Source: an optimization exercise on an open RTL-to-GDS flow (aim: small area, a short achievable clock period and few clock cycles per item). Production flows keep margins and buffers that such runs may drop. The RTL was checked by simulation tests, not by an equivalence proof against the original design. The series may have gaps, and a smaller design here may also do less where the tests do not look.

run_1/final_all.png
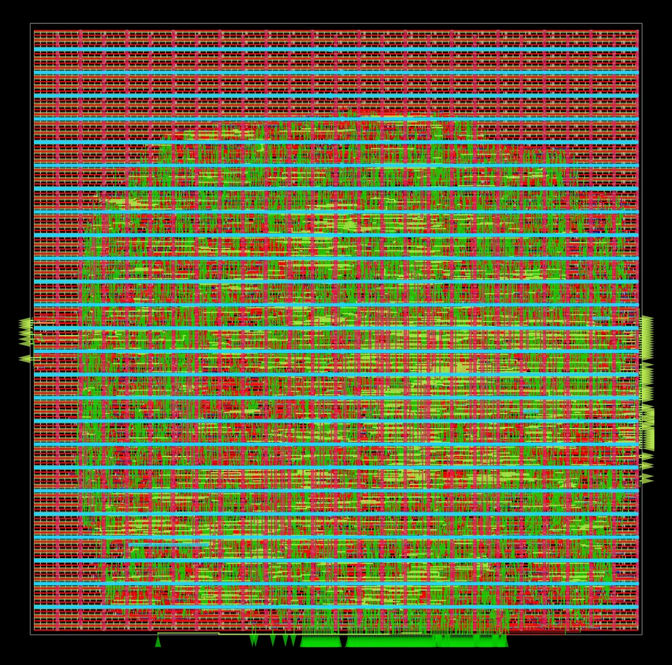
run_1/registers.png
(1.5 px per micron) Other sequential cells in the stronger gray, the rest of the logic in the fainter gray.
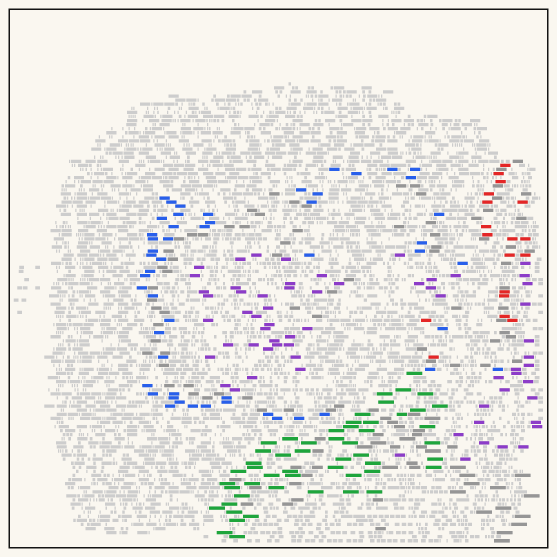
run_1/met4.png
(1.5 px per micron) Cells faint in the background.
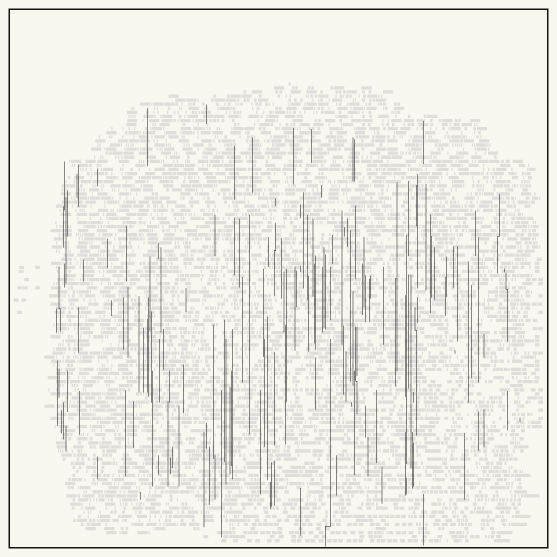
--- flow/design.v: outline only ---
// module float64_mul: 3795 lines
module float64_mul (
    input         ap_clk,
    input         ap_rst,
    input         ap_start,
    output        ap_done,
    output        ap_idle,
    output        ap_ready,
    input  [63:0] a,
    input  [63:0] b,
    output [63:0] ap_return
);
  // ...
==> flow/run.sh <==
#!/bin/bash
# synth_recipe.tcl (not shown) runs the flow's synth.tcl, then flattens the netlist and writes it again
# the make line also repeats each setting of config.mk as NAME=value (left out here)
make -C /OpenROAD-flow-scripts/flow DESIGN_CONFIG=/design/flow/config.mk WORK_HOME=/design/flow/orfs CLKGATE_MAP_FILE= SYNTH_SCRIPT=/design/flow/synth_recipe.tcl finish
==> flow/config.mk <==
export PLATFORM = sky130hd
export DESIGN_NAME = float64_mul
export DESIGN_NICKNAME = float64_mul
export VERILOG_FILES = /design/flow/design.v
export SDC_FILE = /design/flow/constraint.sdc
export NUM_CORES = 4
export LEC_CHECK = 0
export CAP_MARGIN = 20
export CORE_MARGIN = 2
export CORE_UTILIZATION = 40
export SLEW_MARGIN = 20
==> flow/constraint.sdc <==
create_clock -name core_clock -period 10.0 [get_ports {ap_clk}]
set_input_delay 2.0000 -clock core_clock [delete_from_list [all_inputs] [get_ports {ap_clk}]]
set_output_delay 2.0000 -clock core_clock [all_outputs]
set_load 0.01 [all_outputs]
==> summary.txt, run 1 <==
Endpoints failing setup: 0
Clk tree area frac: 0.0248
Register area share after synthesis: 0.136
Critical path type: reg2reg
Detailed Routing Iterations Pass 1: 6
Largest net degree at the start of global routing: 82
Syn Inst Count: 5,658
GR Util All Layers: 0.284
Gpl congestion: 0.954
Initial antenna violation count: 12
Met2 GRT Util: 0.456
Hold_buf cts: 0
DR WL/cell: 24.6 microns
Worst Tran Pin Value: 1.24 ns
Dpl cells: 7,217
Final WL: 179,000 microns
GR peak layer: met2
Layout cells sized above 1: 0.0444
Cell family with most CP delay: simple AND/OR/NAND/NOR gates
Crit-path cells: inv_1 -> ha_1 -> nor2_1 -> a221oi_1 -> a2111oi_2 -> nor4b_4 -> o31a_1 -> fa_1 -> or4b_1 -> nor4_2 -> nand4_2 -> nor4_4 -> and3_1 -> nand2_1 -> a211oi_1 -> or2_1 -> a21oi_1 -> nand2b_1 -> a311oi_1 -> a311oi_1
Post-CTS Setup Inserts: 0
# DRC: 0
Ports: 198
Yosys warnings: 1
Non-clock buffering overhead: 0.0486
Synth Area in Simple Gates: 0.189
Outcome: finished clean
Syn Std Cell Area: 50,100 sq um
Clock buffers: 58
Library cells used by synthesis: 100
Worst slew margin: 0.172
Post-DRT Antenna Nets: 0
Fillers: 12,100
Mapped Nets: 6,939
P&R area growth vs syn: 9.53%
Final hold vios: 0
Seq area share: 0.125
Multi-input gates: 3,967
Most frequent cells in the layout: 1,017 x inv_1, 948 x fa_1, 696 x nand2_1
Synth area leaders: fa_1 38%, dfxtp_1 9.3%, inv_1 7.6%
Port buffer count: 197
Non-clk bufs: 290
Clock buffer depth: 3
WP data arrival: 8.27 ns
Initial DRC Count: 3,812
Most numerous cell in the Yosys netlist: inv_1
Clock Skew: 0.0373 ns
Post-synthesis register bit count: 304
Worst-Skew Late Latency: 0.59 ns
Non-CTS inverters: 1,019
Worst path required time: 10.41 ns
Critical path depth in cells: 20
RSZ-0062 raised after global routing: false
Leading area contributor after synthesis: fa_1
Max Clk Rate: 127 MHz
Fraction of registers with async set/reset: 0
Die Ht: 358 microns
Core ar.: 124,000 sq um
Area of placed instances: 53,500 sq um
Dpl ws: 2.34 ns
Register Area: 6840 sq um
Largest class: multi-input combinational cells
Multi-input logic area: 38,100 sq um
Crit end category: flip-flop
Setup TNS: 0 ns
Multi-input combinational area share: 0.695
Top routing layer used: met5
Primary FF master, synth: dfxtp_1
Number of diodes: 4
Overflow after GRT: 0
Hold crit path type: reg2reg
Top cell by count, worst path: a311oi_1
Worst Path Buf+Inv: 1
Testbench counts for the RTL of run 1, summed over its fixed seeds: cycles 12,538, items 2,048.
-- final_all.png (at the start) --
Final Instance Area: 54,900 sq um
row count: 129
Post-Layout Cell Count: 7,296
post-layout util: 0.443
die area: 128,000 sq um

-- registers.png (at the start) --
ar -> green  # flops 53
RS -> red  # flops 18, where east
C -> blue  # flops 52
OUT -> purple  # flops 64
not colored = 117

-- met4.png (at the start) --
share of all routed wire = 4.1%
nets with wire on the layer = 115

run_1/met3.png
(1.5 px per micron)
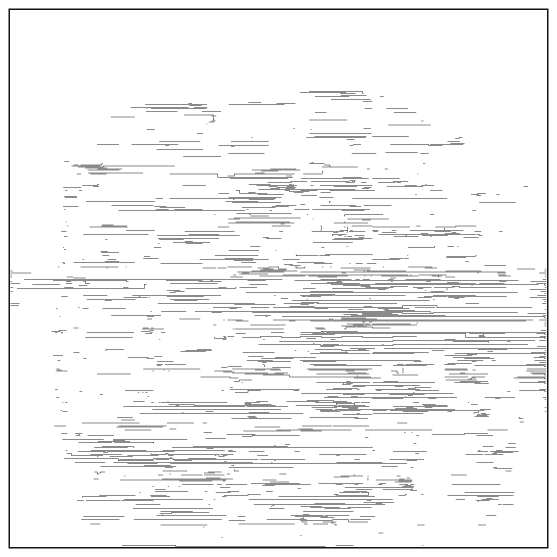

==> run 2: too many edits to list; what changed since run 1 <==
flow/design.v: 3795 -> 2748 lines; modules unchanged: 0
  float64_mul: edited, 3795 -> 2748 lines
--- a/flow/config.mk
+++ b/flow/config.mk
@@ -9,3 +9,4 @@
 export CORE_MARGIN = 2
 export CORE_UTILIZATION = 40
+export SETUP_SLACK_MARGIN = 5
 export SLEW_MARGIN = 20
run_2/met3.png
(1.5 px per micron)
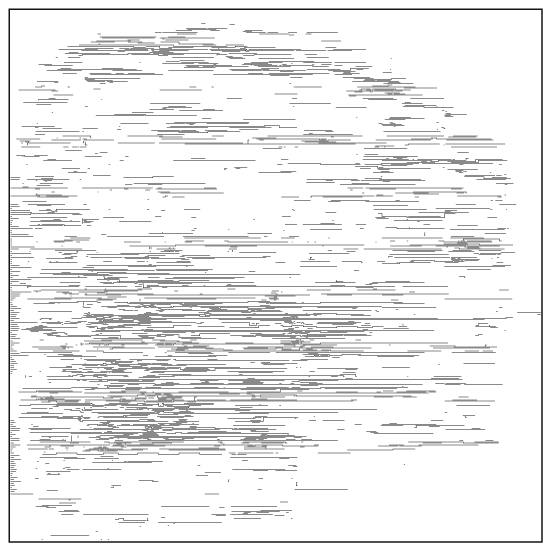
main direction = horizontal
wire length on this layer = 27.4 mm
longest straight run = 277 microns
nets with wire on the layer = 801
share of all routed wire = 12%

run_2/met4.png
(1.5 px per micron) Cells faint in the background.
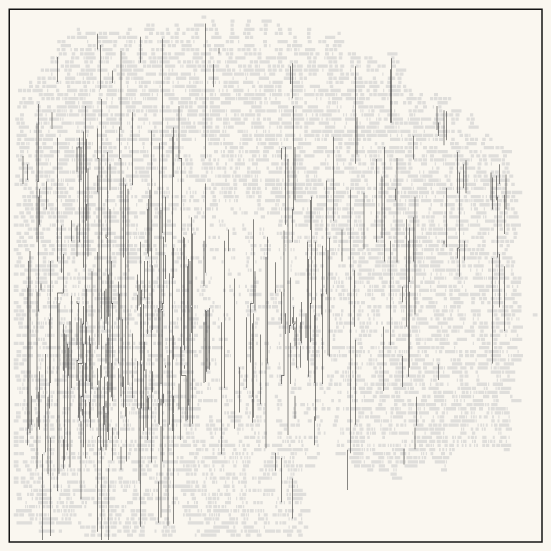
longest straight run = 221 microns
nets with wire on the layer = 201
main direction = vertical
wire length on this layer = 13,700 microns

run_2/registers.png
(1.5 px per micron) Other sequential cells in the stronger gray, the rest of the logic in the fainter gray.
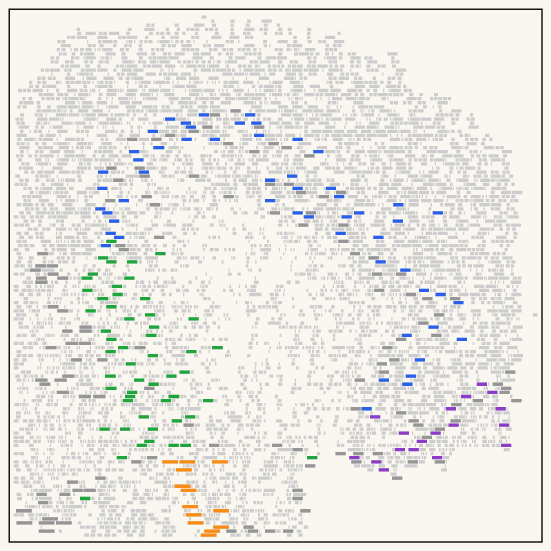
ar -> green  # flops 53
RS -> purple  # flops 18, where south-east
C -> blue  # flops 54
E -> orange  # flops 13
not colored = 128

==> summary.txt, run 2 <==
Outcome: finished clean
WL met2: 98,700 microns
Reg2reg path depth: 14
Clock-pin slew on the worst setup and hold paths: 0.06 ns
Yosys warnings: 1
First-pass GRT wire length: 332,000 microns
Tapcell count: 1,625
Met3 Routed Length: 27,400 microns
Multi-input combinational area share: 0.725
Post-Syn Area per Cell: 8.10 sq um
Primary FF master, synth: dfxtp_1
Fraction of registers with async set/reset: 0
Critical path depth in cells: 14
Worst Path Max Fanout: 6
Layout cells sized above 1: 0.0699
Die area: 125,000 sq um
M1 wire length: 91,300 microns
Seq area share: 0.104
Initial antenna violation count: 10
Most numerous cell in the Yosys netlist: inv_1
Post-layout util: 0.442
Post-synthesis mux area share: 0.0181
Library cells used by synthesis: 101
Hold crit path type: reg2reg
Non-clock buffering overhead: 0.0615
Crit-path cells: ha_1 -> fa_2 -> nand3_1 -> or4b_4 -> or4_4 -> nor2_1 -> nand3_1 -> nor2_1 -> mux2i_1 -> o21ai_0 -> xor2_1 -> nand3_1 -> a31o_2 -> a311oi_1
Cells on Worst Hold Path: 2
Fillers: 12,100
Area of placed instances: 52,000 sq um
Worst slew margin: 0.226
Final net count: 6,836
Fin Hold WS: 0.464 ns
Clk tree area frac: 0.0212
Syn Inst Count: 6,059
Synth Area in Simple Gates: 0.133
P&R area growth vs syn: 9.75%
Commonest non-fill, non-tap cell in the layout: inv_1
R2r setup slk: 4.97 ns
Synth Area in Adders: 0.293
DR WL/cell: 30.5 microns
Starting Density: 0.403
Dpl ws: 4.01 ns
Setup ws final: 4.97 ns
Post-synth top cells: 719 x inv_1, 582 x fa_1, 535 x xnor2_1, 477 x a22oi_1, 460 x nand2_1
Clock buffer depth: 3
Worst path required time: 10.52 ns
Drt via density: 6.26
Post-DRT Antenna Nets: 0
Multi-input gates: 4,505
GR peak layer: met2
Crit end category: flip-flop
Largest class: multi-input combinational cells
Detailed Routing Iterations Pass 1: 7
Total clock sinks: 266
Row count: 128
Multi-input logic area: 39,000 sq um
Synth Area in Compound Gates: 0.197
Non-clk bufs: 372
Register Area: 5590 sq um
Ports: 198
Met3 usage: 0.0904
Top cell by count, worst path: nand3_1
Final Instance Area: 53,800 sq um
Met1 global-route usage: 0.479
Root Driver: clkbuf_16
Setup TNS: 0 ns
Combinational family with the most area after synthesis: adder cells
WP data arrival: 5.55 ns
Horiz. Die Dim: 354 microns
Worst-Skew Late Latency: 0.63 ns
Worst Tran Pin Value: 1.15 ns
Critical path type: reg2reg
RSZ-0062 raised after global routing: true
# DRC: 0
Post-Layout Cell Count: 7,567
Cts repair resizes: 48
Core ar.: 122,000 sq um
Final WL: 231,000 microns
Endpoints failing setup: 0
CP max-delay cell: fa_2
CTS tree: yes
Leading area contributor after synthesis: fa_1
Register area share after synthesis: 0.112
Dpl cells: 7,468
Clock Skew: 0.0703 ns
Crit-path max cell delay: 0.59 ns
Max Clk Rate: 199 MHz
Clock buffers: 56
Synth area leaders: fa_1 24%, dfxtp_1 10%, xnor2_1 9.6%
Gpl congestion: 1.07
Top routing layer used: met5
Post-Synth XOR/XNOR Area: 0.143
H-tree levels: 2
Final min period: 5.03 ns
Mapped Nets: 6,987
Met2 GRT Util: 0.536
Initial DRC Count: 6,520
Post-synth EDFFs: 19
Number of CTS-inserted buffers: 36
Top cell type's share of synthesized area: 0.237
Port buffer count: 197
Syn Std Cell Area: 49,100 sq um
Most frequent cells in the layout: 717 x inv_1, 577 x fa_1, 532 x xnor2_1
Number of diodes: 9
Largest net degree at the start of global routing: 79
Worst Path Buf+Inv: 0
GR Util All Layers: 0.358
Nature of the critical path startpoint: flip-flop
Cell family with most CP delay: simple AND/OR/NAND/NOR gates
Post-CTS Setup Inserts: 11
Pins over their slew limit: 0
Final hold vios: 0
Max cap viols: 0
Post-synthesis register bit count: 266
Seq_cells: 266
Hold_buf cts: 0
Die Ht: 354 microns
Crit share post-route: 0.503
Post-DP HPWL: 170,000 microns
Overflow after GRT: 0
Vias in the first global route: 46,400
Non-CTS inverters: 727
Total number of vias: 47,400
Testbench counts for the RTL of run 2, summed over its fixed seeds: cycles 12,564, items 2,048.
run_2/metal_stack.png
(1.5 px per micron) Only two layers are drawn.
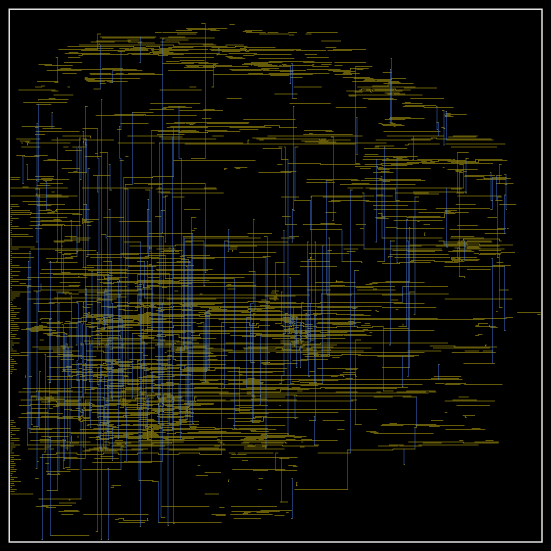

--- run 3: outline of the changes from run 2 ---
flow/design.v: 2748 -> 3297 lines; modules unchanged: 0
  float64_mul: edited, 2748 -> 3297 lines
run_3/metal_stack.png
(1.5 px per micron) Only two layers are drawn.
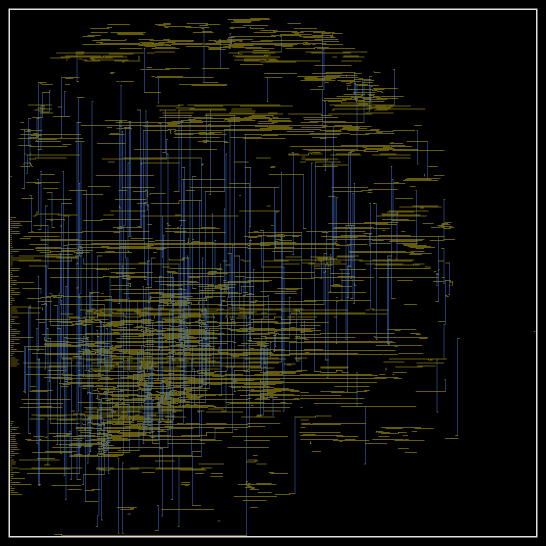
met4 -> blue  # wire length 15,100 microns
met3 -> yellow  # wire length 25.1 mm

run_3/final_all.png
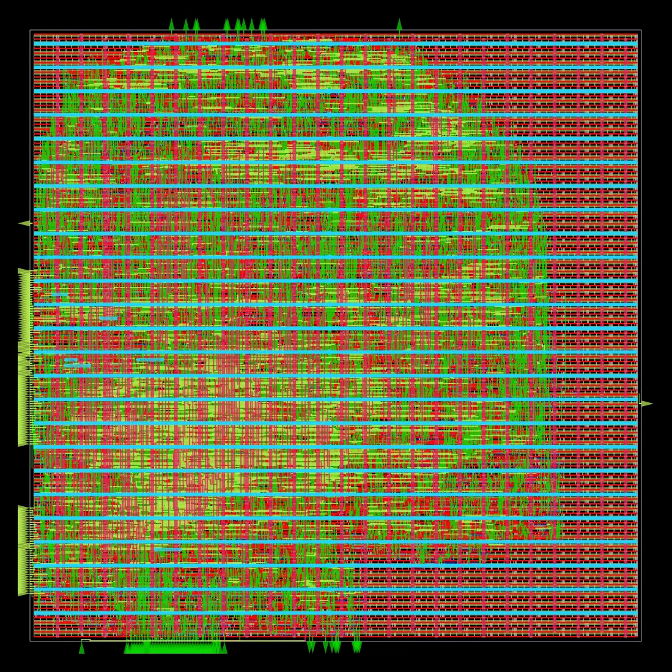
Die Ht: 351 microns
post-layout util: 0.448

run_3/met4.png
(1.5 px per micron) Cells faint in the background.
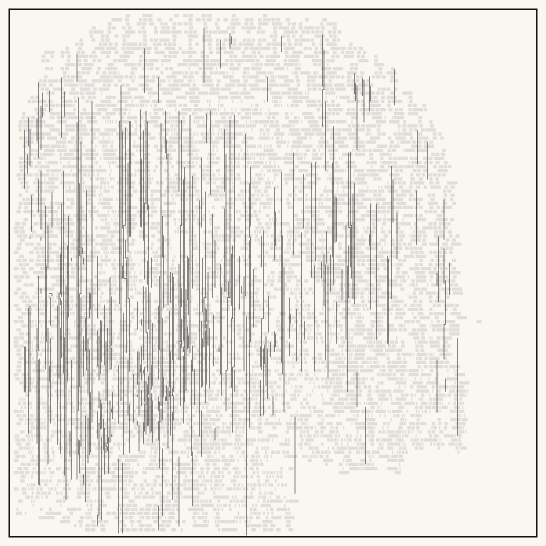
nets with wire on the layer = 239
wire length on this layer = 15,100 microns
share of all routed wire = 7.1%
main direction = vertical

==> summary.txt, run 3 <==
Initial DRC Count: 6,226
Post-Layout Cell Count: 7,330
Crit-path max cell delay: 0.59 ns
Multi-input gates: 4,558
Seq_cells: 266
Multi-input logic area: 39,300 sq um
Hold crit path type: reg2reg
Number of CTS-inserted buffers: 36
Clock Skew: 0.0744 ns
Mapped Nets: 6,768
Non-clock buffering overhead: 0.0697
Post-synthesis mux area share: 0.0126
Post-Synth XOR/XNOR Area: 0.149
DR WL/cell: 28.8 microns
Post-DP HPWL: 155,000 microns
Total clock sinks: 266
Yosys warnings: 1
Final min period: 5.10 ns
Leading area contributor after synthesis: fa_1
Syn Std Cell Area: 48,000 sq um
Clk tree area frac: 0.0215
Ports: 198
Met3 Routed Length: 25,100 microns
Multi-input combinational area share: 0.735
Number of diodes: 8
Cell family with most CP delay: simple AND/OR/NAND/NOR gates
Area of placed instances: 50,900 sq um
Worst Tran Pin Value: 1.16 ns
Non-clk bufs: 388
Fraction of registers with async set/reset: 0
Synth area leaders: fa_1 24%, xnor2_1 11%, dfxtp_1 10%
Fillers: 11,900
Max Clk Rate: 196 MHz
GR peak layer: met2
Post-synth top cells: 609 x xnor2_1, 582 x fa_1, 498 x nor2_1, 487 x a22oi_1, 460 x nand2_1
Critical path type: reg2reg
Most numerous cell in the Yosys netlist: xnor2_1
Seq area share: 0.105
Critical path depth in cells: 18
Pins over their slew limit: 0
Clock buffers: 47
Outcome: finished clean
Root Driver: clkbuf_16
Port buffer count: 197
Crit end category: flip-flop
Nature of the critical path startpoint: flip-flop
Row count: 127
Vias in the first global route: 45,400
Met2 GRT Util: 0.506
Met3 usage: 0.0856
Hold_buf cts: 0
Dpl cells: 7,206
H-tree levels: 2
CTS tree: yes
Cells on Worst Hold Path: 2
Synth Area in Simple Gates: 0.133
Final WL: 211,000 microns
Primary FF master, synth: dfxtp_1
Clock buffer depth: 3
Largest net degree at the start of global routing: 72
Drt via density: 6.33
Post-Syn Area per Cell: 8.24 sq um
Total number of vias: 46,400
Top routing layer used: met5
Final Instance Area: 53,500 sq um
Most frequent cells in the layout: 607 x xnor2_1, 578 x fa_1, 487 x nor2_1
Met1 global-route usage: 0.429
Synth Area in Compound Gates: 0.206
Post-CTS Setup Inserts: 20
Layout cells sized above 1: 0.0772
Die area: 123,000 sq um
WL met2: 91,400 microns
Combinational family with the most area after synthesis: adder cells
Final net count: 6,621
Largest class: multi-input combinational cells
Non-CTS inverters: 436
Post-DRT Antenna Nets: 0
Core ar.: 119,000 sq um
Crit-path cells: inv_1 -> ha_1 -> xnor2_1 -> or4_4 -> or4_4 -> or4b_4 -> a2111oi_4 -> buf_4 -> xnor2_4 -> xnor2_4 -> o211a_1 -> o31ai_4 -> buf_6 -> or2_4 -> buf_12 -> buf_16 -> nor2_1 -> a211oi_1
Clock-pin slew on the worst setup and hold paths: 0.05 ns
Tapcell count: 1,612
Overflow after GRT: 0
Syn Inst Count: 5,833
Starting Density: 0.402
First-pass GRT wire length: 307,000 microns
Crit share post-route: 0.510
Final hold vios: 0
Cts repair resizes: 83
Setup TNS: 0 ns
Setup ws final: 4.90 ns
Endpoints failing setup: 0
R2r setup slk: 4.90 ns
Gpl congestion: 1.09
Initial antenna violation count: 14
Horiz. Die Dim: 351 microns
Register area share after synthesis: 0.115
Worst Path Buf+Inv: 5
Post-synth EDFFs: 19
Worst path required time: 10.53 ns
Reg2reg path depth: 18
Top cell type's share of synthesized area: 0.242
RSZ-0062 raised after global routing: true
Commonest non-fill, non-tap cell in the layout: xnor2_1
M1 wire length: 79,800 microns
Library cells used by synthesis: 90
# DRC: 0
Dpl ws: 3.99 ns
Fin Hold WS: 0.459 ns
P&R area growth vs syn: 11.3%
Register Area: 5590 sq um
WP data arrival: 5.63 ns
Detailed Routing Iterations Pass 1: 7
Post-synthesis register bit count: 266
Max cap viols: 0
Synth Area in Adders: 0.300
Worst-Skew Late Latency: 0.62 ns
CP max-delay cell: or4_4
GR Util All Layers: 0.336
Worst Path Max Fanout: 8
Worst slew margin: 0.220
Testbench counts for the RTL of run 3, summed over its fixed seeds: cycles 12,564, items 2,048.
run_3/registers.png
(1.5 px per micron) Other sequential cells in the stronger gray, the rest of the logic in the fainter gray.
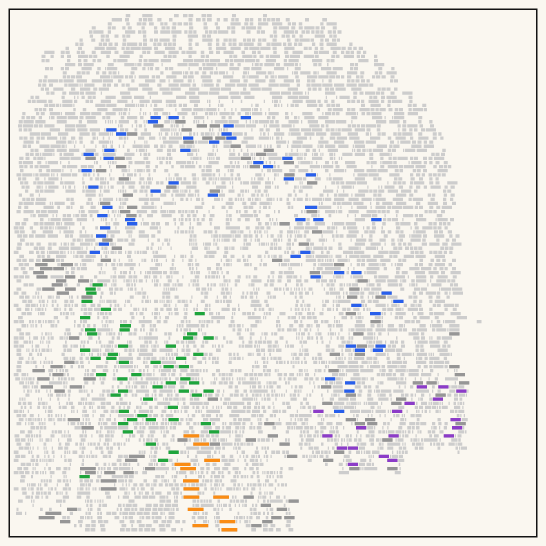

--- run 4: outline of the changes from run 3 ---
flow/design.v: 3297 -> 3111 lines; modules unchanged: 0
  float64_mul: edited, 3297 -> 3111 lines
--- a/flow/config.mk
+++ b/flow/config.mk
@@ -6,7 +6,8 @@
 export NUM_CORES = 4
 export LEC_CHECK = 0
-export CAP_MARGIN = 20
+export CAP_MARGIN = 0
 export CORE_MARGIN = 2
 export CORE_UTILIZATION = 40
+export CTS_BUF_LIST = sky130_fd_sc_hd__clkbuf_4 sky130_fd_sc_hd__clkbuf_8
 export SETUP_SLACK_MARGIN = 5
-export SLEW_MARGIN = 20
+export SLEW_MARGIN = 0
run_4/registers.png
(1.5 px per micron) Other sequential cells in the stronger gray, the rest of the logic in the fainter gray.
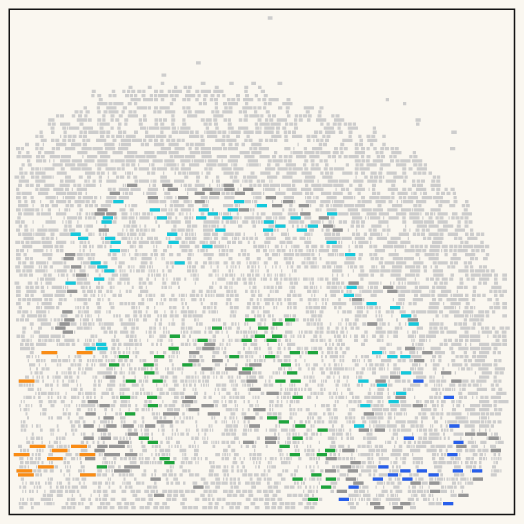
E -> orange  # flops 13, where south-west
ar -> green  # flops 53, where south
S -> cyan  # flops 55
RS -> blue  # flops 18, where south-east
not colored = 128

run_4/met4.png
(1.5 px per micron) Cells faint in the background.
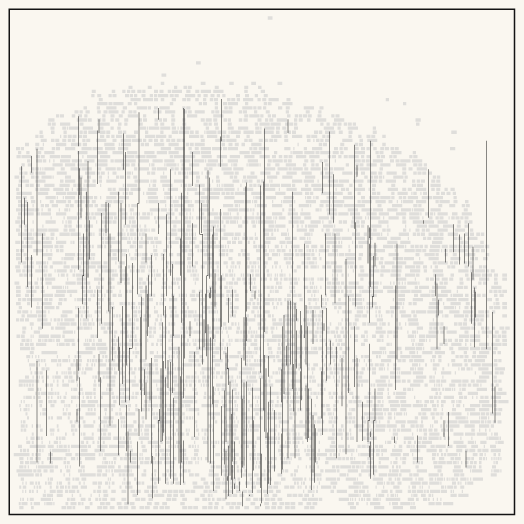
nets with wire on the layer = 177
share of all routed wire = 5.6%

run_4/final_all.png
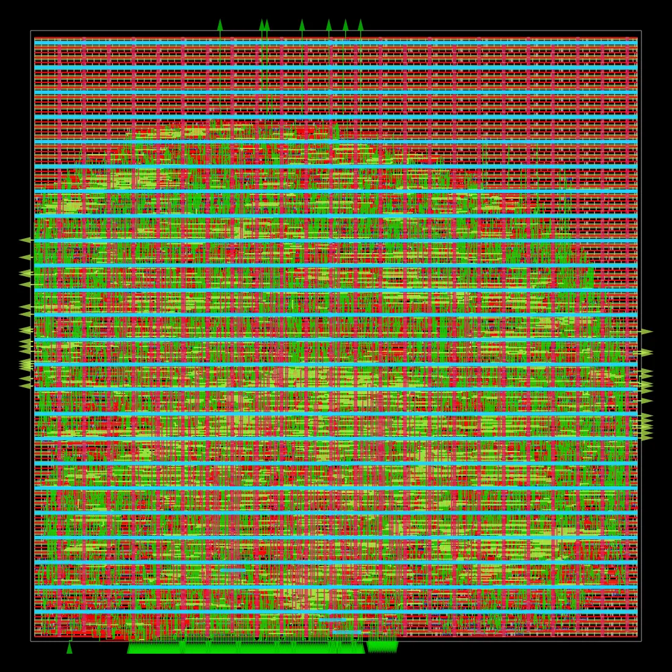
final WL: 191,000 microns
Horiz. Die Dim: 336 microns
Die Ht: 336 microns
die area: 113,000 sq um
Post-Layout Cell Count: 6,546

==> summary.txt, run 4 <==
Largest class: multi-input combinational cells
Largest net degree at the start of global routing: 70
Most numerous cell in the Yosys netlist: fa_1
Fraction of registers with async set/reset: 0
Combinational family with the most area after synthesis: adder cells
Failed Checks: capacitance limit
Total clock sinks: 267
Post-synthesis register bit count: 267
Setup TNS: 0 ns
Hold_buf cts: 0
CTS tree: yes
Final hold vios: 0
Most frequent cells in the layout: 527 x fa_1, 472 x a22oi_1, 448 x xnor2_1
Met1 global-route usage: 0.434
Synth Area in Simple Gates: 0.108
Seq area share: 0.115
H-tree levels: 2
Clk tree area frac: 0.0222
Critical path type: in2out
WL met2: 84,800 microns
Initial antenna violation count: 8
Top routing layer used: met5
Layout cells sized above 1: 0.0739
Multi-input logic area: 35,300 sq um
Commonest non-fill, non-tap cell in the layout: fa_1
Hold crit path type: reg2reg
Met3 Routed Length: 21,300 microns
Port buffer count: 197
Multi-input gates: 4,006
Clock buffer depth: 3
Cell family with most CP delay: buffers and inverters
Detailed Routing Iterations Pass 1: 7
Worst Path Buf+Inv: 2
Mapped Nets: 6,053
Dpl cells: 6,431
Primary FF master, synth: dfxtp_1
Post-synthesis mux area share: 0.0161
Max cap viols: 1
Fin Hold WS: 0.464 ns
Syn Std Cell Area: 44,000 sq um
Crit-path max cell delay: 0.53 ns
Post-CTS Setup Inserts: 7
WP data arrival: 2.96 ns
Initial DRC Count: 5,006
M1 wire length: 74,100 microns
Endpoints failing setup: 0
Post-DP HPWL: 140,000 microns
Root Driver: clkbuf_8
Leading area contributor after synthesis: fa_1
Number of CTS-inserted buffers: 49
Synth area leaders: fa_1 24%, dfxtp_1 11%, xnor2_1 8.9%
Worst Path Max Fanout: 4
RSZ-0062 raised after global routing: true
Worst Tran Pin Value: 1.52 ns
Final Instance Area: 48,500 sq um
Non-CTS inverters: 411
Clock Skew: 0.0547 ns
Outcome: finished with violations
Yosys warnings: 1
Post-layout util: 0.445
Post-Synth XOR/XNOR Area: 0.158
Clock-pin slew on the worst setup and hold paths: 0.08 ns
Worst path required time: 8.00 ns
Syn Inst Count: 5,186
Seq_cells: 267
Starting Density: 0.404
Drt via density: 6.36
P&R area growth vs syn: 10.2%
Final net count: 5,956
Dpl ws: 3.88 ns
Ports: 198
DR WL/cell: 29.2 microns
Library cells used by synthesis: 94
Testbench counts for the RTL of run 4, summed over its fixed seeds: cycles 12,564, items 2,048.
run_4/metal_stack.png
(1.5 px per micron) Only two layers are drawn.
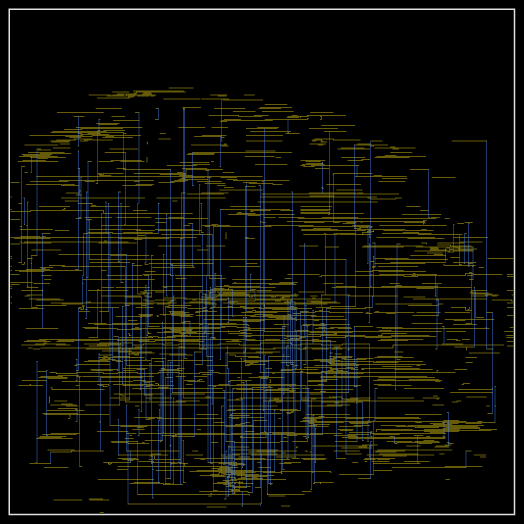

==> inputs of run 5 (changes only) <==
--- a/flow/config.mk
+++ b/flow/config.mk
@@ -7,3 +7,3 @@
 export LEC_CHECK = 0
-export CAP_MARGIN = 0
+export CAP_MARGIN = 20
 export CORE_MARGIN = 2
@@ -12,2 +12,2 @@
 export SETUP_SLACK_MARGIN = 5
-export SLEW_MARGIN = 0
+export SLEW_MARGIN = 20
run_5/metal_stack.png
(1.5 px per micron) Only two layers are drawn.
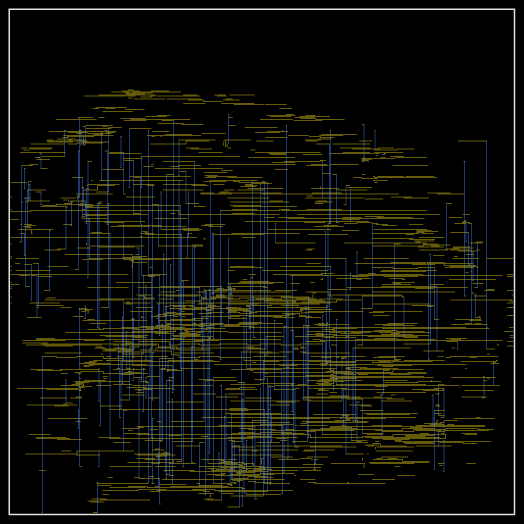
met3 -> yellow  # wire length 21.2 mm
met4 -> blue  # wire length 10,500 microns

run_5/registers.png
(1.5 px per micron) Other sequential cells in the stronger gray, the rest of the logic in the fainter gray.
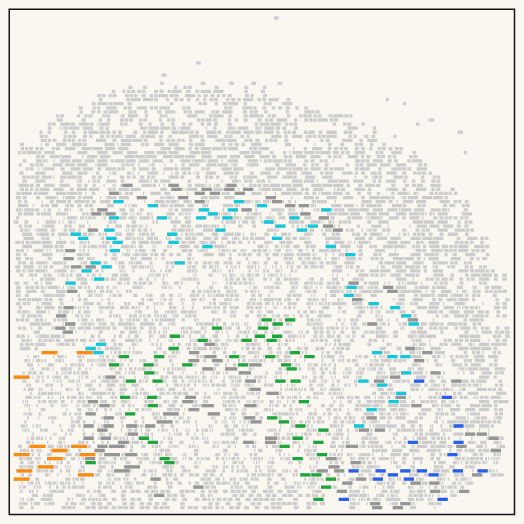
ar -> green  # flops 53, where south
RS -> blue  # flops 18, where south-east
S -> cyan  # flops 55
E -> orange  # flops 13, where south-west
not colored = 128

run_5/met3.png
(1.5 px per micron)
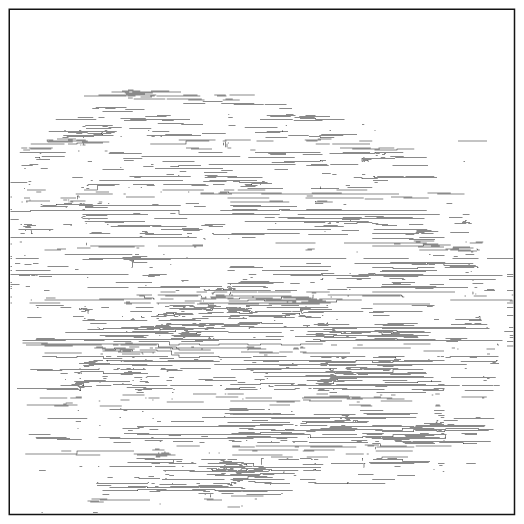
longest straight run = 171 microns
share of all routed wire = 11%
nets with wire on the layer = 620
main direction = horizontal
wire length on this layer = 21.2 mm

==> summary.txt, run 5 <==
# DRC: 0
Syn Std Cell Area: 44,000 sq um
Synth Area in Adders: 0.300
Combinational family with the most area after synthesis: adder cells
WL met2: 84,000 microns
P&R area growth vs syn: 10.3%
Post-DP HPWL: 139,000 microns
Max Clk Rate: 201 MHz
Mapped Nets: 6,053
Seq_cells: 267
Final net count: 5,961
Worst Path Max Fanout: 4
Root Driver: clkbuf_8
H-tree levels: 2
RSZ-0062 raised after global routing: true
Worst Tran Pin Value: 1.13 ns
Post-Layout Cell Count: 6,549
Non-clk bufs: 358
Non-CTS inverters: 411
Die area: 113,000 sq um
Layout cells sized above 1: 0.0731
Synth Area in Simple Gates: 0.108
Non-clock buffering overhead: 0.0667
CTS tree: yes
Post-layout util: 0.446
Primary FF master, synth: dfxtp_1
Most numerous cell in the Yosys netlist: fa_1
Final hold vios: 0
Commonest non-fill, non-tap cell in the layout: fa_1
Multi-input logic area: 35,300 sq um
Setup ws final: 5.03 ns
Clock buffers: 78
Cells on Worst Hold Path: 2
Number of diodes: 6
Top cell type's share of synthesized area: 0.240
Row count: 121
M1 wire length: 74,100 microns
Worst slew margin: 0.242
First-pass GRT wire length: 279,000 microns
Number of CTS-inserted buffers: 50
Clock buffer depth: 3
Post-CTS Setup Inserts: 6
Largest net degree at the start of global routing: 70
Drt via density: 6.32
Hold crit path type: reg2reg
GR Util All Layers: 0.330
Post-synth EDFFs: 19
Clk tree area frac: 0.0225
Initial antenna violation count: 5
Final WL: 190,000 microns
Die Ht: 336 microns
GR peak layer: met2
Critical path type: in2out
Total number of vias: 41,400
Detailed Routing Iterations Pass 1: 6
Area of placed instances: 46,800 sq um
Pins over their slew limit: 0
Dpl ws: 3.89 ns
Post-synthesis register bit count: 267
DR WL/cell: 29.0 microns
CP max-delay cell: clkdlybuf4s50_1
Max FFs per register: 55
Largest class: multi-input combinational cells
Tapcell count: 1,414
Worst Path Buf+Inv: 2
Crit-path max cell delay: 0.53 ns
Multi-input gates: 4,006
Horiz. Die Dim: 336 microns
Fin Hold WS: 0.461 ns
Post-Synth XOR/XNOR Area: 0.158
Crit-path cells: clkdlybuf4s50_1 -> and2_1 -> dlygate4sd2_1
Final min period: 4.97 ns
Post-synth top cells: 528 x fa_1, 472 x a22oi_1, 448 x xnor2_1, 407 x inv_1, 365 x clkbuf_1
Register Area: 5600 sq um
R2r setup slk: 5.09 ns
Vias in the first global route: 41,100
Outcome: finished clean
Multi-input combinational area share: 0.727
Register area share after synthesis: 0.126
Final Instance Area: 48,600 sq um
Initial DRC Count: 4,989
Synth area leaders: fa_1 24%, dfxtp_1 11%, xnor2_1 8.9%
WP data arrival: 2.97 ns
Post-synthesis mux area share: 0.0161
Nature of the critical path startpoint: input port
Met3 Routed Length: 21,200 microns
Critical path depth in cells: 3
Top routing layer used: met5
Reg2reg path depth: 18
Total clock sinks: 267
Clock Skew: 0.0654 ns
Fraction of registers with async set/reset: 0
Seq area share: 0.115
Port buffer count: 197
Syn Inst Count: 5,186
Library cells used by synthesis: 94
Ports: 198
Post-Syn Area per Cell: 8.49 sq um
Synth Area in Compound Gates: 0.210
Most frequent cells in the layout: 527 x fa_1, 472 x a22oi_1, 448 x xnor2_1
Setup TNS: 0 ns
Clock-pin slew on the worst setup and hold paths: 0.06 ns
Cell family with most CP delay: buffers and inverters
Post-DRT Antenna Nets: 0
Met2 GRT Util: 0.507
Met3 usage: 0.0803
Met1 global-route usage: 0.433
Core ar.: 109,000 sq um
run_5/met4.png
(1.5 px per micron) Cells faint in the background.
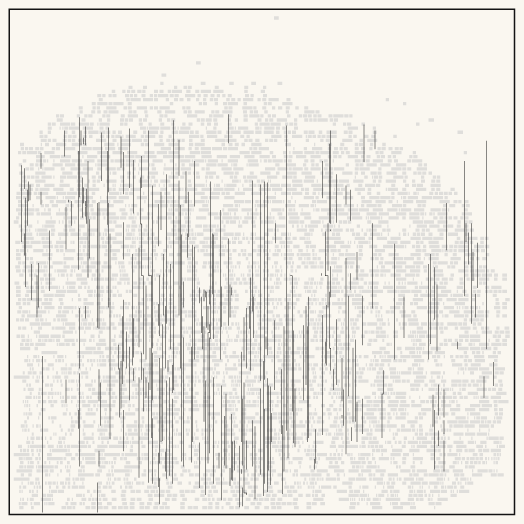

==> inputs of run 6 (changes only) <==
--- a/flow/config.mk
+++ b/flow/config.mk
@@ -10,3 +10,2 @@
 export CORE_UTILIZATION = 40
-export CTS_BUF_LIST = sky130_fd_sc_hd__clkbuf_4 sky130_fd_sc_hd__clkbuf_8
 export SETUP_SLACK_MARGIN = 5
run_6/met4.png
(1.5 px per micron) Cells faint in the background.
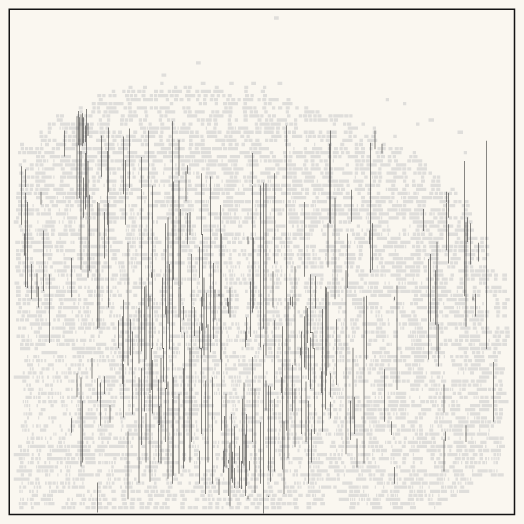
longest straight run = 203 microns
main direction = vertical
share of all routed wire = 5.5%
nets with wire on the layer = 169

run_6/registers.png
(1.5 px per micron) Other sequential cells in the stronger gray, the rest of the logic in the fainter gray.
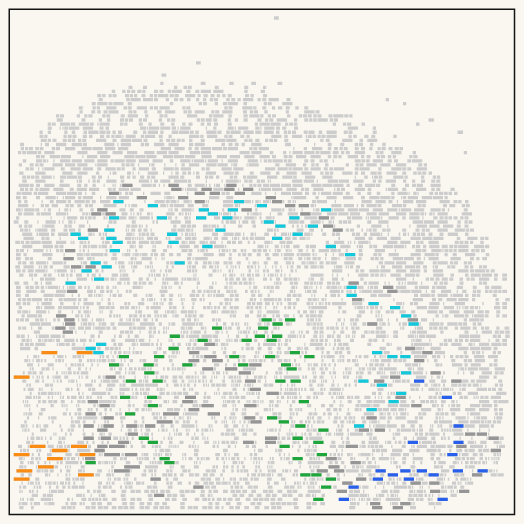
S -> cyan  # flops 55
E -> orange  # flops 13, where south-west
ar -> green  # flops 53, where south
RS -> blue  # flops 18, where south-east
not colored = 128

==> summary.txt, run 6 <==
Outcome: finished clean
Worst-Skew Late Latency: 0.61 ns
Max cap viols: 0
Crit end category: output port
Final min period: 4.97 ns
Multi-input gates: 4,006
Post-CTS Setup Inserts: 6
Overflow after GRT: 0
M1 wire length: 74,600 microns
Final net count: 5,944
Synth area leaders: fa_1 24%, dfxtp_1 11%, xnor2_1 8.9%
Number of diodes: 4
Non-CTS inverters: 411
Syn Std Cell Area: 44,000 sq um
Total clock sinks: 267
Synth Area in Adders: 0.300
Dpl ws: 3.89 ns
Mapped Nets: 6,053
DR WL/cell: 29.1 microns
Die Ht: 336 microns
Met3 Routed Length: 20,700 microns
Hold_buf cts: 0
Initial antenna violation count: 4
Root Driver: clkbuf_16
Multi-input logic area: 35,300 sq um
Worst path required time: 8.00 ns
Met2 GRT Util: 0.511
Met3 usage: 0.0770
Setup ws final: 5.03 ns
Post-DP HPWL: 139,000 microns
CTS tree: yes
Seq area share: 0.115
Row count: 121
Post-Syn Area per Cell: 8.49 sq um
Layout cells sized above 1: 0.0674
Fraction of registers with async set/reset: 0
Final WL: 190,000 microns
Register area share after synthesis: 0.126
Post-synthesis register bit count: 267
R2r setup slk: 5.07 ns
Worst slew margin: 0.150
Hold crit path type: reg2reg
Yosys warnings: 1
Vias in the first global route: 40,900
Total number of vias: 41,300
CP max-delay cell: clkdlybuf4s50_1
Post-layout util: 0.447
Max FFs per register: 55
Clock buffer depth: 3
Commonest non-fill, non-tap cell in the layout: fa_1
RSZ-0062 raised after global routing: true
H-tree levels: 2
Drt via density: 6.33
WL met2: 84,100 microns
Post-synthesis mux area share: 0.0161
Combinational family with the most area after synthesis: adder cells
Most numerous cell in the Yosys netlist: fa_1
Crit share post-route: 0.497
Ports: 198
Initial DRC Count: 5,176
GR Util All Layers: 0.330
Endpoints failing setup: 0
Fin Hold WS: 0.473 ns
Max Clk Rate: 201 MHz
Largest class: multi-input combinational cells
Area of placed instances: 46,800 sq um
Core ar.: 109,000 sq um
Non-clk bufs: 356
# DRC: 0
Multi-input combinational area share: 0.724
run_6/met3.png
(1.5 px per micron)
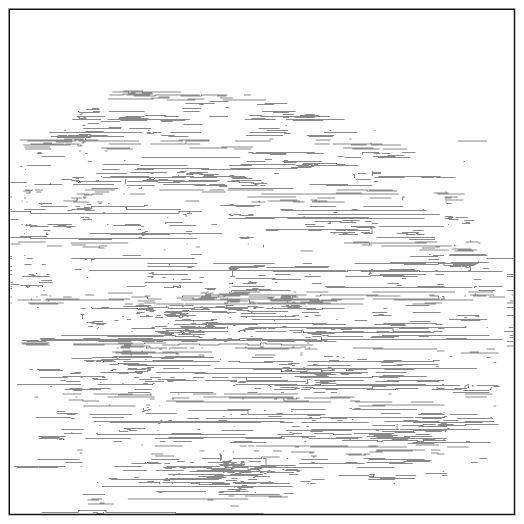
longest straight run = 175 microns
nets with wire on the layer = 613
wire length on this layer = 20.7 mm

run_6/metal_stack.png
(1.5 px per micron) Only two layers are drawn.
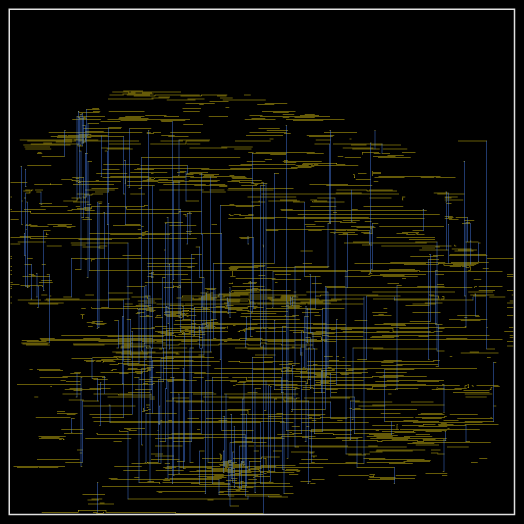

==> inputs of run 7 (changes only) <==
==> flow/flow/run.sh (new file) <==
#!/bin/bash
set -euo pipefail
MARGIN=${MARGIN:-5.2}
sed "s/SETUP_SLACK_MARGIN=[0-9.]*/SETUP_SLACK_MARGIN=$MARGIN/" standard.sh > my_standard.sh
grep -q "SETUP_SLACK_MARGIN=$MARGIN" my_standard.sh
bash my_standard.sh > layout.log 2>&1
==> flow/standard.sh (new file) <==
#!/bin/bash
# synth_recipe.tcl (not shown) runs the flow's synth.tcl, then flattens the netlist and writes it again
# the make line also repeats each setting of config.mk as NAME=value (left out here)
make -C /OpenROAD-flow-scripts/flow DESIGN_CONFIG=/design/flow/config.mk WORK_HOME=/design/flow/orfs CLKGATE_MAP_FILE= SYNTH_SCRIPT=/design/flow/synth_recipe.tcl "${@:-finish}"
removed: flow/run.sh
run_7/metal_stack.png
(1.5 px per micron) Only two layers are drawn.
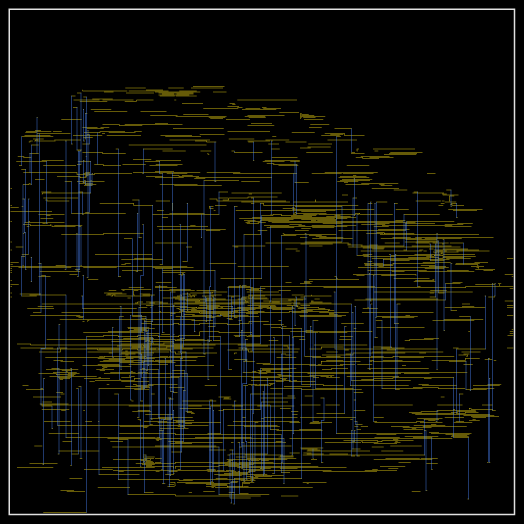
met4 -> blue  # wire length 10,500 microns
met3 -> yellow  # wire length 19,600 microns

run_7/final_all.png
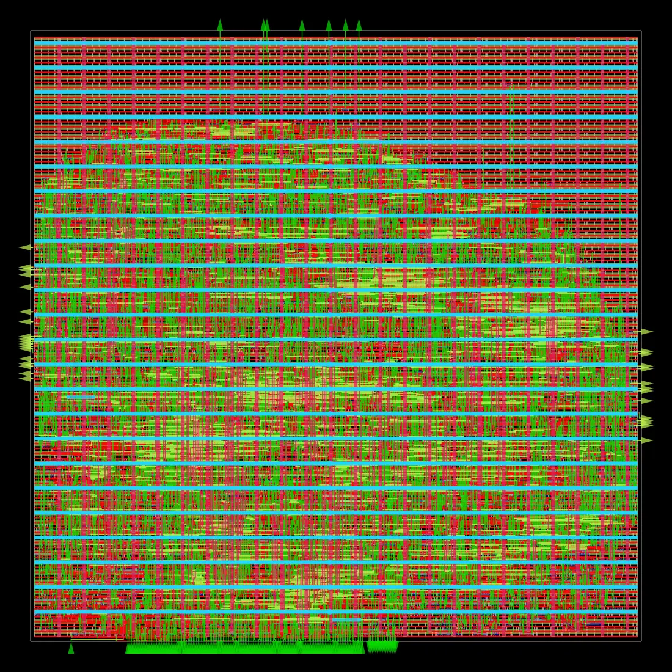
Ports: 198
Final Instance Area: 48,900 sq um
row count: 121
final WL: 189,000 microns
post-layout util: 0.449

run_7/met3.png
(1.5 px per micron)
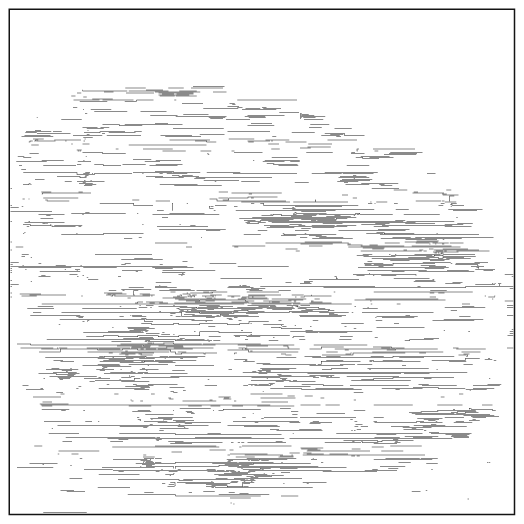
share of all routed wire = 10%
longest straight run = 153 microns
main direction = horizontal
wire length on this layer = 19,600 microns
nets with wire on the layer = 626

==> summary.txt, run 7 <==
# DRC: 0
Final hold vios: 0
Port buffer count: 197
Tapcell count: 1,414
Multi-input gates: 4,005
Commonest non-fill, non-tap cell in the layout: fa_1
Hold_buf cts: 0
Area of placed instances: 46,800 sq um
Synth Area in Compound Gates: 0.210
Detailed Routing Iterations Pass 1: 8
Outcome: finished clean
Gpl congestion: 1.03
H-tree levels: 1
Initial antenna violation count: 5
GR Util All Layers: 0.329
Met3 usage: 0.0765
Die Ht: 336 microns
Overflow after GRT: 0
Final net count: 5,948
Dpl cells: 6,430
Primary FF master, synth: dfxtp_1
Endpoints failing setup: 0
Fraction of registers with async set/reset: 0
Drt via density: 6.34
Yosys warnings: 1
Syn Std Cell Area: 44,000 sq um
Clock-pin slew on the worst setup and hold paths: 0.07 ns
Post-DRT Antenna Nets: 0
Post-Layout Cell Count: 6,524
Clk tree area frac: 0.0219
Synth area leaders: fa_1 24%, dfxtp_1 11%, xnor2_1 8.9%
Crit end category: flip-flop
Max FFs per register: 55
Worst-Skew Late Latency: 0.64 ns
Non-CTS inverters: 411
Post-synth top cells: 528 x fa_1, 472 x a22oi_1, 448 x xnor2_1, 407 x inv_1, 365 x clkbuf_1
WP data arrival: 5.28 ns
CTS tree: yes
R2r setup slk: 5.28 ns
Largest net degree at the start of global routing: 66
Post-DP HPWL: 139,000 microns
Seq_cells: 267
Fillers: 10,800
Setup ws final: 5.28 ns
Root Driver: clkbuf_16
Met1 global-route usage: 0.433
Synth Area in Adders: 0.300
Multi-input logic area: 35,500 sq um
Nature of the critical path startpoint: flip-flop
Number of diodes: 6
Clock Skew: 0.0286 ns
Clock buffers: 36
Met3 Routed Length: 19,600 microns
Top cell type's share of synthesized area: 0.240
Clock buffer depth: 3
Non-clock buffering overhead: 0.0691
Worst Path Buf+Inv: 3
Vias in the first global route: 41,000
Multi-input combinational area share: 0.726
Hold crit path type: reg2reg
Dpl ws: 4.12 ns
Post-Syn Area per Cell: 8.49 sq um
Cells on Worst Hold Path: 2
Cell family with most CP delay: simple AND/OR/NAND/NOR gates
Final min period: 4.72 ns
Setup TNS: 0 ns
Initial DRC Count: 5,299
Post-CTS Setup Inserts: 9
run_7/registers.png
(1.5 px per micron) Other sequential cells in the stronger gray, the rest of the logic in the fainter gray.
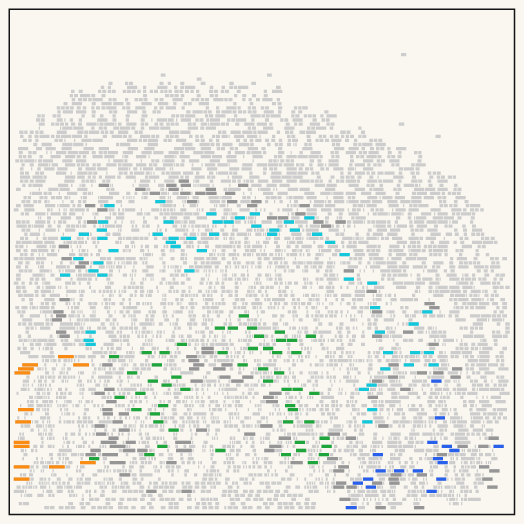

==> inputs of run 8 (changes only) <==
--- a/flow/config.mk
+++ b/flow/config.mk
@@ -10,2 +10,3 @@
 export CORE_UTILIZATION = 40
+export CTS_BUF_LIST = sky130_fd_sc_hd__clkbuf_4 sky130_fd_sc_hd__clkbuf_8
 export SETUP_SLACK_MARGIN = 5
run_8/registers.png
(1.5 px per micron) Other sequential cells in the stronger gray, the rest of the logic in the fainter gray.
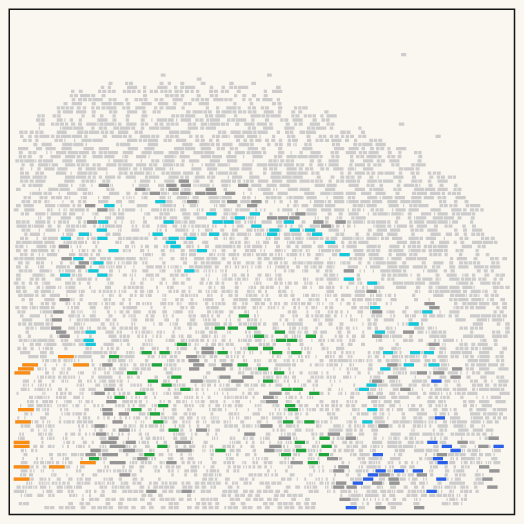
ar -> green  # flops 53, where south
RS -> blue  # flops 18, where south-east
E -> orange  # flops 13, where south-west
S -> cyan  # flops 55
not colored = 128

run_8/met3.png
(1.5 px per micron)
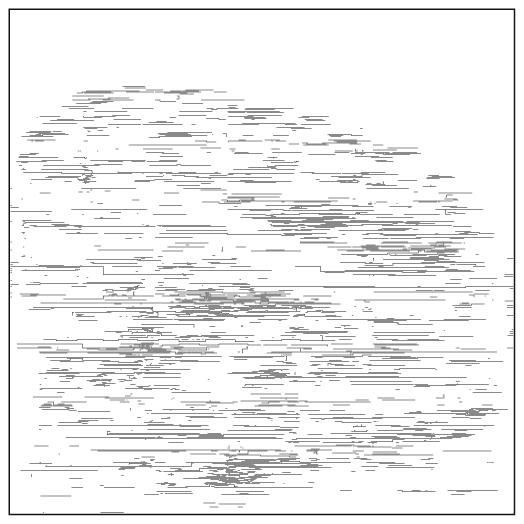
main direction = horizontal
longest straight run = 150 microns
nets with wire on the layer = 622
wire length on this layer = 20.9 mm
share of all routed wire = 11%

==> summary.txt, run 8 <==
Seq_cells: 267
Syn Inst Count: 5,186
Fraction of registers with async set/reset: 0
Cell family with most CP delay: simple AND/OR/NAND/NOR gates
Final net count: 5,962
Cells on Worst Hold Path: 2
Crit-path max cell delay: 0.64 ns
Max FFs per register: 55
Worst Path Max Fanout: 5
Combinational family with the most area after synthesis: adder cells
Hold_buf cts: 0
Horiz. Die Dim: 336 microns
Post-layout util: 0.450
Overflow after GRT: 0
First-pass GRT wire length: 278,000 microns
Clk tree area frac: 0.0239
Final hold vios: 0
Pins over their slew limit: 0
Syn Std Cell Area: 44,000 sq um
Clock Skew: 0.0568 ns
Initial antenna violation count: 3
Largest class: multi-input combinational cells
Met2 GRT Util: 0.506
Root Driver: clkbuf_8
Non-CTS inverters: 411
Reg2reg path depth: 12
Gpl congestion: 1.03
Primary FF master, synth: dfxtp_1
Vias in the first global route: 41,100
Tapcell count: 1,414
Ports: 198
Worst slew margin: 0.316
Setup TNS: 0 ns
Initial DRC Count: 5,508
Non-clk bufs: 359
Register Area: 5610 sq um
Multi-input gates: 4,005
Post-synthesis mux area share: 0.0161
H-tree levels: 2
Endpoints failing setup: 0
Crit end category: flip-flop
Row count: 121
Worst Tran Pin Value: 1.03 ns
Seq area share: 0.115
Worst-Skew Late Latency: 0.72 ns
Area of placed instances: 46,800 sq um
Post-synth top cells: 528 x fa_1, 472 x a22oi_1, 448 x xnor2_1, 407 x inv_1, 365 x clkbuf_1
Outcome: finished clean
Post-DP HPWL: 139,000 microns
Post-CTS Setup Inserts: 9
RSZ-0062 raised after global routing: true
Multi-input logic area: 35,500 sq um
Max cap viols: 0
Max Clk Rate: 210 MHz
Fin Hold WS: 0.467 ns
Worst path required time: 10.63 ns
Post-Synth XOR/XNOR Area: 0.158
Port buffer count: 197
Synth Area in Adders: 0.300
Drt via density: 6.33
Largest net degree at the start of global routing: 66
Worst Path Buf+Inv: 0
Final WL: 190,000 microns
Fillers: 10,800
Most numerous cell in the Yosys netlist: fa_1
Leading area contributor after synthesis: fa_1
Starting Density: 0.404
Layout cells sized above 1: 0.0820
Most frequent cells in the layout: 527 x fa_1, 471 x a22oi_1, 445 x xnor2_1
run_8/metal_stack.png
(1.5 px per micron) Only two layers are drawn.
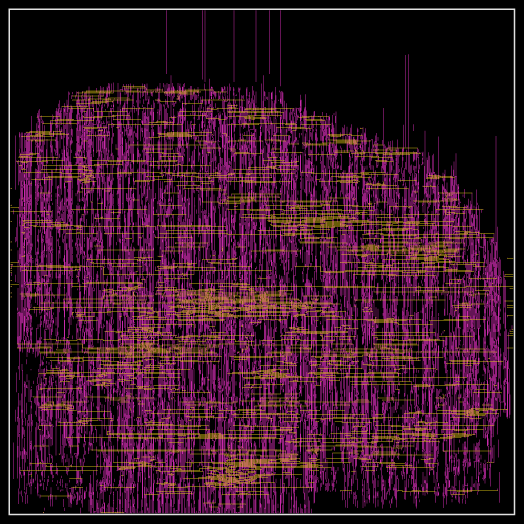
met3 -> yellow  # wire length 20.9 mm
met2 -> magenta  # wire length 84.0 mm

run_8/final_all.png
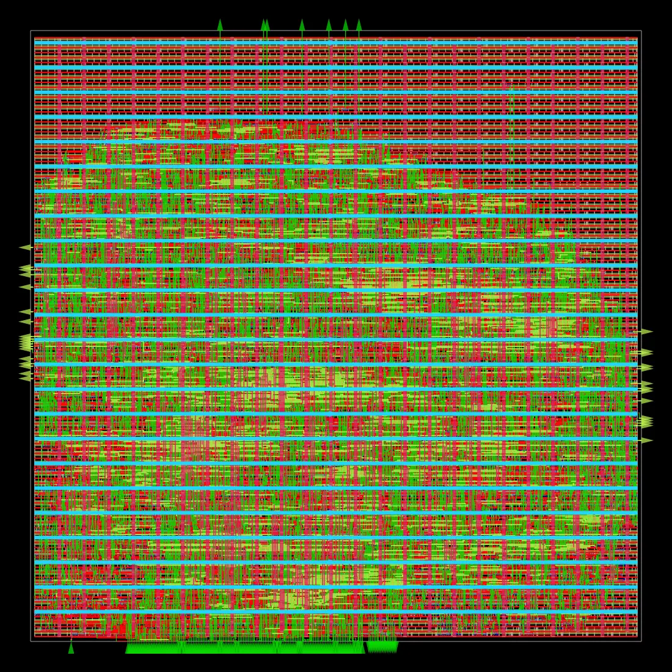

==> run 9: too many edits to list; what changed since run 8 <==
flow/design.v: 3111 -> 3082 lines; modules unchanged: 0
  float64_mul: edited, 3111 -> 3082 lines
--- a/flow/config.mk
+++ b/flow/config.mk
@@ -8,5 +8,5 @@
 export CAP_MARGIN = 20
 export CORE_MARGIN = 2
-export CORE_UTILIZATION = 40
+export CORE_UTILIZATION = 75
 export CTS_BUF_LIST = sky130_fd_sc_hd__clkbuf_4 sky130_fd_sc_hd__clkbuf_8
 export SETUP_SLACK_MARGIN = 5
run_9/final_all.png
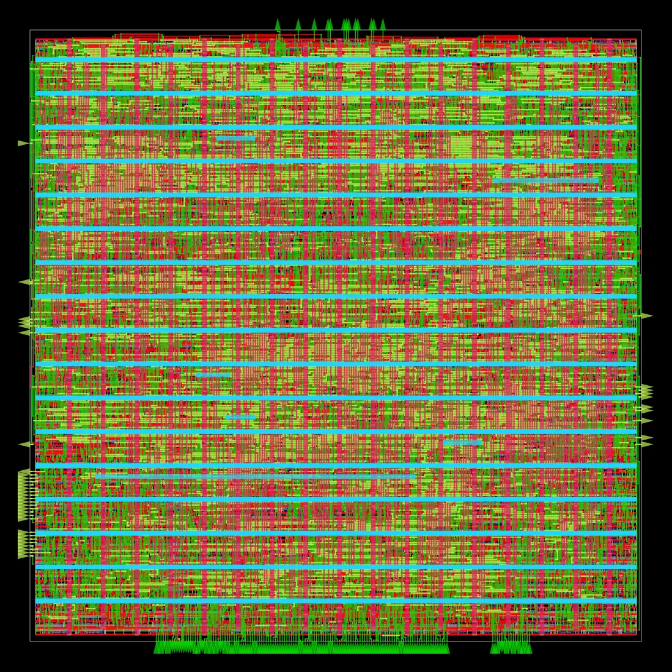
row count: 88
Horiz. Die Dim: 246 microns

run_9/met3.png
(2 px per micron)
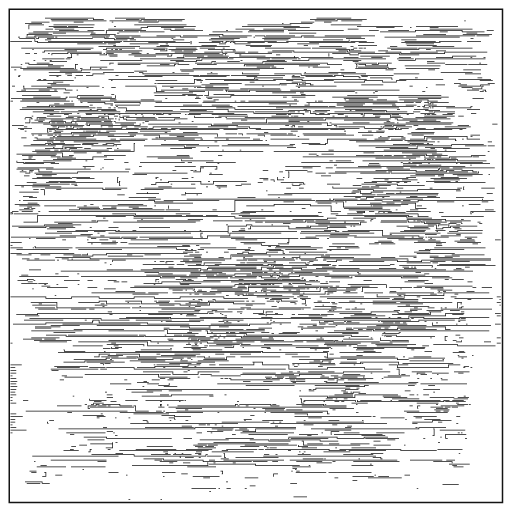
wire length on this layer = 28.5 mm
longest straight run = 119 microns

==> summary.txt, run 9 <==
Synth Area in Compound Gates: 0.192
P&R area growth vs syn: 8.24%
Post-Syn Area per Cell: 8.40 sq um
Critical path type: reg2reg
Post-synthesis register bit count: 267
Top routing layer used: met5
Pins over their slew limit: 0
Setup TNS: 0 ns
Worst Tran Pin Value: 1.24 ns
Final net count: 5,984
Multi-input gates: 4,080
Seq area share: 0.118
Leading area contributor after synthesis: fa_1
Commonest non-fill, non-tap cell in the layout: fa_1
Fillers: 3,755
Core ar.: 57,800 sq um
Drt via density: 7.34
Cts repair resizes: 36
Setup ws final: 5.14 ns
Register Area: 5590 sq um
Fin Hold WS: 0.487 ns
WL met2: 71,900 microns
Crit-path max cell delay: 0.94 ns
Overflow after GRT: 0
Final hold vios: 0
Number of CTS-inserted buffers: 49
Total clock sinks: 267
Max cap viols: 0
# DRC: 0
Hold crit path type: reg2reg
Dpl ws: 4.09 ns
Final Instance Area: 47,500 sq um
Multi-input combinational area share: 0.741
Max FFs per register: 55
Post-synthesis mux area share: 0.0170
Initial antenna violation count: 13
Largest net degree at the start of global routing: 81
Cell family with most CP delay: adder cells
Library cells used by synthesis: 83
Number of diodes: 10
Post-DRT Antenna Nets: 0
Post-DP HPWL: 119,000 microns
Clock buffer depth: 3
Clk tree area frac: 0.0227
GR peak layer: met2
Multi-input logic area: 35,200 sq um
Outcome: finished clean
Met2 GRT Util: 0.825
Primary FF master, synth: dfxtp_1
H-tree levels: 2
Crit end category: flip-flop
R2r setup slk: 5.14 ns
CTS tree: yes
Cells on Worst Hold Path: 1
Area of placed instances: 45,700 sq um
Non-clock buffering overhead: 0.0673
Worst path required time: 10.56 ns
Starting Density: 0.759
Clock Skew: 0.0697 ns
Met3 Routed Length: 28,500 microns
Register area share after synthesis: 0.126
Non-CTS inverters: 386
Combinational family with the most area after synthesis: adder cells
M1 wire length: 53,300 microns
DR WL/cell: 29.4 microns
Post-Layout Cell Count: 5,934
Clock buffers: 79
Endpoints failing setup: 0
Max Clk Rate: 206 MHz
Yosys warnings: 1
Post-Synth XOR/XNOR Area: 0.158
Clock-pin slew on the worst setup and hold paths: 0.07 ns
Testbench counts for the RTL of run 9, summed over its fixed seeds: cycles 12,564, items 2,048.
run_9/met4.png
(2 px per micron) Cells faint in the background.
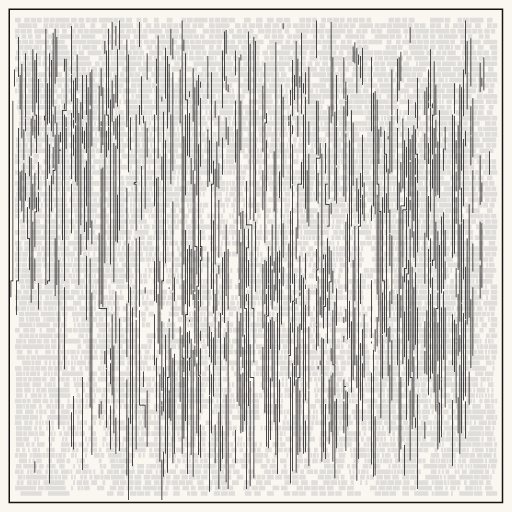
nets with wire on the layer = 402
share of all routed wire = 12%
wire length on this layer = 20.5 mm

run_9/registers.png
(2 px per micron) Other sequential cells in the stronger gray, the rest of the logic in the fainter gray.
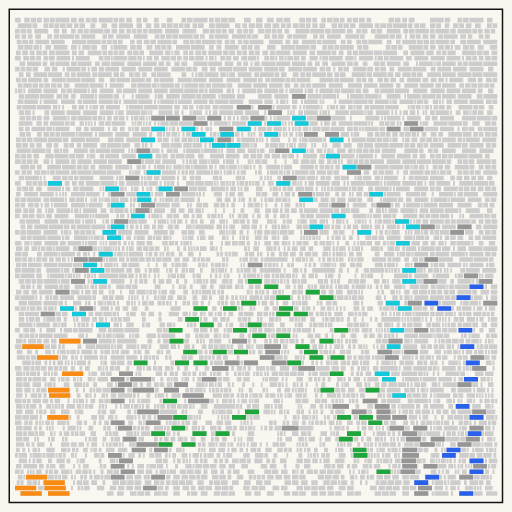

==> inputs of run 10 (changes only) <==
--- a/flow/config.mk
+++ b/flow/config.mk
@@ -9,3 +9,3 @@
 export CORE_MARGIN = 2
-export CORE_UTILIZATION = 75
+export CORE_UTILIZATION = 60
 export CTS_BUF_LIST = sky130_fd_sc_hd__clkbuf_4 sky130_fd_sc_hd__clkbuf_8
run_10/registers.png
(2 px per micron) Other sequential cells in the stronger gray, the rest of the logic in the fainter gray.
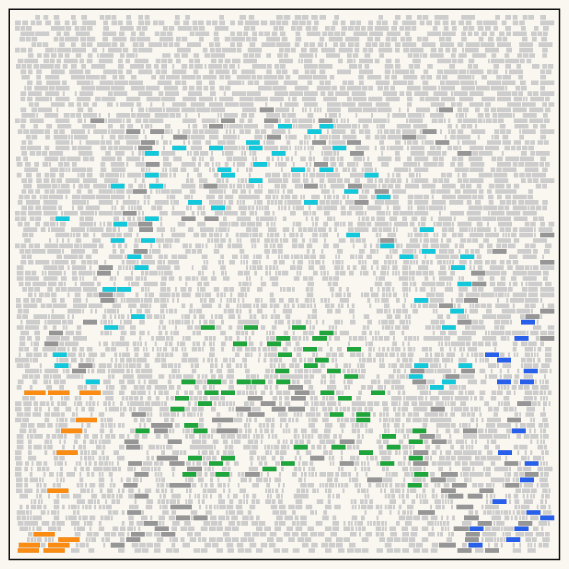
ar -> green  # flops 53
E -> orange  # flops 13, where south-west
S -> cyan  # flops 55
RS -> blue  # flops 18, where south-east

run_10/met4.png
(2 px per micron) Cells faint in the background.
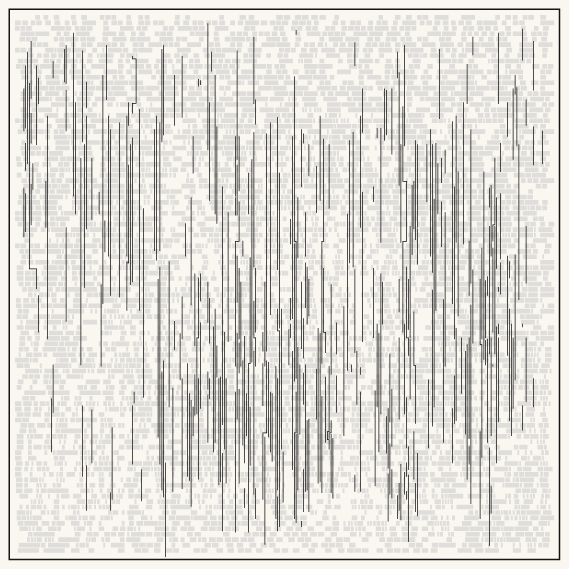
share of all routed wire = 8.0%
nets with wire on the layer = 243
wire length on this layer = 14,000 microns
main direction = vertical

run_10/final_all.png
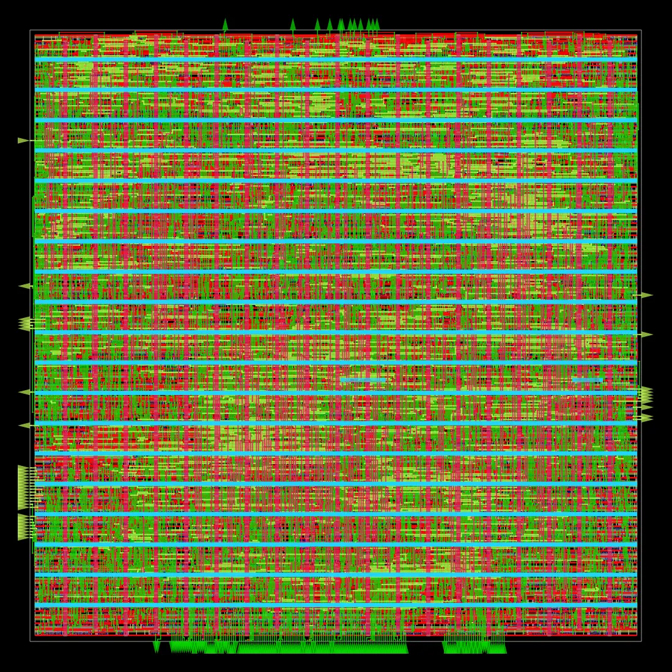
Horiz. Die Dim: 274 microns
row count: 99
Final Instance Area: 47,800 sq um
Die Ht: 274 microns
final WL: 175,000 microns

==> summary.txt, run 10 <==
Final hold vios: 0
Max cap viols: 0
Total clock sinks: 267
Initial DRC Count: 5,493
Multi-input combinational area share: 0.735
Register area share after synthesis: 0.126
Clock-pin slew on the worst setup and hold paths: 0.07 ns
Initial antenna violation count: 2
Fin Hold WS: 0.484 ns
Hold crit path type: reg2reg
Post-synth EDFFs: 19
Most frequent cells in the layout: 527 x fa_1, 480 x nor2_1, 476 x a22oi_1
Crit-path max cell delay: 0.75 ns
Post-layout util: 0.657
Number of diodes: 0
Total number of vias: 41,300
Clk tree area frac: 0.0258
Combinational family with the most area after synthesis: adder cells
Dpl cells: 6,004
Post-synthesis register bit count: 267
R2r setup slk: 5.25 ns
DR WL/cell: 28.6 microns
Worst-Skew Late Latency: 0.69 ns
Crit share post-route: 0.475
Library cells used by synthesis: 83
Pins over their slew limit: 0
Drt via density: 6.74
Primary FF master, synth: dfxtp_1
Top routing layer used: met5
Endpoints failing setup: 0
Outcome: finished clean
Most numerous cell in the Yosys netlist: fa_1
Detailed Routing Iterations Pass 1: 8
Worst Tran Pin Value: 1.11 ns
Post-Layout Cell Count: 6,127
WP data arrival: 5.33 ns
Fillers: 6,342
Multi-input gates: 4,077
Yosys warnings: 1
Synth Area in Compound Gates: 0.192
Final min period: 4.75 ns
First-pass GRT wire length: 257,000 microns
Post-DP HPWL: 125,000 microns
Syn Inst Count: 5,224
Non-clk bufs: 342
Post-CTS Setup Inserts: 16
Worst path required time: 10.58 ns
Ports: 198
P&R area growth vs syn: 8.92%
Area of placed instances: 46,000 sq um
# DRC: 0
Mapped Nets: 6,088
Starting Density: 0.603
Hold_buf cts: 0
Met3 usage: 0.101
CP max-delay cell: dfxtp_2
Die area: 75,300 sq um
Final net count: 5,990
Root Driver: clkbuf_8
M1 wire length: 62,700 microns
WL met2: 78,600 microns
Post-synthesis mux area share: 0.0170
Multi-input logic area: 35,100 sq um
Number of CTS-inserted buffers: 52
Clock Skew: 0.0391 ns
RSZ-0062 raised after global routing: true
Non-CTS inverters: 386
H-tree levels: 2
Met1 global-route usage: 0.565
Gpl congestion: 1.02
Met2 GRT Util: 0.716
Commonest non-fill, non-tap cell in the layout: fa_1
Clock buffers: 86
Crit-path cells: buf_6 -> a22oi_1 -> xor2_1 -> fa_1 -> fa_1 -> fa_1 -> fa_1 -> fa_1 -> nor2_1 -> a31oi_1 -> nor2_1
Setup ws final: 5.25 ns
Cells on Worst Hold Path: 2
Max FFs per register: 55
Top cell by count, worst path: fa_1
Critical path type: reg2reg
GR Util All Layers: 0.458
Setup TNS: 0 ns
Non-clock buffering overhead: 0.0670
Vias in the first global route: 40,200
Met3 Routed Length: 20,000 microns
Nature of the critical path startpoint: flip-flop
Fraction of registers with async set/reset: 0
Worst Path Max Fanout: 38
Post-Syn Area per Cell: 8.40 sq um
Crit end category: flip-flop
Port buffer count: 197
Overflow after GRT: 0
Top cell type's share of synthesized area: 0.241
run_10/met3.png
(2 px per micron)
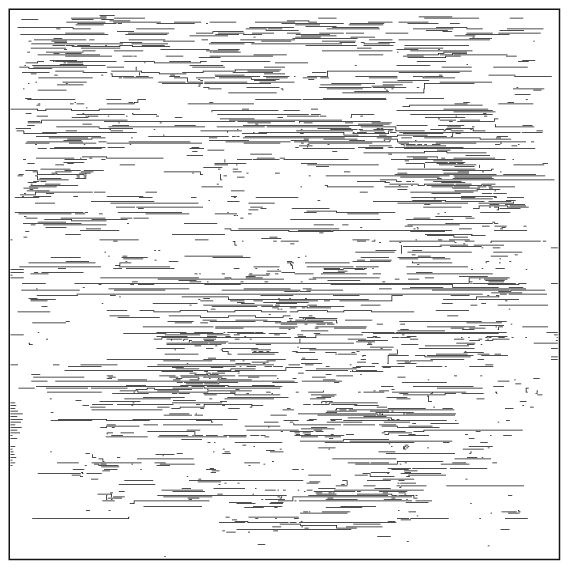

## Run 11: large edit since run 10, in outline
flow/design.v: 3082 -> 3659 lines; modules unchanged: 0
  float64_mul: edited, 3082 -> 3659 lines
==> flow/run.sh (new file) <==
#!/bin/bash
# synth_recipe.tcl (not shown) runs the flow's synth.tcl, then flattens the netlist and writes it again
# the make line also repeats each setting of config.mk as NAME=value (left out here)
make -C /OpenROAD-flow-scripts/flow DESIGN_CONFIG=/design/flow/config.mk WORK_HOME=/design/flow/orfs CLKGATE_MAP_FILE= SYNTH_SCRIPT=/design/flow/synth_recipe.tcl finish
--- a/flow/config.mk
+++ b/flow/config.mk
@@ -8,6 +8,5 @@
 export CAP_MARGIN = 20
 export CORE_MARGIN = 2
-export CORE_UTILIZATION = 60
-export CTS_BUF_LIST = sky130_fd_sc_hd__clkbuf_4 sky130_fd_sc_hd__clkbuf_8
+export CORE_UTILIZATION = 40
 export SETUP_SLACK_MARGIN = 5
 export SLEW_MARGIN = 20
removed: flow/flow/run.sh
removed: flow/standard.sh
run_11/met3.png
(1.5 px per micron)
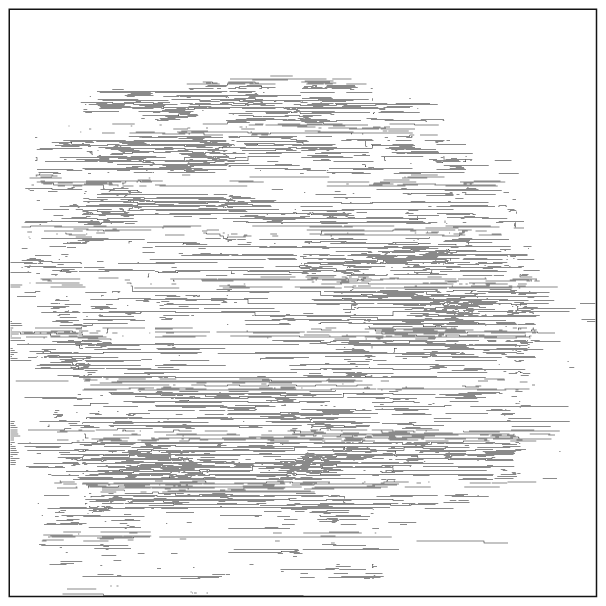
wire length on this layer = 43.5 mm
main direction = horizontal
longest straight run = 207 microns
share of all routed wire = 15%
nets with wire on the layer = 918

run_11/met4.png
(1.5 px per micron) Cells faint in the background.
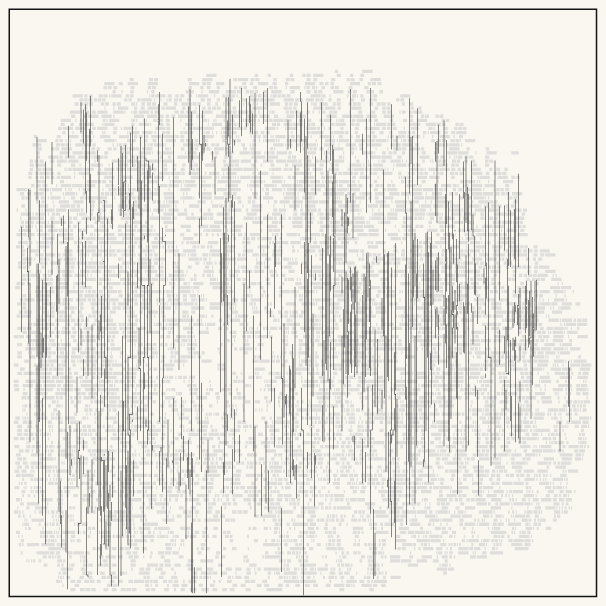
wire length on this layer = 22.8 mm
nets with wire on the layer = 279
share of all routed wire = 7.8%

==> summary.txt, run 11 <==
Outcome: finished clean
Register area share after synthesis: 0.104
Worst slew margin: 0.211
Starting Density: 0.404
Number of CTS-inserted buffers: 39
Core ar.: 148,000 sq um
Final net count: 8,056
Root Driver: clkbuf_16
P&R area growth vs syn: 11.5%
Multi-input combinational area share: 0.716
Most frequent cells in the layout: 988 x inv_1, 840 x fa_1, 824 x xnor2_1
WL met2: 122,000 microns
Post-DP HPWL: 204,000 microns
Overflow after GRT: 0
Final Instance Area: 66,600 sq um
Worst Path Buf+Inv: 6
Tapcell count: 1,930
Non-clock buffering overhead: 0.0741
RSZ-0062 raised after global routing: true
Post-CTS Setup Inserts: 38
Clock buffer depth: 3
Syn Std Cell Area: 59,700 sq um
Largest class: multi-input combinational cells
Seq_cells: 301
GR Util All Layers: 0.373
Max cap viols: 0
Primary FF master, synth: dfxtp_1
Cell family with most CP delay: simple AND/OR/NAND/NOR gates
Post-synthesis register bit count: 301
Met3 Routed Length: 43,500 microns
Dpl ws: 3.94 ns
Row count: 141
Crit end category: flip-flop
Vias in the first global route: 56,500
Hold crit path type: reg2reg
Cts repair resizes: 211
Pins over their slew limit: 0
Worst Path Max Fanout: 26
Met2 GRT Util: 0.551
GR peak layer: met2
Reg2reg path depth: 18
Initial antenna violation count: 15
# DRC: 0
Drt via density: 6.48
Post-synth top cells: 993 x inv_1, 843 x fa_1, 833 x xnor2_1, 739 x a22oi_1, 548 x clkbuf_1
Clk tree area frac: 0.0203
Most numerous cell in the Yosys netlist: inv_1
Clock Skew: 0.0296 ns
Fraction of registers with async set/reset: 0
Post-layout util: 0.450
Post-Layout Cell Count: 8,807
Post-Syn Area per Cell: 8.49 sq um
Mapped Nets: 8,253
Testbench counts for the RTL of run 11, summed over its fixed seeds: cycles 10,530, items 2,048.
run_11/registers.png
(1.5 px per micron) Other sequential cells in the stronger gray, the rest of the logic in the fainter gray.
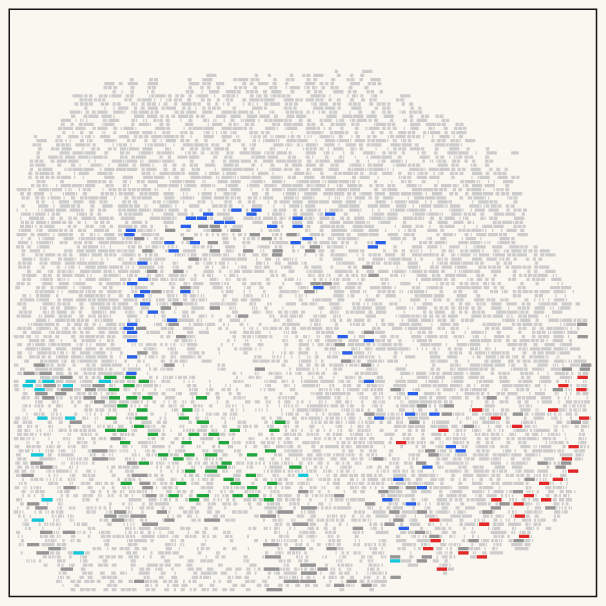
C -> blue  # flops 54
RS -> red  # flops 28, where south-east
ar -> green  # flops 53
bn -> cyan  # flops 14
not colored = 152

port drivers added, routing unchanged:
The results above use ideal ports. As a check the final layouts listed here were re-extracted and re-timed, cells and wires unchanged.
Step 1 sets driving cells, clkbuf_16 on the clock port and buf_2 on the other inputs (assumed; they add their load-dependent delay and slew).
Step 2, shift: input delay + t, output delay - t, t = (earliest + latest rising clock arrival at the registers) / 2. This alone moves slack from input paths to output paths.
Slacks: ideal ports / drivers / drivers and shift; pairs: ideal ports / drivers.
| run | t, ns | setup WS [ns] | hold slack, ns | worst data-port slew with drivers (ns) |
|---|---|---|---|---|
| run 1 | 0.635 | 2.138 / 2.138 / 2.138 | 0.454 / 0.454 / 0.454 | 0.09 |
| run 2 | 0.671 | 4.974 / 4.974 / 4.590 | 0.464 / 0.464 / 0.464 | 0.08 |
| run 3 | 0.655 | 4.901 / 4.901 / 4.617 | 0.459 / 0.459 / 0.459 | 0.12 |
| run 4 | 0.748 | 5.036 / 5.011 / 4.702 | 0.464 / 0.464 / 0.464 | 0.06 |
| run 5 | 0.768 | 5.032 / 5.008 / 4.669 | 0.461 / 0.461 / 0.461 | 0.06 |
| run 6 | 0.649 | 5.033 / 5.008 / 4.692 | 0.473 / 0.473 / 0.473 | 0.06 |
| run 7 | 0.698 | 5.276 / 5.268 / 4.718 | 0.469 / 0.469 / 0.469 | 0.09 |
| run 8 | 0.765 | 5.239 / 5.239 / 4.753 | 0.467 / 0.467 / 0.467 | 0.09 |
| run 9 | 0.742 | 5.143 / 5.143 / 4.794 | 0.487 / 0.487 / 0.487 | 0.05 |
| run 10 | 0.736 | 5.249 / 5.249 / 4.861 | 0.484 / 0.484 / 0.484 | 0.04 |
| run 11 | 0.671 | 5.002 / 5.002 / 4.504 | 0.467 / 0.467 / 0.467 | 0.08 |
For run 7, which loses most, drivers alone change the setup slack by -0.008 ns; drivers and shift together by -0.558 ns.
